Source: an optimization exercise on an open RTL-to-GDS flow (aim: a short achievable clock period and few clock cycles). Production flows keep margins and buffers that such runs may drop.
The RTL was checked by simulation tests, not by an equivalence proof against the original design.
Some runs may be left out. An edit can pass the tests and still lose a function that they never use.
Power figures rest on the tool's default switching activity, not on a simulated workload.

File: flow/design.v
module RV32I_CPU (
     input         I_CLK
    ,input         I_RST_N
    ,input  [31:0] I_INSTR
    ,input  [31:0] I_MEM_RD_DATA
    ,output [31:0] O_PC
    ,output        O_MEM_WR
    ,output [ 3:0] O_MEM_WR_STRB
    ,output [31:0] O_MEM_ADDR
    ,output [31:0] O_MEM_WR_DATA
);
    reg  [31:0] r_pc_f;      
    reg         r_v_x;       
    reg  [31:0] r_ir_x;
    reg  [31:0] r_pc_x;
    reg         r_m_wr;      
    reg         r_m_ld;      
    reg  [ 4:0] r_m_rd;
    reg  [ 2:0] r_m_f3;
    reg  [31:0] r_m_addr;
    reg  [31:0] r_m_wdata;
    reg  [ 3:0] r_m_strb;
    wire [6:0] w_op  = r_ir_x[6:0];
    wire [2:0] w_f3  = r_ir_x[14:12];
    wire [4:0] w_rd  = r_ir_x[11:7];
    wire [4:0] w_rs1 = r_ir_x[19:15];
    wire [4:0] w_rs2 = r_ir_x[24:20];
    wire w_lui    = (w_op == 7'b0110111);
    wire w_auipc  = (w_op == 7'b0010111);
    wire w_jal    = (w_op == 7'b1101111);
    wire w_jalr   = (w_op == 7'b1100111);
    wire w_br     = (w_op == 7'b1100011);
    wire w_ld     = (w_op == 7'b0000011);
    wire w_st     = (w_op == 7'b0100011);
    wire w_opimm  = (w_op == 7'b0010011);
    wire w_oprr   = (w_op == 7'b0110011);
    wire w_use_rs1 = w_jalr | w_br | w_ld | w_st | w_opimm | w_oprr;
    wire w_use_rs2 = w_br | w_st | w_oprr;
    wire [31:0] w_imm_i = {{20{r_ir_x[31]}}, r_ir_x[31:20]};
    wire [31:0] w_imm_s = {{20{r_ir_x[31]}}, r_ir_x[31:25], r_ir_x[11:7]};
    wire [31:0] w_imm_b = {{19{r_ir_x[31]}}, r_ir_x[31], r_ir_x[7], r_ir_x[30:25], r_ir_x[11:8], 1'b0};
    wire [31:0] w_imm_u = {r_ir_x[31:12], 12'h0};
    wire [31:0] w_imm_j = {{11{r_ir_x[31]}}, r_ir_x[31], r_ir_x[19:12], r_ir_x[20], r_ir_x[30:21], 1'b0};
    wire [1023:0] w_rf;
    assign w_rf[31:0] = 32'h0;
    wire [31:0] w_a = w_rf[32*w_rs1 +: 32];
    wire [31:0] w_b = w_rf[32*w_rs2 +: 32];
    wire w_stall = r_v_x & r_m_ld &
                   ((w_use_rs1 & (w_rs1 == r_m_rd)) | (w_use_rs2 & (w_rs2 == r_m_rd)));
    wire w_go    = r_v_x & ~w_stall;
    wire [31:0] w_op2  = w_opimm ? w_imm_i : w_b;
    wire [31:0] w_sum  = w_a + w_op2;
    wire [31:0] w_diff = w_a - w_op2;
    wire        w_slt  = $signed(w_a) < $signed(w_op2);
    wire        w_sltu = w_a < w_op2;
    wire [ 4:0] w_sh   = w_op2[4:0];
    wire [31:0] w_sll  = w_a << w_sh;
    wire [31:0] w_srl  = w_a >> w_sh;
    wire [31:0] w_sra  = $signed(w_a) >>> w_sh;
    reg  [31:0] w_alu;
    always @(*) begin
        case (w_f3)
            3'd0: w_alu = (w_oprr & r_ir_x[30]) ? w_diff : w_sum;
            3'd1: w_alu = w_sll;
            3'd2: w_alu = {31'h0, w_slt};
            3'd3: w_alu = {31'h0, w_sltu};
            3'd4: w_alu = w_a ^ w_op2;
            3'd5: w_alu = r_ir_x[30] ? w_sra : w_srl;
            3'd6: w_alu = w_a | w_op2;
            default: w_alu = w_a & w_op2;
        endcase
    end
    wire [31:0] w_res_x = w_lui            ? w_imm_u :
                          w_auipc          ? r_pc_x + w_imm_u :
                          (w_jal | w_jalr) ? r_pc_x + 32'd4 :
                          w_alu;
    wire w_we_x = w_go & (w_rd != 5'd0) & (w_lui | w_auipc | w_jal | w_jalr | w_opimm | w_oprr);
    wire w_beq  = (w_a == w_b);
    wire w_blt  = $signed(w_a) < $signed(w_b);
    wire w_bltu = w_a < w_b;
    reg  w_cond;
    always @(*) begin
        case (w_f3)
            3'd0: w_cond = w_beq;
            3'd1: w_cond = ~w_beq;
            3'd4: w_cond = w_blt;
            3'd5: w_cond = ~w_blt;
            3'd6: w_cond = w_bltu;
            3'd7: w_cond = ~w_bltu;
            default: w_cond = 1'b0;
        endcase
    end
    wire        w_redirect = w_go & (w_jal | w_jalr | (w_br & w_cond));
    wire [31:0] w_jalr_t   = w_a + w_imm_i;
    wire [31:0] w_target   = w_jalr ? {w_jalr_t[31:1], 1'b0} :
                             w_jal  ? r_pc_x + w_imm_j :
                                      r_pc_x + w_imm_b;
    wire [31:0] w_addr = w_a + (w_st ? w_imm_s : w_imm_i);
    wire        w_ld_sext = ~r_m_f3[2];
    wire [31:0] w_ld_data = (r_m_f3[1:0] == 2'd0) ? {{24{w_ld_sext & I_MEM_RD_DATA[ 7]}}, I_MEM_RD_DATA[ 7:0]} :
                            (r_m_f3[1:0] == 2'd1) ? {{16{w_ld_sext & I_MEM_RD_DATA[15]}}, I_MEM_RD_DATA[15:0]} :
                                                    I_MEM_RD_DATA;
    genvar gi;
    generate
        for (gi = 1; gi < 32; gi = gi + 1) begin : g_rf
            reg [31:0] r_x;
            always @(posedge I_CLK) begin
                if (w_we_x && w_rd == gi)
                    r_x <= w_res_x;
                else if (r_m_ld && r_m_rd == gi)
                    r_x <= w_ld_data;
            end
            assign w_rf[32*gi +: 32] = r_x;
        end
    endgenerate
    always @(posedge I_CLK, negedge I_RST_N) begin
        if (!I_RST_N) begin
            r_pc_f <= 32'h0;
            r_v_x  <= 1'b0;
            r_m_wr <= 1'b0;
            r_m_ld <= 1'b0;
        end else begin
            if (w_redirect) begin
                r_pc_f <= w_target;
                r_v_x  <= 1'b0;
            end else if (!w_stall) begin
                r_pc_f <= r_pc_f + 32'd4;
                r_v_x  <= 1'b1;
            end
            r_m_wr <= w_go & w_st;
            r_m_ld <= w_go & w_ld & (w_rd != 5'd0);
        end
    end
    always @(posedge I_CLK) begin
        if (!w_stall) begin
            r_ir_x <= I_INSTR;
            r_pc_x <= r_pc_f;
        end
        r_m_rd    <= w_rd;
        r_m_f3    <= w_f3;
        r_m_addr  <= w_addr;
        r_m_wdata <= w_b;
        r_m_strb  <= w_f3[1] ? 4'b1111 : w_f3[0] ? 4'b0011 : 4'b0001;
    end
    assign O_PC          = r_pc_f;
    assign O_MEM_WR      = r_m_wr;
    assign O_MEM_WR_STRB = r_m_strb;
    assign O_MEM_ADDR    = r_m_addr;
    assign O_MEM_WR_DATA = r_m_wdata;
endmodule
File: flow/run.sh
#!/bin/bash
# synth_recipe.tcl (not shown) runs the flow's synth.tcl, then flattens the netlist and writes it again
# the make line also repeats each setting of config.mk as NAME=value (left out here)
make -C /OpenROAD-flow-scripts/flow DESIGN_CONFIG=/design/flow/config.mk WORK_HOME=/design/flow/orfs CLKGATE_MAP_FILE= SYNTH_SCRIPT=/design/flow/synth_recipe.tcl finish
File: flow/config.mk
export PLATFORM = sky130hd
export DESIGN_NAME = RV32I_CPU
export DESIGN_NICKNAME = RV32I_CPU
export VERILOG_FILES = /design/flow/design.v
export SDC_FILE = /design/flow/constraint.sdc
export NUM_CORES = 4
export LEC_CHECK = 0
export CAP_MARGIN = 20
export CORE_MARGIN = 2
export CORE_UTILIZATION = 30
export SLEW_MARGIN = 20
File: flow/constraint.sdc
create_clock -name core_clock -period 28.0 [get_ports {I_CLK}]
set_input_delay 5.6000 -clock core_clock [delete_from_list [all_inputs] [get_ports {I_CLK}]]
set_output_delay 5.6000 -clock core_clock [all_outputs]
set_load 0.01 [all_outputs]
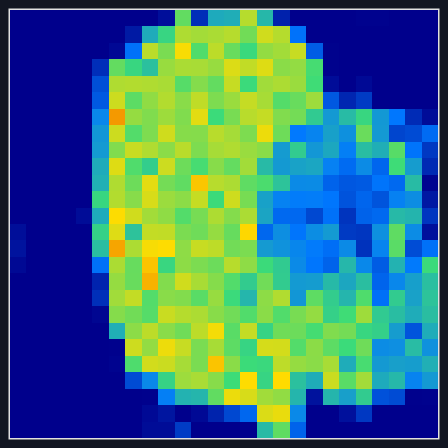
Run 1: cell area per tile
The die is cut into 26 by 26 equal tiles; dark blue is low, red is high, 0 to 100% covered.
The mean over all tiles is 32%. The fullest tile reaches 83%. The emptiest ninth of the die: bottom left. 1.2% of the tiles are over 75% full.
Initial Utilization: 30.2%
Layout Utilization: 34.0%
Core Area: 0.265 sq mm

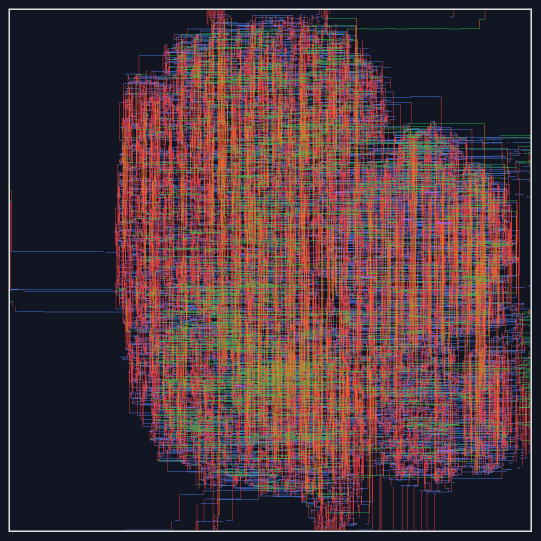
Run 1: metal layers overlaid
(1 px per um)
Key: blue = M1 [wire length 133 mm]; red = M2 [wire length 167 mm]; orange = M4 [wire length 34.5 mm]; purple = M5 [wire length 82.8 um]; green = M3 [wire length 41.3 mm]
GRT Util Overall: 26.8%
routed len/inst: 33.0 um
drt total wl: 376000 um
Vias: 70503

==> impl_metrics.toml, run 1 <==
[grt]
overflow = 0
antenna_found_initial = 20

[drt]
drcViolationCount = 0
drt-initial-drc-count = 11016
top_layer = "met5"
antenna_left = 0
wl_met3_um = 41300

[setup_path]
path_max_fanout = 45

[clock_tree]
cts_resized = 0
cts_sinks = 1165
cts_setup_buffers = 0
cts.clk_slew.worst_paths_ns = 0.06
cts_tree = "yes"

[pwr]
irDropWorstVdd_mv = 0.0696
p_int_uw = 3630
powerComb_uw = 1840
swShare_pct = 36.8

[synthesis]
synthDistinctLibCells = 101
yosysSeqAreaShare_pct = 42.6

[hold_path]
hold_end = "r_m_strb[2]"
min_from = "r_ir_x[13]"

[timing]
max_freq_mhz = 101
setup_viol = 0
maxSlewViolCount = 0

[status]
outcome = "finished clean"
Testbench counts for the RTL of run 1, summed over its fixed seeds: cycles 89,140.
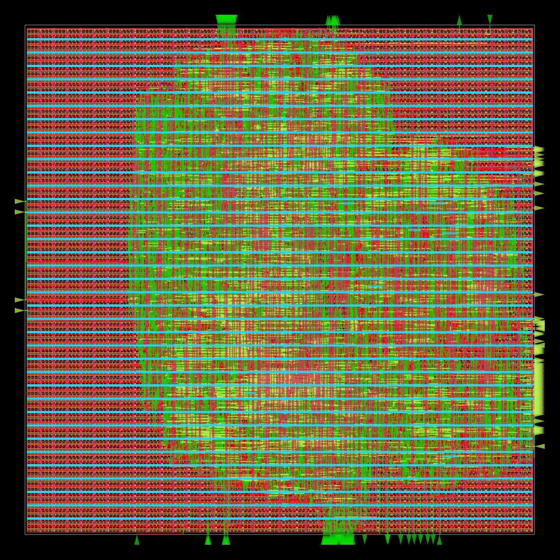
Run 1: top view of the die
fin area: 0.0903 sq mm
standard-cell row count: 189
Die Area: 0.271 sq mm
Final Non-Filler Cells: 11390

==> run 1: cell families after synthesis <==
logic type                 Yosys count  synth area share, %
AOI/OAI and AO/OA                 2354                 17.8
xor gates and xnor gates           171                 1.87
adders and majority gates          217                 3.43
buffers and inverters              966                 4.99
DFF                               1165                 42.6
muxes                              947                 17.9
other                                1              0.00468
and+or+nand+nor                   2131                 11.5
==> run 1: sequential cells by signal (all words and copies together) (netlist names), 3 cells and up <==
signal	cells
r_m_wdata	32
r_m_addr	32
r_pc_x	32
g_rf.r_x	992
r_m_rd	5
r_pc_f	32
r_m_f3	3
r_ir_x	32
==> run 1: final cells by class <==
class                           instances  area (sq um)
Fill cell                           26551        175000
Multi-Input combinational cell       5821         43000
Sequential cell                      1165         34100
Tap cell                             3533          4420
Timing Repair Buffer                  433          3720
Clock buffer                          175          3630
Inverter                              188           708
Clock inverter                         59           656
Antenna cell                           16          40.0
==> run 1: worst max-delay path: stages, from the launching register on <==
cell,delay (ns)
edfxtp_1,1.00
buf_4,0.71
buf_4,0.81
buf_4,0.72
mux4_2,0.59
mux4_2,0.47
mux2i_1,0.73
inv_1,0.24
o21ai_0,0.39
ha_1,0.51
inv_1,0.14
a21oi_1,0.19
o31ai_1,0.12
a21oi_1,0.27
o21bai_1,0.11
a211oi_1,0.34
o221ai_1,0.22
or3_1,0.40
a211oi_1,0.90
o31ai_4,0.19
buf_4,0.30
o21ai_0,0.23
==> run 1: per-layer routing <==
layer,track usage (%),vias to the layer above
li1,-,29396
met4,20.5,14
met3,6.08,1391
met5,0,-
met1,32.1,34512
met2,41.8,5190
==> run 1: worst max path at each step <==
stage,slack [ns],depth (start not counted),to,from
after global placement,18.41,19,r_pc_f[26],r_ir_x[20]
after global routing,17.71,21,g_rf[30].r_x[0],r_ir_x[20]
after detailed placement,18.28,21,g_rf[30].r_x[0],r_ir_x[20]
after CTS,18.26,21,g_rf[30].r_x[0],r_ir_x[20]
after floorplan,20.85,7,g_rf[10].r_x[23],I_MEM_RD_DATA[15]
final,18.08,21,g_rf[25].r_x[0],r_ir_x[20]
==> run 1: cell usage in the layout, fill, tap and decap left out, types with 164 or more instances in the layout <==
master	n
o21ai_0	466
inv_1	179
mux4_2	373
nand2_1	672
a21oi_1	951
buf_4	263
nor2_1	908
mux2i_1	439
ha_1	213
clkdlybuf4s50_1	164
edfxtp_1	1056
--- run 2 (changed files replaced; the others as in run 1) ---
removed: flow/run.sh
==> flow/design.v <==
module RV32I_CPU (
     input         I_CLK
    ,input         I_RST_N
    ,input  [31:0] I_INSTR
    ,input  [31:0] I_MEM_RD_DATA
    ,output [31:0] O_PC
    ,output        O_MEM_WR
    ,output [ 3:0] O_MEM_WR_STRB
    ,output [31:0] O_MEM_ADDR
    ,output [31:0] O_MEM_WR_DATA
);
    localparam [6:0] OP_LUI   = 7'b0110111;
    localparam [6:0] OP_AUIPC = 7'b0010111;
    localparam [6:0] OP_JAL   = 7'b1101111;
    localparam [6:0] OP_JALR  = 7'b1100111;
    localparam [6:0] OP_BR    = 7'b1100011;
    localparam [6:0] OP_LD    = 7'b0000011;
    localparam [6:0] OP_ST    = 7'b0100011;
    localparam [6:0] OP_IMM   = 7'b0010011;
    localparam [6:0] OP_RR    = 7'b0110011;
    reg  [31:0] r_pc_o;      
    reg  [31:0] r_pc_n;      
    wire [31:0] w_pc_f = ~r_pc_n;
    reg         r_v_x;       
    reg         r_haz_x;     
    reg         r_pred_x;    
    reg  [31:0] r_ir_x;
    reg  [31:0] r_pc_x;
    reg  [31:0] r_rs1_x;     
    reg  [31:0] r_rs2_x;
    reg  [31:0] r_rd_x;      
    reg         r_lui_x, r_auipc_x, r_jal_x, r_jalr_x, r_br_x, r_ld_x, r_st_x, r_imm_x, r_rr_x;
    reg         r_wb_x;      
    reg         r_sub_x;     
    reg         r_m_wr;      
    reg         r_m_ld;      
    reg  [31:0] r_m_rd;      
    reg  [ 2:0] r_m_f3;
    reg  [31:0] r_m_addr;
    reg  [31:0] r_m_wdata;
    reg  [ 3:0] r_m_strb;
    reg         r_w_ld;      
    reg  [31:0] r_w_rd;      
    reg  [ 2:0] r_w_f3;
    reg  [31:0] r_w_raw;     
    reg         r_fwd1_x;    
    reg         r_fwd2_x;
    wire [2:0] w_f3 = r_ir_x[14:12];
    wire [31:0] w_imm_i = {{20{r_ir_x[31]}}, r_ir_x[31:20]};
    wire [31:0] w_imm_s = {{20{r_ir_x[31]}}, r_ir_x[31:25], r_ir_x[11:7]};
    wire [31:0] w_imm_b = {{19{r_ir_x[31]}}, r_ir_x[31], r_ir_x[7], r_ir_x[30:25], r_ir_x[11:8], 1'b0};
    wire [31:0] w_imm_u = {r_ir_x[31:12], 12'h0};
    wire [31:0] w_imm_j = {{11{r_ir_x[31]}}, r_ir_x[31], r_ir_x[19:12], r_ir_x[20], r_ir_x[30:21], 1'b0};
    wire [31:0] w_rf [1:31];
    reg  [31:0] w_rf_a, w_rf_b;
    integer k;
    always @(*) begin
        w_rf_a = 32'h0;
        w_rf_b = 32'h0;
        for (k = 1; k < 32; k = k + 1) begin
            w_rf_a = w_rf_a | ({32{r_rs1_x[k]}} & w_rf[k]);
            w_rf_b = w_rf_b | ({32{r_rs2_x[k]}} & w_rf[k]);
        end
    end
    wire        w_ld_sext = ~r_w_f3[2];
    wire [31:0] w_ld_data = (r_w_f3[1:0] == 2'd0) ? {{24{w_ld_sext & r_w_raw[ 7]}}, r_w_raw[ 7:0]} :
                            (r_w_f3[1:0] == 2'd1) ? {{16{w_ld_sext & r_w_raw[15]}}, r_w_raw[15:0]} :
                                                    r_w_raw;
    wire [31:0] w_a = r_fwd1_x ? w_ld_data : w_rf_a;
    wire [31:0] w_b = r_fwd2_x ? w_ld_data : w_rf_b;
    wire w_go = r_v_x & ~r_haz_x;
    wire [31:0] w_op2  = r_imm_x ? w_imm_i : w_b;
    wire [32:0] w_add  = {1'b0, w_a} + {1'b0, w_op2 ^ {32{r_sub_x}}} + {32'h0, r_sub_x};
    wire [31:0] w_sum  = w_add[31:0];
    wire        w_ltu  = ~w_add[32];
    wire        w_lt   = (w_a[31] ^ w_op2[31]) ? w_a[31] : w_sum[31];
    wire [31:0] w_xor  = w_a ^ w_op2;
    wire        w_eq   = (w_xor == 32'h0);
    wire        w_left = (w_f3 == 3'd1);
    wire [31:0] w_a_rev;
    wire [31:0] w_shr_rev;
    wire [31:0] w_sh_in  = w_left ? w_a_rev : w_a;
    wire        w_fill   = r_ir_x[30] & w_a[31] & ~w_left;
    wire [32:0] w_shr_x  = $signed({w_fill, w_sh_in}) >>> w_op2[4:0];
    wire [31:0] w_shr    = w_shr_x[31:0];
    genvar gr;
    generate
        for (gr = 0; gr < 32; gr = gr + 1) begin : g_rev
            assign w_a_rev[gr]   = w_a[31-gr];
            assign w_shr_rev[gr] = w_shr[31-gr];
        end
    endgenerate
    wire [31:0] w_shift = w_left ? w_shr_rev : w_shr;
    reg  [31:0] w_alu;
    always @(*) begin
        case (w_f3)
            3'd0: w_alu = w_sum;
            3'd2: w_alu = {31'h0, w_lt};
            3'd3: w_alu = {31'h0, w_ltu};
            3'd4: w_alu = w_xor;
            3'd6: w_alu = w_a | w_op2;
            3'd7: w_alu = w_a & w_op2;
            default: w_alu = w_shift;
        endcase
    end
    wire [31:0] w_pc_x4 = r_pc_x + 32'd4;
    wire [31:0] w_res_x = r_lui_x              ? w_imm_u :
                          r_auipc_x            ? r_pc_x + w_imm_u :
                          (r_jal_x | r_jalr_x) ? w_pc_x4 :
                          w_alu;
    wire [31:0] w_addr = w_a + (r_st_x ? w_imm_s : w_imm_i);
    reg  w_cond;
    always @(*) begin
        case (w_f3)
            3'd0: w_cond = w_eq;
            3'd1: w_cond = ~w_eq;
            3'd4: w_cond = w_lt;
            3'd5: w_cond = ~w_lt;
            3'd6: w_cond = w_ltu;
            3'd7: w_cond = ~w_ltu;
            default: w_cond = 1'b0;
        endcase
    end
    wire [31:0] w_jalr_t   = w_addr;         
    wire [31:0] w_target_s = r_pc_x + (r_jal_x ? w_imm_j : w_imm_b);
    wire        w_tgt_ok   = (w_target_s == w_pc_f);     
    wire        w_taken_s  = r_jal_x | (r_br_x & w_cond);
    wire        w_redirect = w_go & (r_jalr_x | (w_taken_s ? ~(r_pred_x & w_tgt_ok) : r_pred_x));
    wire [31:0] w_redir_pc = r_jalr_x  ? {w_jalr_t[31:1], 1'b0} :
                             w_taken_s ? w_target_s : w_pc_x4;
    wire w_we_x = w_go & r_wb_x;
    genvar gi;
    generate
        for (gi = 1; gi < 32; gi = gi + 1) begin : g_rf
            reg [31:0] r_x;
            always @(posedge I_CLK) begin
                if (w_we_x & r_rd_x[gi])
                    r_x <= w_res_x;
                else if (r_w_ld & r_w_rd[gi])
                    r_x <= w_ld_data;
            end
            assign w_rf[gi] = r_x;
        end
    endgenerate
    wire [6:0] w_fop  = I_INSTR[6:0];
    wire [4:0] w_frd  = I_INSTR[11:7];
    wire [4:0] w_frs1 = I_INSTR[19:15];
    wire [4:0] w_frs2 = I_INSTR[24:20];
    wire [2:0] w_ff3  = I_INSTR[14:12];
    wire f_lui   = (w_fop == OP_LUI);
    wire f_auipc = (w_fop == OP_AUIPC);
    wire f_jal   = (w_fop == OP_JAL);
    wire f_jalr  = (w_fop == OP_JALR);
    wire f_br    = (w_fop == OP_BR);
    wire f_ld    = (w_fop == OP_LD);
    wire f_st    = (w_fop == OP_ST);
    wire f_imm   = (w_fop == OP_IMM);
    wire f_rr    = (w_fop == OP_RR);
    wire f_use1  = f_jalr | f_br | f_ld | f_st | f_imm | f_rr;
    wire f_use2  = f_br | f_st | f_rr;
    wire f_wb    = (w_frd != 5'd0) & (f_lui | f_auipc | f_jal | f_jalr | f_imm | f_rr);
    wire f_sub   = f_br | ((f_imm | f_rr) & (w_ff3 == 3'd2 || w_ff3 == 3'd3)) |
                   (f_rr & (w_ff3 == 3'd0) & I_INSTR[30]);
    wire [31:0] w_frs1_oh = 32'd1 << w_frs1;
    wire [31:0] w_frs2_oh = 32'd1 << w_frs2;
    wire [31:0] w_frd_oh  = (32'd1 << w_frd) & 32'hFFFF_FFFE;
    wire w_fhaz = w_go & r_ld_x &
                  (((r_rd_x & w_frs1_oh) != 32'h0 && f_use1) || ((r_rd_x & w_frs2_oh) != 32'h0 && f_use2));
    wire w_m_live = r_m_ld & ~(w_we_x & ((r_rd_x & r_m_rd) != 32'h0));
    localparam BTB_IW = 4;
    localparam BTB_N  = 1 << BTB_IW;
    reg  [BTB_N-1:0]   r_btb_v;
    reg  [11:BTB_IW+2] r_btb_tag [0:BTB_N-1];
    reg  [11:1]        r_btb_tgt [0:BTB_N-1];
    wire [BTB_IW-1:0] w_idx_f  = w_pc_f[BTB_IW+1:2];
    wire              w_bpred  = r_btb_v[w_idx_f] & (r_btb_tag[w_idx_f] == w_pc_f[11:BTB_IW+2]);
    wire [BTB_IW-1:0] w_idx_x  = r_pc_x[BTB_IW+1:2];
    reg                r_bu_v;       
    reg                r_bu_taken;
    reg  [BTB_IW-1:0]  r_bu_idx;
    reg  [11:BTB_IW+2] r_bu_tag;
    reg  [11:1]        r_bu_tgt;
    always @(posedge I_CLK) begin
        r_bu_taken <= w_taken_s;
        r_bu_idx   <= w_idx_x;
        r_bu_tag   <= r_pc_x[11:BTB_IW+2];
        r_bu_tgt   <= w_target_s[11:1];
        if (r_bu_v & r_bu_taken) begin
            r_btb_tag[r_bu_idx] <= r_bu_tag;
            r_btb_tgt[r_bu_idx] <= r_bu_tgt;
        end
    end
    wire [31:0] w_npc_f = w_bpred ? {w_pc_f[31:12], r_btb_tgt[w_idx_f], 1'b0} : w_pc_f + 32'd4;
    wire        w_hold  = r_v_x & r_haz_x;       
    wire [31:0] w_next_pc = w_redirect ? w_redir_pc : w_hold ? w_pc_f : w_npc_f;
    always @(posedge I_CLK, negedge I_RST_N) begin
        if (!I_RST_N) begin
            r_pc_o  <= 32'h0;
            r_pc_n  <= 32'hFFFF_FFFF;
            r_v_x   <= 1'b0;
            r_haz_x <= 1'b0;
            r_m_wr  <= 1'b0;
            r_m_ld  <= 1'b0;
            r_w_ld  <= 1'b0;
            r_btb_v <= {BTB_N{1'b0}};
            r_bu_v  <= 1'b0;
        end else begin
            r_pc_o <= w_next_pc;
            r_pc_n <= ~w_next_pc;
            if (w_redirect) begin
                r_v_x   <= 1'b0;
                r_haz_x <= 1'b0;
            end else if (!w_hold) begin
                r_v_x   <= 1'b1;
                r_haz_x <= w_fhaz;
            end else begin
                r_haz_x <= 1'b0;
            end
            r_w_ld <= w_m_live;
            r_m_wr <= w_go & r_st_x;
            r_m_ld <= w_go & r_ld_x & (r_rd_x != 32'h0);
            r_bu_v <= w_go & (r_br_x | r_jal_x);
            if (r_bu_v)
                r_btb_v[r_bu_idx] <= r_bu_taken;
        end
    end
    always @(posedge I_CLK) begin
        if (!w_hold) begin
            r_ir_x    <= I_INSTR;
            r_pc_x    <= w_pc_f;
            r_pred_x  <= w_bpred;
            r_rs1_x   <= w_frs1_oh;
            r_rs2_x   <= w_frs2_oh;
            r_rd_x    <= w_frd_oh;
            r_lui_x   <= f_lui;
            r_auipc_x <= f_auipc;
            r_jal_x   <= f_jal;
            r_jalr_x  <= f_jalr;
            r_br_x    <= f_br;
            r_ld_x    <= f_ld;
            r_st_x    <= f_st;
            r_imm_x   <= f_imm;
            r_rr_x    <= f_rr;
            r_wb_x    <= f_wb;
            r_sub_x   <= f_sub;
        end
        if (!w_hold) begin
            r_fwd1_x <= w_m_live & ((w_frs1_oh & r_m_rd) != 32'h0);
            r_fwd2_x <= w_m_live & ((w_frs2_oh & r_m_rd) != 32'h0);
        end else begin
            r_fwd1_x <= r_m_ld & ((r_rs1_x & r_m_rd) != 32'h0);
            r_fwd2_x <= r_m_ld & ((r_rs2_x & r_m_rd) != 32'h0);
        end
        r_w_rd    <= r_m_rd;
        r_w_f3    <= r_m_f3;
        r_w_raw   <= I_MEM_RD_DATA;
        r_m_rd    <= r_rd_x;
        r_m_f3    <= w_f3;
        r_m_addr  <= w_addr;
        r_m_wdata <= w_b;
        r_m_strb  <= w_f3[1] ? 4'b1111 : w_f3[0] ? 4'b0011 : 4'b0001;
    end
    assign O_PC          = r_pc_o;
    assign O_MEM_WR      = r_m_wr;
    assign O_MEM_WR_STRB = r_m_strb;
    assign O_MEM_ADDR    = r_m_addr;
    assign O_MEM_WR_DATA = r_m_wdata;
endmodule
==> flow/flow/run.sh <==
#!/bin/bash
# Layout: the standard flow (standard.sh), with two changes to how the
# resizer works; the clock, the constraints and every step stay the same:
#  - timing repair aims at a shorter period than the 28 ns clock the design is
#    laid out and signed off at (a setup slack margin), so that it works on the
#    design's critical paths;
#  - ports are buffered with buf_4 cells rather than the resizer's default pick.
# make's full output goes to make.log here; ORFS's own per-step logs stay
# under orfs/logs/.
set -o pipefail
bash standard.sh SETUP_SLACK_MARGIN=21 TNS_END_PERCENT=100 \
    "BUFFER_PORTS_ARGS=-buffer_cell sky130_fd_sc_hd__buf_4" finish > make.log 2>&1
==> flow/standard.sh <==
#!/bin/bash
# synth_recipe.tcl (not shown) runs the flow's synth.tcl, then flattens the netlist and writes it again
# the make line also repeats each setting of config.mk as NAME=value (left out here)
make -C /OpenROAD-flow-scripts/flow DESIGN_CONFIG=/design/flow/config.mk WORK_HOME=/design/flow/orfs CLKGATE_MAP_FILE= SYNTH_SCRIPT=/design/flow/synth_recipe.tcl "${@:-finish}"
==> flow/config.mk <==
export PLATFORM = sky130hd
export DESIGN_NAME = RV32I_CPU
export DESIGN_NICKNAME = RV32I_CPU
export VERILOG_FILES = /design/flow/design.v
export SDC_FILE = /design/flow/constraint.sdc
export NUM_CORES = 4
export LEC_CHECK = 0
export ABC_CLOCK_PERIOD_IN_PS = 5000
export CAP_MARGIN = 20
export CELL_PAD_IN_SITES_DETAIL_PLACEMENT = 1
export CELL_PAD_IN_SITES_GLOBAL_PLACEMENT = 2
export CORE_MARGIN = 2
export CORE_UTILIZATION = 35
export PLACE_DENSITY = 0.5
export SLEW_MARGIN = 20
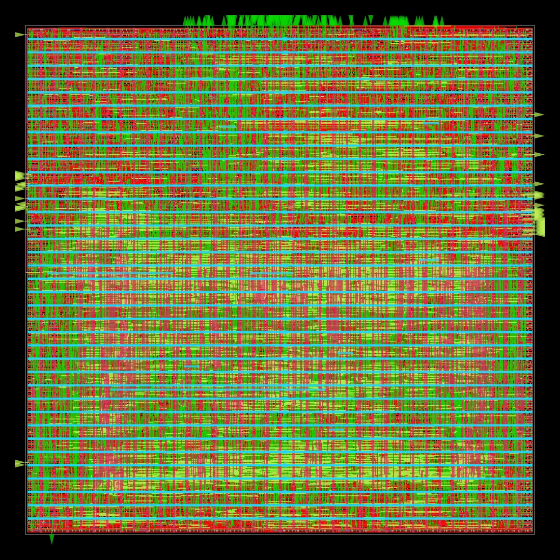
Run 2: top view of the die
Layout Utilization: 40.8%
fin area: 0.108 sq mm
Die Area: 0.270 sq mm
number of I/O pins: 167

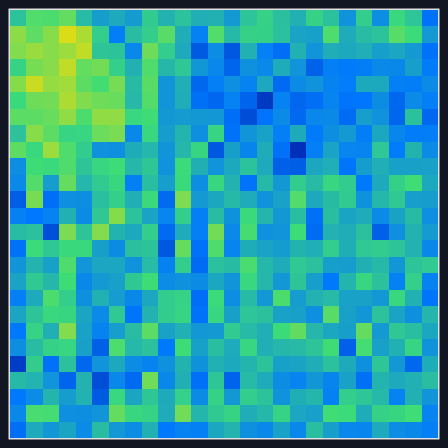
Run 2: cell area per tile
The die is cut into 26 by 26 equal tiles; dark blue is low, red is high, 0 to 100% covered.
The mean over all tiles is 38%. The fullest tile reaches 70%. The densest ninth of the die: top left.
Initial Utilization: 35.2%
Core Area: 0.265 sq mm

==> impl_metrics.toml, run 2 <==
[timing]
setup_viol = 0
maxSlewViolCount = 0
max_freq_mhz = 141

[synthesis]
synth.most_common_cell = "edfxtp_1"
yosysSeqAreaShare_pct = 52.4
synth_top_area_cell = "edfxtp_1"
synth_area_per_cell_sq_um = 10.4
synthDistinctLibCells = 100

[clock_tree]
cts.clk_slew.worst_paths_ns = 0.06
cts_tree = "yes"
cts.htree.levels = 4
cts_sinks = 1701

[setup_path]
path_cells = "buf_6"
critPathTopFamily = "flip-flops"
cp_slowest_cell = "dfxtp_4"
path_max_fanout = 1
path_buf_inv = 1
endpoint_kind = "primary output"

[final_layout]
final_cell_mix = "edfxtp_1 (1425), nor2_1 (1001), a21oi_1 (982), nand2_1 (641), buf_4 (431)"
largest_reg_flops = 992
top_regs = "g_rf.r_x (992), r_btb_tgt (176), r_btb_tag (96)"
layout_commonest_cell = "edfxtp_1"
regMostFlops = "g_rf.r_x"

[drt]
drcViolationCount = 0
drt-initial-drc-count = 16066
wl_per_cell_um = 47.7
antenna_left = 0
vias = 89277
drt_wl_total_um = 600000

[pwr]
finalPower_uw = 7740
irDropWorstVdd_mv = 0.0638

[grt]
grt_pass1_vias = 83930
track_usage_pct = 42.7
antenna_found_initial = 60
overflow = 0
grt_max_degree = 68

[floorplan]
rows = 189

[status]
outcome = "finished clean"
Testbench counts for the RTL of run 2, summed over its fixed seeds: cycles 83,468.
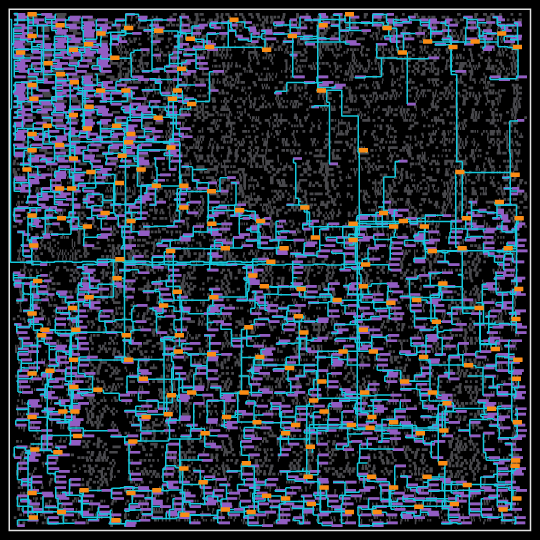
Run 2: routed clock nets over the placement
(1 px per um)
Key: purple = flip-flops [count 1701]; cyan = clock wires [length 26.7 mm]; orange = clock-net drivers [count 203]
There are 204 routed clock nets.
clock skew: 0.0810 ns
Clock group: 2800 uW

[run 2: cells by family after synthesis]
logic type	synth area share [%]
xor gates and xnor gates	2.02
muxes	4.47
adders and majority gates	2.55
DFF	52.4
buffers and inverters	4.18
and+or+nand+nor	11.4
other	0.00403
AOI/OAI and AO/OA	23.0
[run 2: repair_timing]
| action | in CTS | in global routing |
|---|---|---|
| endpoints found under the setup margin | 621 | 297 |
| pin swaps | 11 | 38 |
| gates resized for setup | 249 | 177 |
| hold buffers | 0 | 0 |
| hold endpoints to repair | 0 | 0 |
| setup buffers | 23 | 31 |
| cloned | 4 | 8 |
[run 2: final cells by class]
type	count	area (sq um)
repair buffers	585	5460
well taps	3533	4420
clock inverters	98	1180
fillers	28497	157000
diodes	25	62.6
clock buffers	275	5620
multi-input cells	6212	42000
flip-flops and latches	1701	48900
inverters	150	576
[run 2: path summary, 6_finish.rpt]
path,cells after the start,endpoint,slack (ns),start
max,1,O_MEM_WR_DATA[7],20.89,r_m_wdata[7]
min,0,r_w_f3[2],0.33,r_m_f3[2]
max reg2reg,25,r_pc_o[9],20.94,r_fwd1_x
min reg2reg,0,r_w_f3[2],0.33,r_m_f3[2]
max in group asynchronous,2,r_btb_v[5],22.15,I_RST_N
min in group asynchronous,1,r_pc_o[15],4.68,I_RST_N
[run 2: per-stage QoR]
stage | util (%) | setup WS (ns) | std cells
floorplan | - | 21.00 | 8924
global placement | 37.3 | 18.58 | 12112
detailed placement | 37.4 | 18.47 | 12114
CTS | 40.4 | 20.86 | 12514
global route | 40.8 | 20.86 | 12559
finish | 40.8 | 20.89 | 12579
[run 2: power by group]
group | internal (uW) | switching, uW
Clock | 1610 | 1200
Sequential | 2880 | 152
Combinational | 637 | 1260
Total | 5120 | 2610
[run 2: per-layer routing]
metal | track usage (%) | wire length [um]
met1 | 59.1 | 245000
met2 | 58.9 | 239000
met3 | 13.7 | 75000
met4 | 22.5 | 40100
met5 | 0.456 | 469
==> inputs of run 3 (changes only) <==
--- a/flow/design.v
+++ b/flow/design.v
@@ -52,15 +52,8 @@
     wire [31:0] w_imm_u = {r_ir_x[31:12], 12'h0};
     wire [31:0] w_imm_j = {{11{r_ir_x[31]}}, r_ir_x[31], r_ir_x[19:12], r_ir_x[20], r_ir_x[30:21], 1'b0};
-    wire [31:0] w_rf [1:31];
-    reg  [31:0] w_rf_a, w_rf_b;
-    integer k;
-    always @(*) begin
-        w_rf_a = 32'h0;
-        w_rf_b = 32'h0;
-        for (k = 1; k < 32; k = k + 1) begin
-            w_rf_a = w_rf_a | ({32{r_rs1_x[k]}} & w_rf[k]);
-            w_rf_b = w_rf_b | ({32{r_rs2_x[k]}} & w_rf[k]);
-        end
-    end
+    wire [31:0] w_rf [0:31];
+    assign w_rf[0] = 32'h0;
+    wire [31:0] w_rf_a = w_rf[r_ir_x[19:15]];
+    wire [31:0] w_rf_b = w_rf[r_ir_x[24:20]];
     wire        w_ld_sext = ~r_w_f3[2];
     wire [31:0] w_ld_data = (r_w_f3[1:0] == 2'd0) ? {{24{w_ld_sext & r_w_raw[ 7]}}, r_w_raw[ 7:0]} :
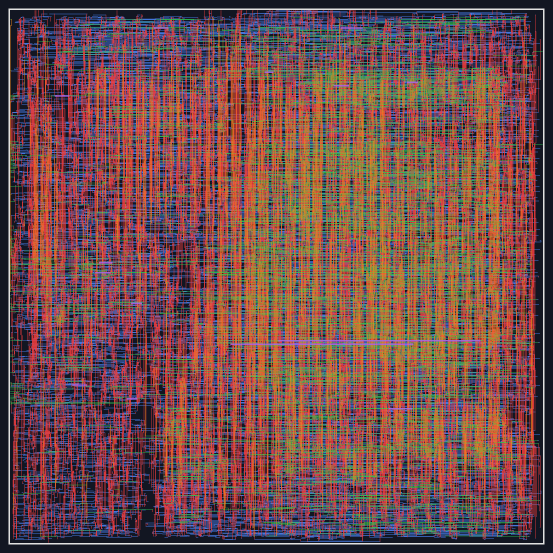
Run 3: metal layers overlaid
(1 px per um)
Key: red = M2 [wire length 283 mm]; blue = M1 [wire length 250 mm]; green = M3 [wire length 78.8 mm]; orange = M4 [wire length 65.8 mm]; purple = M5 [wire length 537 um]
routed len/inst: 48.3 um
Vias: 99562

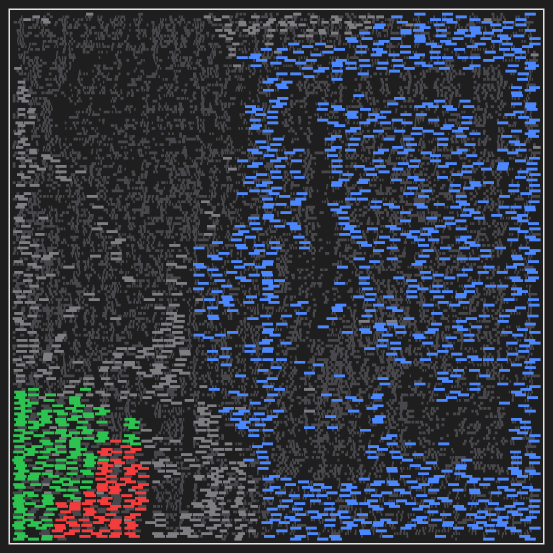
Run 3: where the registers sit
(1 px per um) Other sequential cells in the stronger gray, the rest of the logic in the fainter gray.
Key: blue = `g_rf.r_x` [flops 992]; red = `r_btb_tag` [flops 96, where bottom left]; green = `r_btb_tgt` [flops 176, where bottom left]
Layout Utilization: 42.2%
Seq/total area: 41.5%

==> impl_metrics.toml, run 3 <==
[floorplan]
rows = 194
ios = 167
initial_core_util_pct = 35.1

[pwr]
p_seq_share_pct = 38.3
p_int_uw = 5170
p_seq_uw = 3030
clk-power_uw = 2790
irDropWorstVdd_mv = 0.0647
finalPower_uw = 7900
swShare_pct = 34.5
power.switching_uw = 2730
powerComb_uw = 2080

[setup_path]
path_max_fanout = 40
cp_slowest_cell = "nor2_4"

[synthesis]
yosysSeqAreaShare_pct = 49.8
synthDistinctLibCells = 127
synthSimpleGateAreaFrac_pct = 16.5
synth_xor_area_share_pct = 1.87
synth_area_per_cell_sq_um = 9.81
synth.most_common_cell = "edfxtp_1"

[timing]
maxSlewViolCount = 0
max_freq_mhz = 138
setup_viol = 0

[clock_tree]
cts_sinks = 1701
cts.clk_slew.worst_paths_ns = 0.06

[grt]
grt_max_degree = 73
grt_pass1_vias = 93352
track_usage_pct = 45.7
met2_usage_pct = 66.6
top_usage_layer = "met2"
antenna_found_initial = 79
grt_use_met1_pct = 57.0

[final_layout]
top_regs = "g_rf.r_x (992), r_btb_tgt (176), r_btb_tag (96)"
layout_commonest_cell = "edfxtp_1"
regMostFlops = "g_rf.r_x"

[status]
outcome = "finished clean"

[drt]
drt-initial-drc-count = 17664
Testbench counts for the RTL of run 3, summed over its fixed seeds: cycles 83,468.
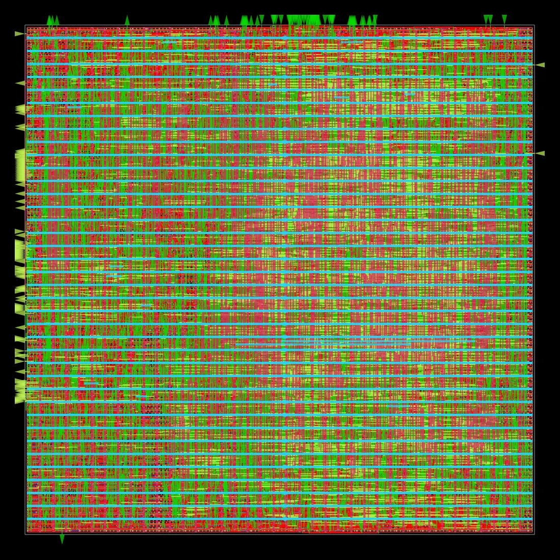
Run 3: top view of the die
fin area: 0.118 sq mm
drt total wl: 677000 um
Final Non-Filler Cells: 14026

run 3: cell count changes in the layout (fill, tap and decap cells not counted), moves of 70 or more:
cell / delta
a21oi_1: -170
o21ai_0: +253
buf_4: +173
nand2_1: +237
a2111oi_0: +70
o21ai_1: +89
a221oi_1: -200
a31oi_1: +71
and3_1: +432
o31ai_1: -141
a22o_1: -218
nor3_1: +104
run 3: area by class of cell:
type | count | area [sq um]
antenna | 67 | 168
clock buffer | 275 | 5750
clock inverter | 98 | 1010
fill | 30211 | 161000
inverter | 149 | 586
multi-input combinational | 7171 | 48000
sequential | 1701 | 48800
tap | 3724 | 4660
timing repair buffer | 841 | 8610
run 3: path summary, 6_finish.rpt:
check | from | to | slack [ns] | cells after the start
max | r_ir_x[16] | r_pc_o[19] | 20.73 | 25
max in group asynchronous | I_RST_N | r_btb_v[0] | 22.22 | 2
min in group asynchronous | I_RST_N | r_pc_o[14] | 4.68 | 1
min | r_m_f3[0] | r_w_f3[0] | 0.33 | 0
min reg2reg | r_m_f3[0] | r_w_f3[0] | 0.33 | 0
max reg2reg | r_ir_x[16] | r_pc_o[19] | 20.73 | 25
run 3: cells by family after synthesis:
group,count (synthesis)
mux,246
fa+ha+maj,187
other cells,1
xor+xnor,206
simple gates,3411
compound gates,3116
buf+inv,1124
flops,1701
run 3: repair_timing:
| item | CTS | global route |
|---|---|---|
| endpoints found under the setup margin | 1111 | 695 |
| buffers inserted | 157 | 97 |
| pin swaps | 80 | 83 |
| cloned | 22 | 12 |
| gates resized for setup | 601 | 232 |
run 3: metrics by stage:
step	worst slack, ns	cells	hold WS, ns	instance area, sq um
after CTS	20.93	13849	0.329	115000
after global routing	20.91	13970	0.342	118000
after floorplan	21.00	9992	0.310	98000
after global placement	16.58	13295	0.313	104000
after detailed placement	17.08	13297	0.315	104000
final	20.73	14026	0.328	118000
run 3: worst max-delay path, delay by kind of cell (launching register included):
kind                     cells  cell delay [ns]
AO/OA/AOI/OAI               12             2.95
adder cells (fa/ha/maj)      1             0.38
buffers and inverters        6             1.80
flip-flops                   1             0.37
multiplexers                 1             0.12
AND/OR/NAND/NOR              5             1.24
run 3: per-layer routing:
metal,up-vias,share of wire [%]
met5,-,0.079
met3,2667,12
met2,8284,42
li1,38203,-
met1,50380,37
met4,28,9.7
==> inputs of run 4 (changes only) <==
--- a/flow/design.v
+++ b/flow/design.v
@@ -29,4 +29,6 @@
     reg  [31:0] r_rs1_x;     
     reg  [31:0] r_rs2_x;
+    reg  [31:0] r_rs1n_x;    
+    reg  [31:0] r_rs2n_x;    
     reg  [31:0] r_rd_x;      
     reg         r_lui_x, r_auipc_x, r_jal_x, r_jalr_x, r_br_x, r_ld_x, r_st_x, r_imm_x, r_rr_x;
@@ -52,8 +54,15 @@
     wire [31:0] w_imm_u = {r_ir_x[31:12], 12'h0};
     wire [31:0] w_imm_j = {{11{r_ir_x[31]}}, r_ir_x[31], r_ir_x[19:12], r_ir_x[20], r_ir_x[30:21], 1'b0};
-    wire [31:0] w_rf [0:31];
-    assign w_rf[0] = 32'h0;
-    wire [31:0] w_rf_a = w_rf[r_ir_x[19:15]];
-    wire [31:0] w_rf_b = w_rf[r_ir_x[24:20]];
+    wire [31:0] w_rf [1:31];
+    reg  [31:0] w_rf_a, w_rf_b;
+    integer k;
+    always @(*) begin
+        w_rf_a = 32'h0;
+        w_rf_b = 32'h0;
+        for (k = 1; k < 32; k = k + 1) begin
+            w_rf_a = w_rf_a | ({{16{~r_rs1n_x[k]}}, {16{r_rs1_x[k]}}} & w_rf[k]);
+            w_rf_b = w_rf_b | ({{16{~r_rs2n_x[k]}}, {16{r_rs2_x[k]}}} & w_rf[k]);
+        end
+    end
     wire        w_ld_sext = ~r_w_f3[2];
     wire [31:0] w_ld_data = (r_w_f3[1:0] == 2'd0) ? {{24{w_ld_sext & r_w_raw[ 7]}}, r_w_raw[ 7:0]} :
@@ -225,4 +234,6 @@
             r_rs1_x   <= w_frs1_oh;
             r_rs2_x   <= w_frs2_oh;
+            r_rs1n_x  <= ~w_frs1_oh;
+            r_rs2n_x  <= ~w_frs2_oh;
             r_rd_x    <= w_frd_oh;
             r_lui_x   <= f_lui;
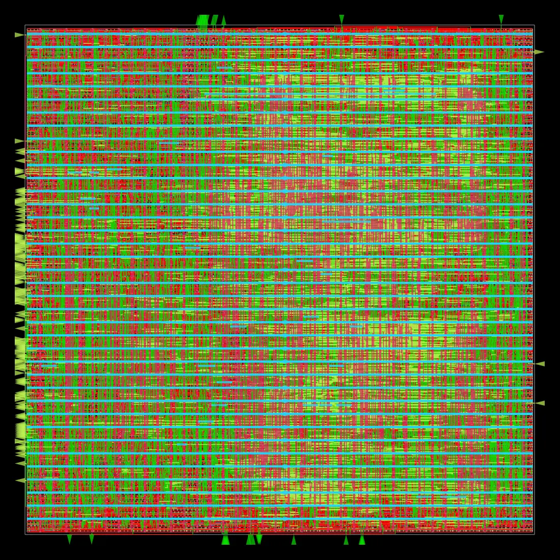
Run 4: top view of the die
Layout Utilization: 40.5%
die height: 529 um
fin area: 0.111 sq mm

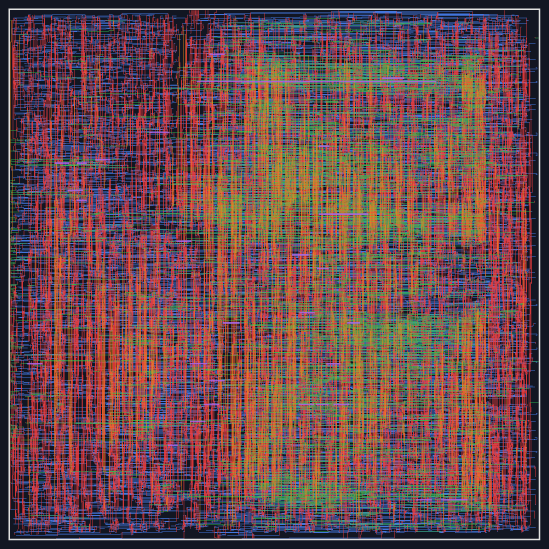
Run 4: metal layers overlaid
(1 px per um)
Key: purple = M5 [wire length 652 um]; green = M3 [wire length 74.9 mm]; orange = M4 [wire length 46.3 mm]; blue = M1 [wire length 241 mm]; red = M2 [wire length 260 mm]
GRT Util Overall: 43.1%
drt total wl: 623000 um
routed len/inst: 48.3 um

==> impl_metrics.toml, run 4 <==
[status]
outcome = "finished clean"

[final_layout]
fillCellCount = 29401
layout_commonest_cell = "edfxtp_1"
stdcell_count = 12906
regMostFlops = "g_rf.r_x"
top_regs = "g_rf.r_x (992), r_btb_tgt (176), r_btb_tag (96)"

[synthesis]
synth.most_common_cell = "edfxtp_1"
synth_adder_area_share_pct = 2.46
synth_area_sq_mm = 0.0964
synthDistinctLibCells = 120
synthSimpleGateAreaFrac_pct = 12.4
synth_xor_area_share_pct = 1.97
yosysSeqAreaShare_pct = 52.5
synth_area_per_cell_sq_um = 10.6
async_flop_share_pct = 4.88

[floorplan]
ios = 167
rows = 192
initial_core_util_pct = 35.2

[clock_tree]
cts_sinks = 1763
cts.clk_slew.worst_paths_ns = 0.08

[place]
place_ws_ns = 19.20
placed_cell_area_sq_mm = 0.103
dp.cells = 12429

[timing]
max_freq_mhz = 140
setup_slack_ns = 20.85
timing.hold.ws_ns = 0.394
period_minus_slack_ns = 7.15
maxSlewViolCount = 0
setup_viol = 0
fin_crit_sh_pct = 25.5
max_slew_margin_pct = 8.42

[setup_path]
r2r_cells = 17
r2r-start = "r_rs1n_x[7]"
rr_endpoint = "g_rf[4].r_x[8]"
path_max_fanout = 31

[pwr]
finalPower_uw = 7690
irDropWorstVdd_mv = 0.0649
p_seq_share_pct = 40.7
power.switching_uw = 2520
swShare_pct = 32.8
power_frac_clock_pct = 36.4
p_int_uw = 5160

[hold_path]
min_from = "r_m_f3[2]"
min_path_cells = 0

[grt]
grt_pass1_vias = 85265
antenna_found_initial = 70

[drt]
vias = 89412
drt-initial-drc-count = 15146
Testbench counts for the RTL of run 4, summed over its fixed seeds: cycles 83,468.
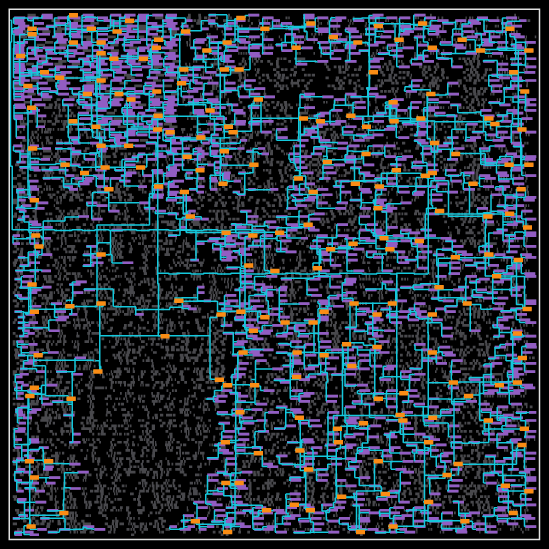
Run 4: routed clock nets over the placement
(1 px per um)
Key: cyan = clock wires [length 27.4 mm]; purple = flip-flops [count 1763]; orange = clock-net drivers [count 208]
Position of the flops: widely spread. There are 209 routed clock nets.
clock skew: 0.0914 ns
Clk Latency, worst-skew pair: 0.94 ns

-- run 4: worst max path at each step --
| stage | startpoint | to | slack, ns | depth (start not counted) |
|---|---|---|---|---|
| global placement | r_w_raw[7] | r_pc_o[4] | 19.20 | 24 |
| global route | r_pc_o[6] | O_PC[6] | 20.86 | 1 |
| detailed placement | r_rs2_x[27] | r_pc_o[4] | 19.20 | 25 |
| CTS | r_pc_o[6] | O_PC[6] | 20.83 | 1 |
| finish | r_rs1n_x[7] | g_rf[4].r_x[8] | 20.85 | 17 |
| floorplan | I_INSTR[18] | r_haz_x | 21.06 | 8 |
-- run 4: power by group through the flow --
stage	clock [uW]	combinational [uW]	sequential (uW)
2_1_floorplan	0	968	3090
3_3_place_gp	0	1650	3180
3_5_place_dp	0	1670	3180
4_1_cts	2820	1700	3130
5_1_grt	2910	1830	3140
6_report	2800	1760	3130
-- run 4: timing repair --
action / CTS / global route
buffers inserted: 20 / 38
setup endpoints to repair: 707 / 483
gates resized for setup: 142 / 123
cloned: 1 / 1
pin swaps: 9 / 21
-- run 4: layer usage --
metal	GRT usage, %	up-vias	part of all wire (%)
met1	55.5	45912	39
li1	-	34482	-
met2	63.1	6945	42
met4	25.3	58	7.4
met3	14.1	2015	12
met5	0.571	-	0.10
-- run 4: cell type report --
cell class                 instances  area (sq um)  share of cell area (%)
clock buffer                     303          5890                    5.30
multi-input combinational       6155         42300                    38.1
clock inverter                    79           871                   0.784
sequential                      1763         50700                    45.7
tap                             3589          4490                    4.04
inverter                         350          1400                    1.26
timing repair buffer             631          5310                    4.78
timing repair inverter             1          11.3                  0.0101
antenna                           35          87.6                  0.0789
-- run 4: worst max-delay path: stages (launching register included) --
cell and delay (ns):
edfxtp_1 0.34, buf_4 0.29, inv_1 0.36, buf_4 0.33
a2111o_1 0.40, a2111oi_0 0.69, a32oi_1 0.26, buf_4 0.29
mux2i_1 0.41, mux2i_1 0.19, mux2i_1 0.54, mux2i_1 0.31
mux2i_1 0.25, a21oi_1 0.25, a2111oi_0 0.54, o31a_1 0.58
or2_2 0.64, a21oi_1 0.15
-- run 4: kinds of logic after synthesis --
logic type / Yosys count
muxes: 396
DFF: 1763
xor gates and xnor gates: 205
AOI/OAI and AO/OA: 2822
adders and majority gates: 187
buffers and inverters: 1139
and+or+nand+nor: 2544
other: 1
==> inputs of run 5 (changes only) <==
--- a/flow/design.v
+++ b/flow/design.v
@@ -38,4 +38,6 @@
     reg         r_m_ld;      
     reg  [31:0] r_m_rd;      
+    reg  [ 4:0] r_m_rdb;     
+    reg         r_ldw_x;     
     reg  [ 2:0] r_m_f3;
     reg  [31:0] r_m_addr;
@@ -167,6 +169,6 @@
     wire [31:0] w_frs2_oh = 32'd1 << w_frs2;
     wire [31:0] w_frd_oh  = (32'd1 << w_frd) & 32'hFFFF_FFFE;
-    wire w_fhaz = w_go & r_ld_x &
-                  (((r_rd_x & w_frs1_oh) != 32'h0 && f_use1) || ((r_rd_x & w_frs2_oh) != 32'h0 && f_use2));
+    wire w_fhaz = w_go & r_ldw_x &
+                  (((w_frs1 == r_ir_x[11:7]) & f_use1) | ((w_frs2 == r_ir_x[11:7]) & f_use2));
     wire w_m_live = r_m_ld & ~(w_we_x & ((r_rd_x & r_m_rd) != 32'h0));
     localparam BTB_IW = 4;
@@ -247,9 +249,10 @@
             r_rr_x    <= f_rr;
             r_wb_x    <= f_wb;
+            r_ldw_x   <= f_ld & (w_frd != 5'd0);
             r_sub_x   <= f_sub;
         end
         if (!w_hold) begin
-            r_fwd1_x <= w_m_live & ((w_frs1_oh & r_m_rd) != 32'h0);
-            r_fwd2_x <= w_m_live & ((w_frs2_oh & r_m_rd) != 32'h0);
+            r_fwd1_x <= w_m_live & (w_frs1 == r_m_rdb);
+            r_fwd2_x <= w_m_live & (w_frs2 == r_m_rdb);
         end else begin
             r_fwd1_x <= r_m_ld & ((r_rs1_x & r_m_rd) != 32'h0);
@@ -260,4 +263,5 @@
         r_w_raw   <= I_MEM_RD_DATA;
         r_m_rd    <= r_rd_x;
+        r_m_rdb   <= r_ir_x[11:7];
         r_m_f3    <= w_f3;
         r_m_addr  <= w_addr;
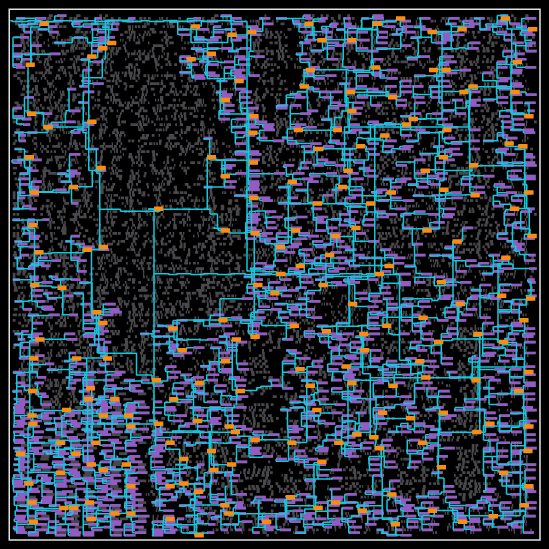
Run 5: routed clock nets over the placement
(1 px per um)
Key: purple = flip-flops [count 1769]; cyan = clock wires [length 27.5 mm]; orange = clock-net drivers [count 210]
There are 211 routed clock nets.
clock share of power: 36.4%
clock skew: 0.0727 ns
Clock group: 2790 uW

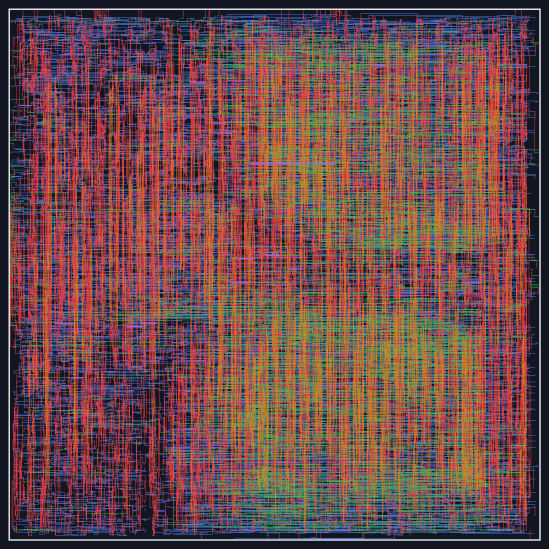
Run 5: metal layers overlaid
(1 px per um)
Key: blue = M1 [wire length 237 mm]; orange = M4 [wire length 52.7 mm]; green = M3 [wire length 78.0 mm]; red = M2 [wire length 266 mm]; purple = M5 [wire length 258 um]
routed len/inst: 48.4 um
drt total wl: 634000 um
GRT Util Overall: 44.1%
Vias: 90566

==> impl_metrics.toml, run 5 <==
[synthesis]
synthDistinctLibCells = 112
synth_area_per_cell_sq_um = 10.5
synthSimpleGateAreaFrac_pct = 13.1
synth.most_common_cell = "edfxtp_1"
yosysSeqAreaShare_pct = 52.6
async_flop_share_pct = 4.86
syn_inst = 9207
synth_area_sq_mm = 0.0966
synth_seq_cells = 1769
synth_xor_area_share_pct = 2.07

[setup_path]
path_buf_inv = 1
cp_slowest_stage_delay_ns = 0.47
rr_endpoint = "r_pc_o[6]"
critPathTopFamily = "flip-flops"
cp_slowest_cell = "dfxtp_4"
path_cells = "buf_6"
path_max_fanout = 1
r2r-start = "r_rs2n_x[20]"
r2r_cells = 23

[hold_path]
min_path_cells = 0
min_from = "r_m_f3[0]"

[clock_tree]
cts_sinks = 1769
clk-insertion-delay-late_ns = 0.94
cts.clk_slew.worst_paths_ns = 0.06

[final_layout]
top_regs = "g_rf.r_x (992), r_btb_tgt (176), r_btb_tag (96)"
layout_commonest_cell = "edfxtp_1"
regMostFlops = "g_rf.r_x"
final_cell_mix = "edfxtp_1 (1488), nor2_1 (879), nand2_1 (784), a21oi_1 (756), buf_4 (542)"

[pwr]
finalPower_uw = 7680
irDropWorstVdd_mv = 0.0584

[grt]
antenna_found_initial = 60
grt_pass1_vias = 86044
overflow = 0

[place]
place_ws_ns = 18.37

[timing]
setup_slack_ns = 20.86
max_slew_margin_pct = 14.7
max_freq_mhz = 140
fin_crit_sh_pct = 25.5

[status]
outcome = "finished clean"

[floorplan]
die_h_um = 529
rows = 192

[drt]
drt-initial-drc-count = 15550
Testbench counts for the RTL of run 5, summed over its fixed seeds: cycles 83,468.
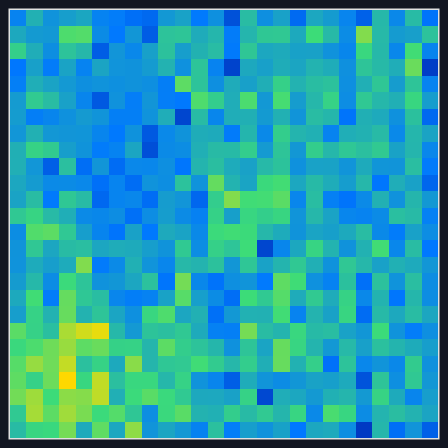
Run 5: cell area per tile
The die is cut into 26 by 26 equal tiles; dark blue is low, red is high, 0 to 100% covered.
The mean over all tiles is 38%. The densest ninth of the die: bottom left. 0.10% of the tiles are over 75% full.
Initial Utilization: 35.2%
Layout Utilization: 40.4%

[run 5: cell count changes after synthesis, sizes merged, moves of 73 or more]
cell,delta
nor2b,+119
a22o,-73
o21ai,+81
nand2b,-97
mux2i,-119
nand2,+208
[run 5: area by class of cell]
class / instances / area (sq um) / share of cell area (%)
sequential: 1769 / 50800 / 46.0
clock buffer: 282 / 5850 / 5.28
timing repair buffer: 605 / 4840 / 4.37
inverter: 316 / 1220 / 1.10
antenna: 34 / 85.1 / 0.0769
multi-input combinational: 6311 / 42300 / 38.2
tap: 3686 / 4610 / 4.17
clock inverter: 104 / 880 / 0.795
[run 5: worst max path at each step]
stage | start | end | slack (ns) | cells past startpoint
floorplan | I_INSTR[3] | r_haz_x | 21.34 | 5
global placement | r_rs2_x[15] | r_pc_o[25] | 18.44 | 23
detailed placement | r_rs2_x[15] | r_pc_o[21] | 18.37 | 23
CTS | r_m_wdata[5] | O_MEM_WR_DATA[5] | 20.84 | 1
global route | r_m_wdata[5] | O_MEM_WR_DATA[5] | 20.89 | 1
finish | r_m_wdata[5] | O_MEM_WR_DATA[5] | 20.86 | 1
[run 5: stage by stage]
step	instances	hold slack, ns	area [sq um]	utilization (%)
finish	13107	0.330	111000	40.4
global route	13082	0.339	111000	40.3
CTS	13066	0.334	110000	40.3
detailed placement	12670	0.323	103000	37.6
global placement	12667	0.313	103000	37.5
floorplan	9207	0.310	96600	-
[run 5: report_power, final]
| part | leakage, uW | total [uW] | internal, uW | switching (uW) |
|---|---|---|---|---|
| sequential | 0.0166 | 3130 | 2980 | 150 |
| combinational | 0.0214 | 1760 | 585 | 1170 |
| clock | 0.00332 | 2790 | 1560 | 1230 |
| total | 0.0414 | 7680 | 5130 | 2550 |
[run 5: logic make-up after synthesis]
| logic type | after synthesis |
|---|---|
| XOR/XNOR | 220 |
| AO/OA/AOI/OAI | 2863 |
| adder cells (fa/ha/maj) | 187 |
| buffers and inverters | 1127 |
| multiplexers | 320 |
| other | 1 |
| AND/OR/NAND/NOR | 2720 |
| flip-flops | 1769 |
[run 5: per-layer routing]
layer,share of wire (%),GRT usage (%)
met1,37,55.2
met2,42,64.7
met3,12,13.8
met4,8.3,29.9
met5,0.041,0.225
[run 5: timing repair]
action	4_1_cts	5_1_grt
hold buffers	0	0
buffers inserted	9	6
pin swaps	4	4
setup endpoints to repair	615	226
resized for setup	145	39
gates cloned	1	0
==> inputs of run 6 (changes only) <==
--- a/flow/design.v
+++ b/flow/design.v
@@ -81,19 +81,8 @@
     wire [31:0] w_xor  = w_a ^ w_op2;
     wire        w_eq   = (w_xor == 32'h0);
-    wire        w_left = (w_f3 == 3'd1);
-    wire [31:0] w_a_rev;
-    wire [31:0] w_shr_rev;
-    wire [31:0] w_sh_in  = w_left ? w_a_rev : w_a;
-    wire        w_fill   = r_ir_x[30] & w_a[31] & ~w_left;
-    wire [32:0] w_shr_x  = $signed({w_fill, w_sh_in}) >>> w_op2[4:0];
+    wire [31:0] w_shl    = w_a << w_op2[4:0];
+    wire        w_fill   = r_ir_x[30] & w_a[31];
+    wire [32:0] w_shr_x  = $signed({w_fill, w_a}) >>> w_op2[4:0];
     wire [31:0] w_shr    = w_shr_x[31:0];
-    genvar gr;
-    generate
-        for (gr = 0; gr < 32; gr = gr + 1) begin : g_rev
-            assign w_a_rev[gr]   = w_a[31-gr];
-            assign w_shr_rev[gr] = w_shr[31-gr];
-        end
-    endgenerate
-    wire [31:0] w_shift = w_left ? w_shr_rev : w_shr;
     reg  [31:0] w_alu;
     always @(*) begin
@@ -105,5 +94,6 @@
             3'd6: w_alu = w_a | w_op2;
             3'd7: w_alu = w_a & w_op2;
-            default: w_alu = w_shift;
+            3'd1: w_alu = w_shl;
+            default: w_alu = w_shr;
         endcase
     end
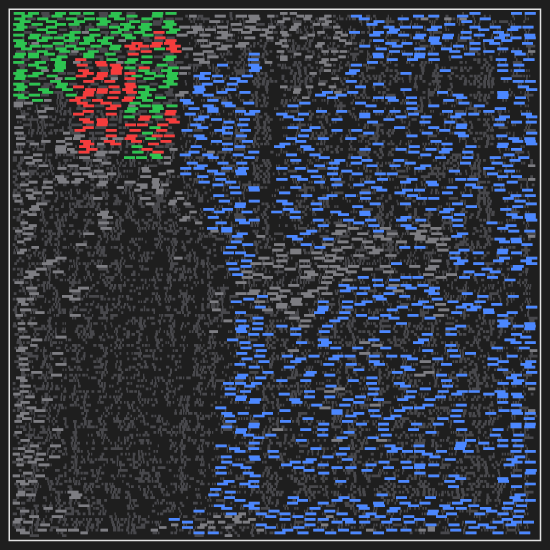
Run 6: where the registers sit
(1 px per um) Other sequential cells in the stronger gray, the rest of the logic in the fainter gray.
Key: blue = `g_rf.r_x` [flops 992]; red = `r_btb_tag` [flops 96, where top left]; green = `r_btb_tgt` [flops 176, where top left]
Another 505 sequential cells are not colored.
register area: 0.0508 sq mm
Seq/total area: 45.6%

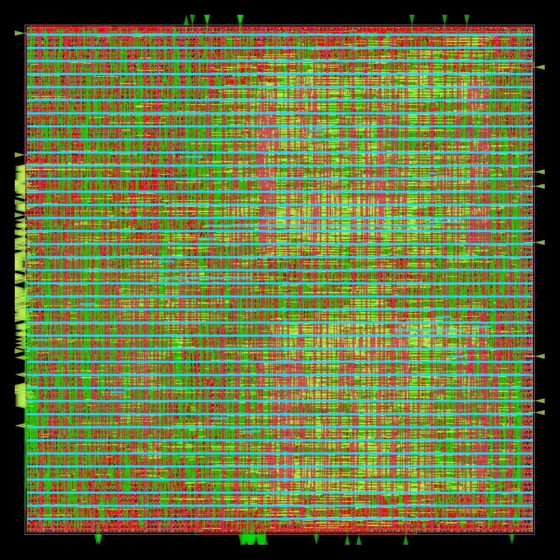
Run 6: top view of the die
Die Area: 0.281 sq mm
standard-cell row count: 193
Chip Width: 530 um
fin area: 0.112 sq mm

==> impl_metrics.toml, run 6 <==
[status]
outcome = "finished clean"

[setup_path]
cp_slowest_cell = "dfrtp_1"
path_cells = "buf_6"
path_depth = 1
critPathTopFamily = "flip-flops"

[pwr]
irDropWorstVdd_mv = 0.0555

[final_layout]
fin_util_pct = 40.4
layout_commonest_cell = "edfxtp_1"
regMostFlops = "g_rf.r_x"
final_cell_mix = "edfxtp_1 (1488), nor2_1 (855), a21oi_1 (755), nand2_1 (738), o21ai_0 (547)"

[synthesis]
synthSimpleGateAreaFrac_pct = 12.9
syn_inst = 9359
synth_xor_area_share_pct = 2.22
async_flop_share_pct = 4.86
synth_area_sq_mm = 0.0967
synth_seq_cells = 1769
synth.most_common_cell = "edfxtp_1"
yosysSeqAreaShare_pct = 52.5

[drt]
routed-wl-met2_um = 267000
drt-initial-drc-count = 14772
top_layer = "met5"

[clock_tree]
cts.clk_slew.worst_paths_ns = 0.06
clk-insertion-delay-late_ns = 0.95

[grt]
grt_pass1_vias = 85830

[timing]
skew_ns = 0.0899
max_freq_mhz = 140
fin_crit_sh_pct = 25.5
max_slew_margin_pct = 2.84

[place]
place_ws_ns = 19.31
Testbench counts for the RTL of run 6, summed over its fixed seeds: cycles 83,468.
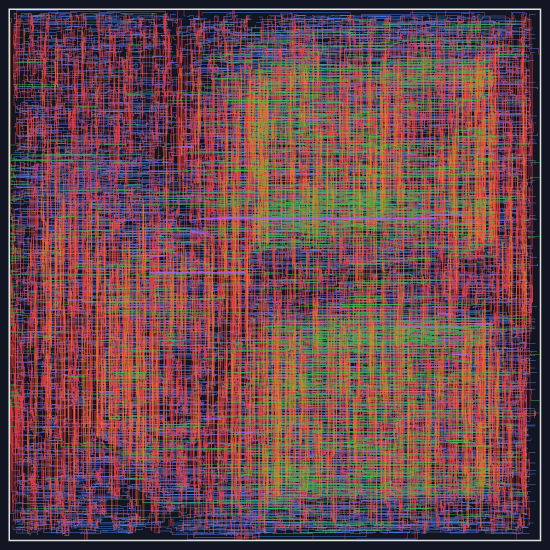
Run 6: metal layers overlaid
(1 px per um)
Key: purple = M5 [wire length 604 um]; red = M2 [wire length 267 mm]; orange = M4 [wire length 45.7 mm]; green = M3 [wire length 69.9 mm]; blue = M1 [wire length 237 mm]
drt total wl: 620000 um
Vias: 91233
GRT Util Overall: 42.8%
routed len/inst: 46.8 um

[run 6: cell types whose count changed in the layout (fill, tap and decap cells not counted), sizes merged, moves of 38 or more]
cell,previous run,this run
a22o,246,303
nand3,98,181
a211oi,93,41
a22oi,301,206
o22ai,61,99
nor2b,315,231
xnor2,125,164
nand2b,94,161
a31oi,29,163
nand2,820,777
mux2,124,68
a2111oi,93,53
[run 6: final timing paths]
path,to,startpoint,slack (ns)
hold / removal,r_w_f3[0],r_m_f3[0],0.32
setup reg to reg,r_pc_o[30],r_rs1n_x[30],20.97
min in group asynchronous,r_m_ld,I_RST_N,4.56
setup / recovery,O_PC[6],r_pc_o[6],20.87
max in group asynchronous,r_pc_o[25],I_RST_N,22.10
hold reg to reg,r_w_f3[0],r_m_f3[0],0.32
[run 6: where the power goes]
| group | leakage (uW) | internal [uW] | switching (uW) |
|---|---|---|---|
| logic | 0.0211 | 602 | 1220 |
| clock network | 0.00355 | 1700 | 1240 |
| registers | 0.0166 | 2990 | 160 |
| total | 0.0413 | 5290 | 2620 |
[run 6: stage by stage]
stage          instances  total power [uW]  instance area (sq um)
4_1_cts            13175              7870                 111000
5_1_grt            13209              8110                 111000
3_5_place_dp       12764              4920                 103000
6_report           13247              7920                 112000
2_1_floorplan       9359              4120                  96700
3_3_place_gp       12762              4910                 103000
[run 6: area by class of cell]
| cell class | instances | area [sq um] | area share, % |
|---|---|---|---|
| tap | 3705 | 4640 | 4.16 |
| inverter | 347 | 1370 | 1.22 |
| timing repair buffer | 611 | 5060 | 4.54 |
| clock buffer | 289 | 6020 | 5.40 |
| multi-input combinational | 6377 | 42300 | 37.9 |
| antenna | 40 | 100 | 0.0898 |
| sequential | 1769 | 50800 | 45.6 |
| clock inverter | 109 | 1230 | 1.10 |
[run 6: cells by family after synthesis]
group / count (synthesis)
AND/OR/NAND/NOR: 2693
buffers and inverters: 1217
adder cells (fa/ha/maj): 188
flip-flops: 1769
other: 1
XOR/XNOR: 240
multiplexers: 251
AO/OA/AOI/OAI: 3000
[run 6: routing by layer]
layer	up-vias	global-route usage [%]
met5	-	0.0855
met4	34	25.5
met3	2068	11.9
met2	7154	64.4
met1	46665	54.5
li1	35312	-
[run 6: timing repair]
item | CTS | global route
cloned | 2 | 2
setup buffers | 11 | 28
setup endpoints to repair | 559 | 381
pin swaps | 3 | 10
gates resized for setup | 156 | 70
==> inputs of run 7 (changes only) <==
--- a/flow/flow/run.sh
+++ b/flow/flow/run.sh
@@ -9,4 +9,4 @@
 # under orfs/logs/.
 set -o pipefail
-bash standard.sh SETUP_SLACK_MARGIN=21 TNS_END_PERCENT=100 \
+bash standard.sh SETUP_SLACK_MARGIN=21.5 TNS_END_PERCENT=100 \
     "BUFFER_PORTS_ARGS=-buffer_cell sky130_fd_sc_hd__buf_4" finish > make.log 2>&1
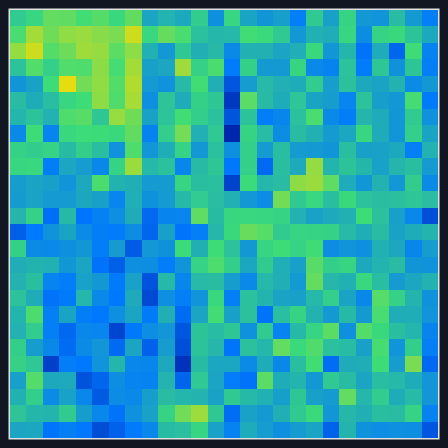
Run 7: cell area per tile
The die is cut into 26 by 26 equal tiles; dark blue is low, red is high, 0 to 100% covered.
The mean over all tiles is 39%. The fullest tile reaches 72%. The densest ninth of the die: top left.
Initial Utilization: 35.1%
Layout Utilization: 41.2%
Core Area: 0.276 sq mm

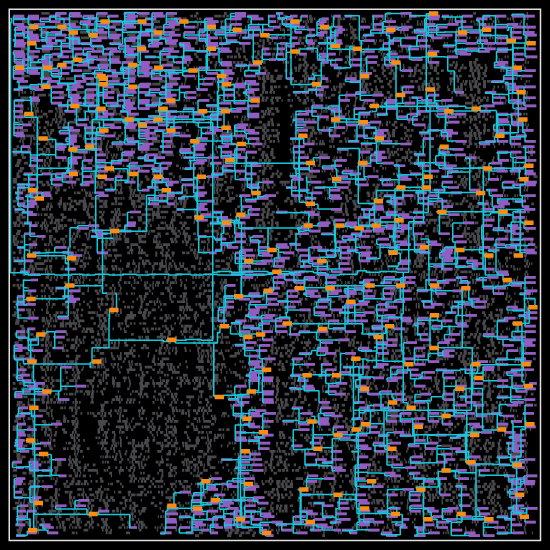
Run 7: routed clock nets over the placement
(1 px per um)
Key: purple = flip-flops [count 1769]; orange = clock-net drivers [count 209]; cyan = clock wires [length 27.2 mm]
Position of the flops: widely spread.
Clock group: 2870 uW
clock share of power: 36.1%
clock skew: 0.0797 ns

==> impl_metrics.toml, run 7 <==
[final_layout]
final_area_sq_mm = 0.114
layout_commonest_cell = "edfxtp_1"
regMostFlops = "g_rf.r_x"
stdcell_count = 13289
final_cell_mix = "edfxtp_1 (1488), nor2_1 (850), a21oi_1 (747), nand2_1 (733), o21ai_0 (531)"

[grt]
track_usage_pct = 43.4
grt_pass1_vias = 87520

[synthesis]
synthSimpleGateAreaFrac_pct = 12.9
synth.top_cells.by_area = "edfxtp_1 (46%), dfxtp_1 (4.0%), a21oi_1 (3.9%)"
synth.most_common_cell = "edfxtp_1"
synth_xor_area_share_pct = 2.22
synth_mux_area_share_pct = 3.84
synth_area_sq_mm = 0.0967
synth_seq_cells = 1769
async_flop_share_pct = 4.86
yosysSeqAreaShare_pct = 52.5

[pwr]
irDropWorstVdd_mv = 0.0620
swShare_pct = 33.4
p_seq_share_pct = 39.6
power.switching_uw = 2650
comb_power_share_pct = 24.3

[clock_tree]
clk-insertion-delay-late_ns = 0.94
cts.clk_slew.worst_paths_ns = 0.06

[floorplan]
die-width_um = 530
die-area_sq_mm = 0.281
rows = 193

[status]
outcome = "finished clean"

[timing]
max_freq_mhz = 141
fin_crit_sh_pct = 25.4
max_slew_margin_pct = 12.2
hold_viol = 0

[drt]
routed-wl-met2_um = 268000
wl_per_cell_um = 47.3
drt-initial-drc-count = 14363
dr.pass1.iters = 7
vias = 91567
top_layer = "met5"
drt_wl_total_um = 628000

[setup_path]
path_cells = "buf_6"
cp_slowest_cell = "dfrtp_1"
critPathKind = "flop to primary output"
critPathTopFamily = "flip-flops"
worstPathRequired_ns = 22.40

[place]
placed_cell_area_sq_mm = 0.103
dp.cells = 12740
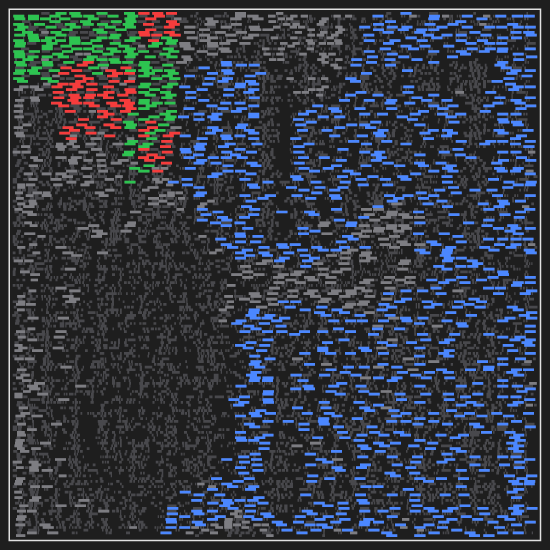
Run 7: where the registers sit
(1 px per um) Other sequential cells in the stronger gray, the rest of the logic in the fainter gray.
Key: red = `r_btb_tag` [flops 96, where top left]; green = `r_btb_tgt` [flops 176, where top left]; blue = `g_rf.r_x` [flops 992]
Another 505 sequential cells are not colored.
Seq/total area: 44.8%
seq pwr: 3150 uW
register area: 0.0509 sq mm

[run 7: per-layer routing]
metal	vias up	global-route usage [%]
met5	-	0.120
li1	35417	-
met1	46752	54.4
met2	7121	65.0
met4	30	27.6
met3	2247	13.0
[run 7: cell type report]
cell class | count | area, sq um
diodes | 37 | 92.6
clock buffers | 290 | 6070
clock inverters | 95 | 976
fillers | 29737 | 162000
inverters | 347 | 1420
multi-input cells | 6376 | 43100
flip-flops and latches | 1769 | 50900
well taps | 3705 | 4640
repair buffers | 670 | 6430
[run 7: worst paths after layout]
| kind | startpoint | end | slack, ns | cells past startpoint |
|---|---|---|---|---|
| worst max-delay path | r_pc_o[7] | O_PC[7] | 20.89 | 1 |
| worst min-delay path | r_m_f3[2] | r_w_f3[2] | 0.32 | 0 |
| worst max register to register | r_rs1n_x[19] | r_pc_o[28] | 21.52 | 23 |
| worst min register to register | r_m_f3[2] | r_w_f3[2] | 0.32 | 0 |
| max in group asynchronous | I_RST_N | r_pc_o[5] | 22.22 | 2 |
| min in group asynchronous | I_RST_N | r_m_wr | 4.67 | 1 |
[run 7: what timing repair did]
| action | in CTS | in global routing |
|---|---|---|
| endpoints found under the setup margin | 948 | 474 |
| buffers inserted | 73 | 41 |
| pin swaps | 26 | 44 |
| cloned | 7 | 6 |
| gates resized for setup | 443 | 178 |
[run 7: cells by family after synthesis]
family / Yosys count
buffers and inverters: 1217
multiplexers: 251
adder cells (fa/ha/maj): 188
AND/OR/NAND/NOR: 2693
AO/OA/AOI/OAI: 3000
XOR/XNOR: 240
flip-flops: 1769
other: 1
[run 7: power groups by stage]
| stage | Sequential [uW] | Clock [uW] | Combinational [uW] |
|---|---|---|---|
| floorplan | 3110 | 0 | 1010 |
| global placement | 3180 | 0 | 1740 |
| detailed placement | 3180 | 0 | 1750 |
| CTS | 3140 | 2880 | 1840 |
| global route | 3150 | 2970 | 2000 |
| finish | 3150 | 2870 | 1930 |
[run 7: stage by stage]
stage | hold WS (ns) | worst slack, ns | power (uW)
after detailed placement | 0.315 | 19.10 | 4930
final | 0.324 | 20.89 | 7950
after CTS | 0.328 | 20.86 | 7860
after global placement | 0.311 | 19.05 | 4920
after floorplan | 0.310 | 21.47 | 4120
after global routing | 0.335 | 20.87 | 8130

==> gallery <==
Cell area per tile.
shot_01.png
The die is cut into 27 by 27 equal tiles; dark blue is low, red is high, 0 to 100% covered.
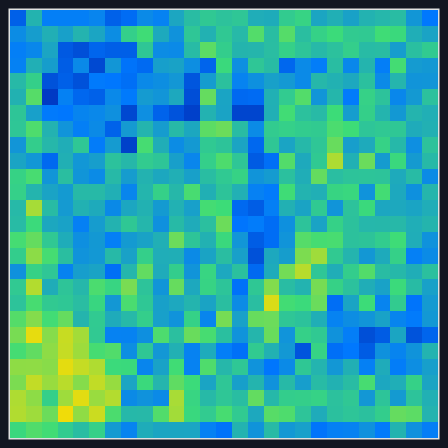
shot_02.png
The die is cut into 26 by 26 equal tiles; dark blue is low, red is high, 0 to 100% covered.
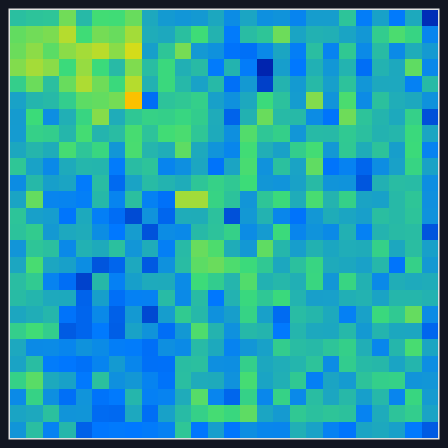
For run 4, see shot_02.png.
For run 3, see shot_01.png.


==> screenshots <==
Where the registers sit.
(1 px per um) Other sequential cells in the stronger gray, the rest of the logic in the fainter gray.
Plate I
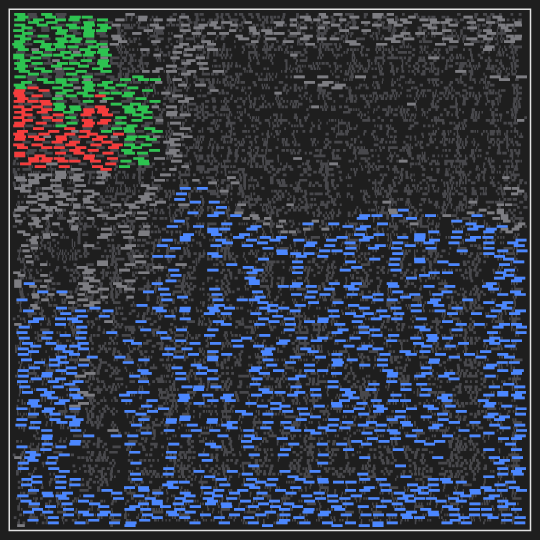
Plate II
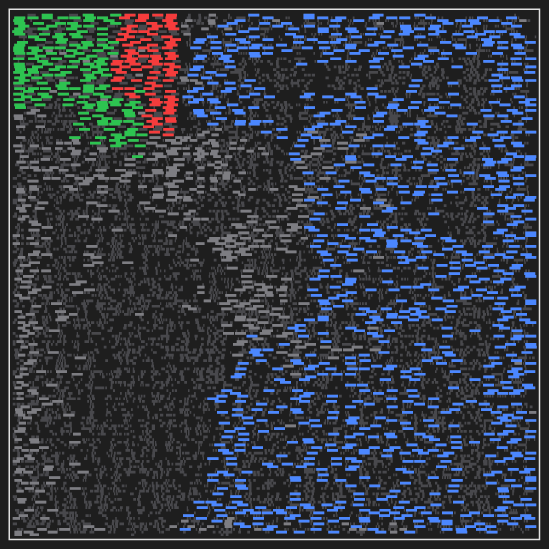
Plate III
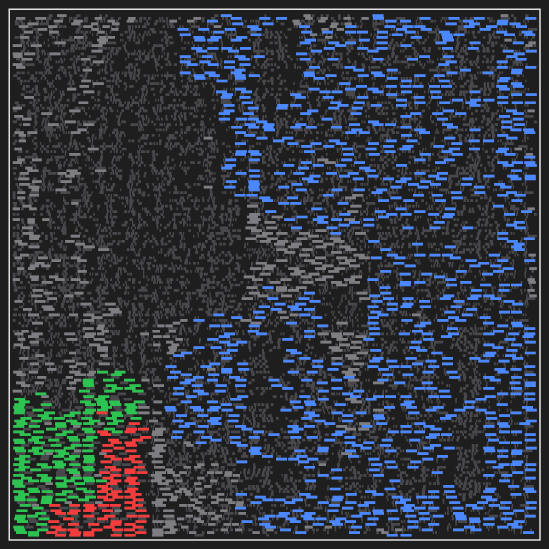
Plate IV
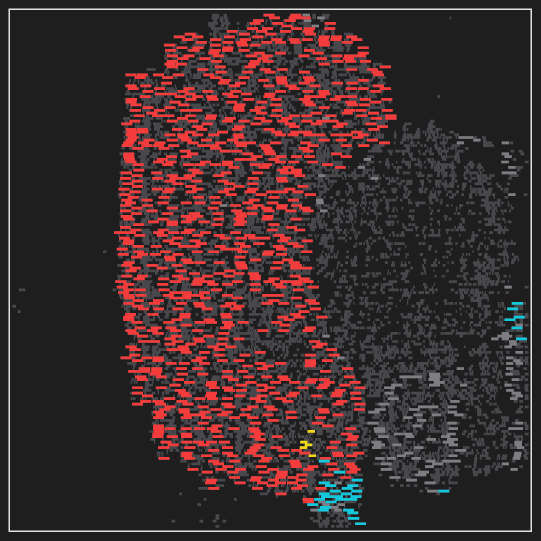
Of these, fewest sequential cells: Plate IV
Plate I comes from run 2.
Plate II comes from run 4.
Plate IV comes from run 1.
Plate III comes from run 5.

Key to Plate III:
Key: blue = `g_rf.r_x` [flops 992]; red = `r_btb_tag` [flops 96, where bottom left]; green = `r_btb_tgt` [flops 176, where bottom left]
Another 505 sequential cells are not colored.

==> afterwards: timing with drivers on the ports <==
No port has a modelled driver above. Below, the same layouts with a new extraction and two added sets of constraints.
Step 1, drivers: a clkbuf_16 drives I_CLK and a buf_2 each remaining input, both assumed.
Step 2 also shifts input and output timing later by t, the mid clock arrival at the registers, as if the neighbouring blocks saw the same clock.
Three values: no drivers, after step 1, after step 2; two values: the first two.
run | shift t [ns] | setup WS [ns] | worst setup path after step 2
run 1 | 0.912 | 18.076 / 18.076 / 18.076 | register to register
run 2 | 1.004 | 20.890 / 20.783 / 20.154 | input to register
run 3 | 1.019 | 20.731 / 20.731 / 19.919 | input to register
run 4 | 1.004 | 20.854 / 20.775 / 19.988 | input to register
run 5 | 1.024 | 20.857 / 20.741 / 20.447 | input to register
run 6 | 1.010 | 20.870 / 20.763 / 20.317 | input to register
run 7 | 1.007 | 20.887 / 20.783 / 20.493 | input to register
After both steps setup and hold are still met in every run listed. For run 4, which loses most, drivers alone change the setup slack by -0.079 ns; drivers and shift together by -0.866 ns.
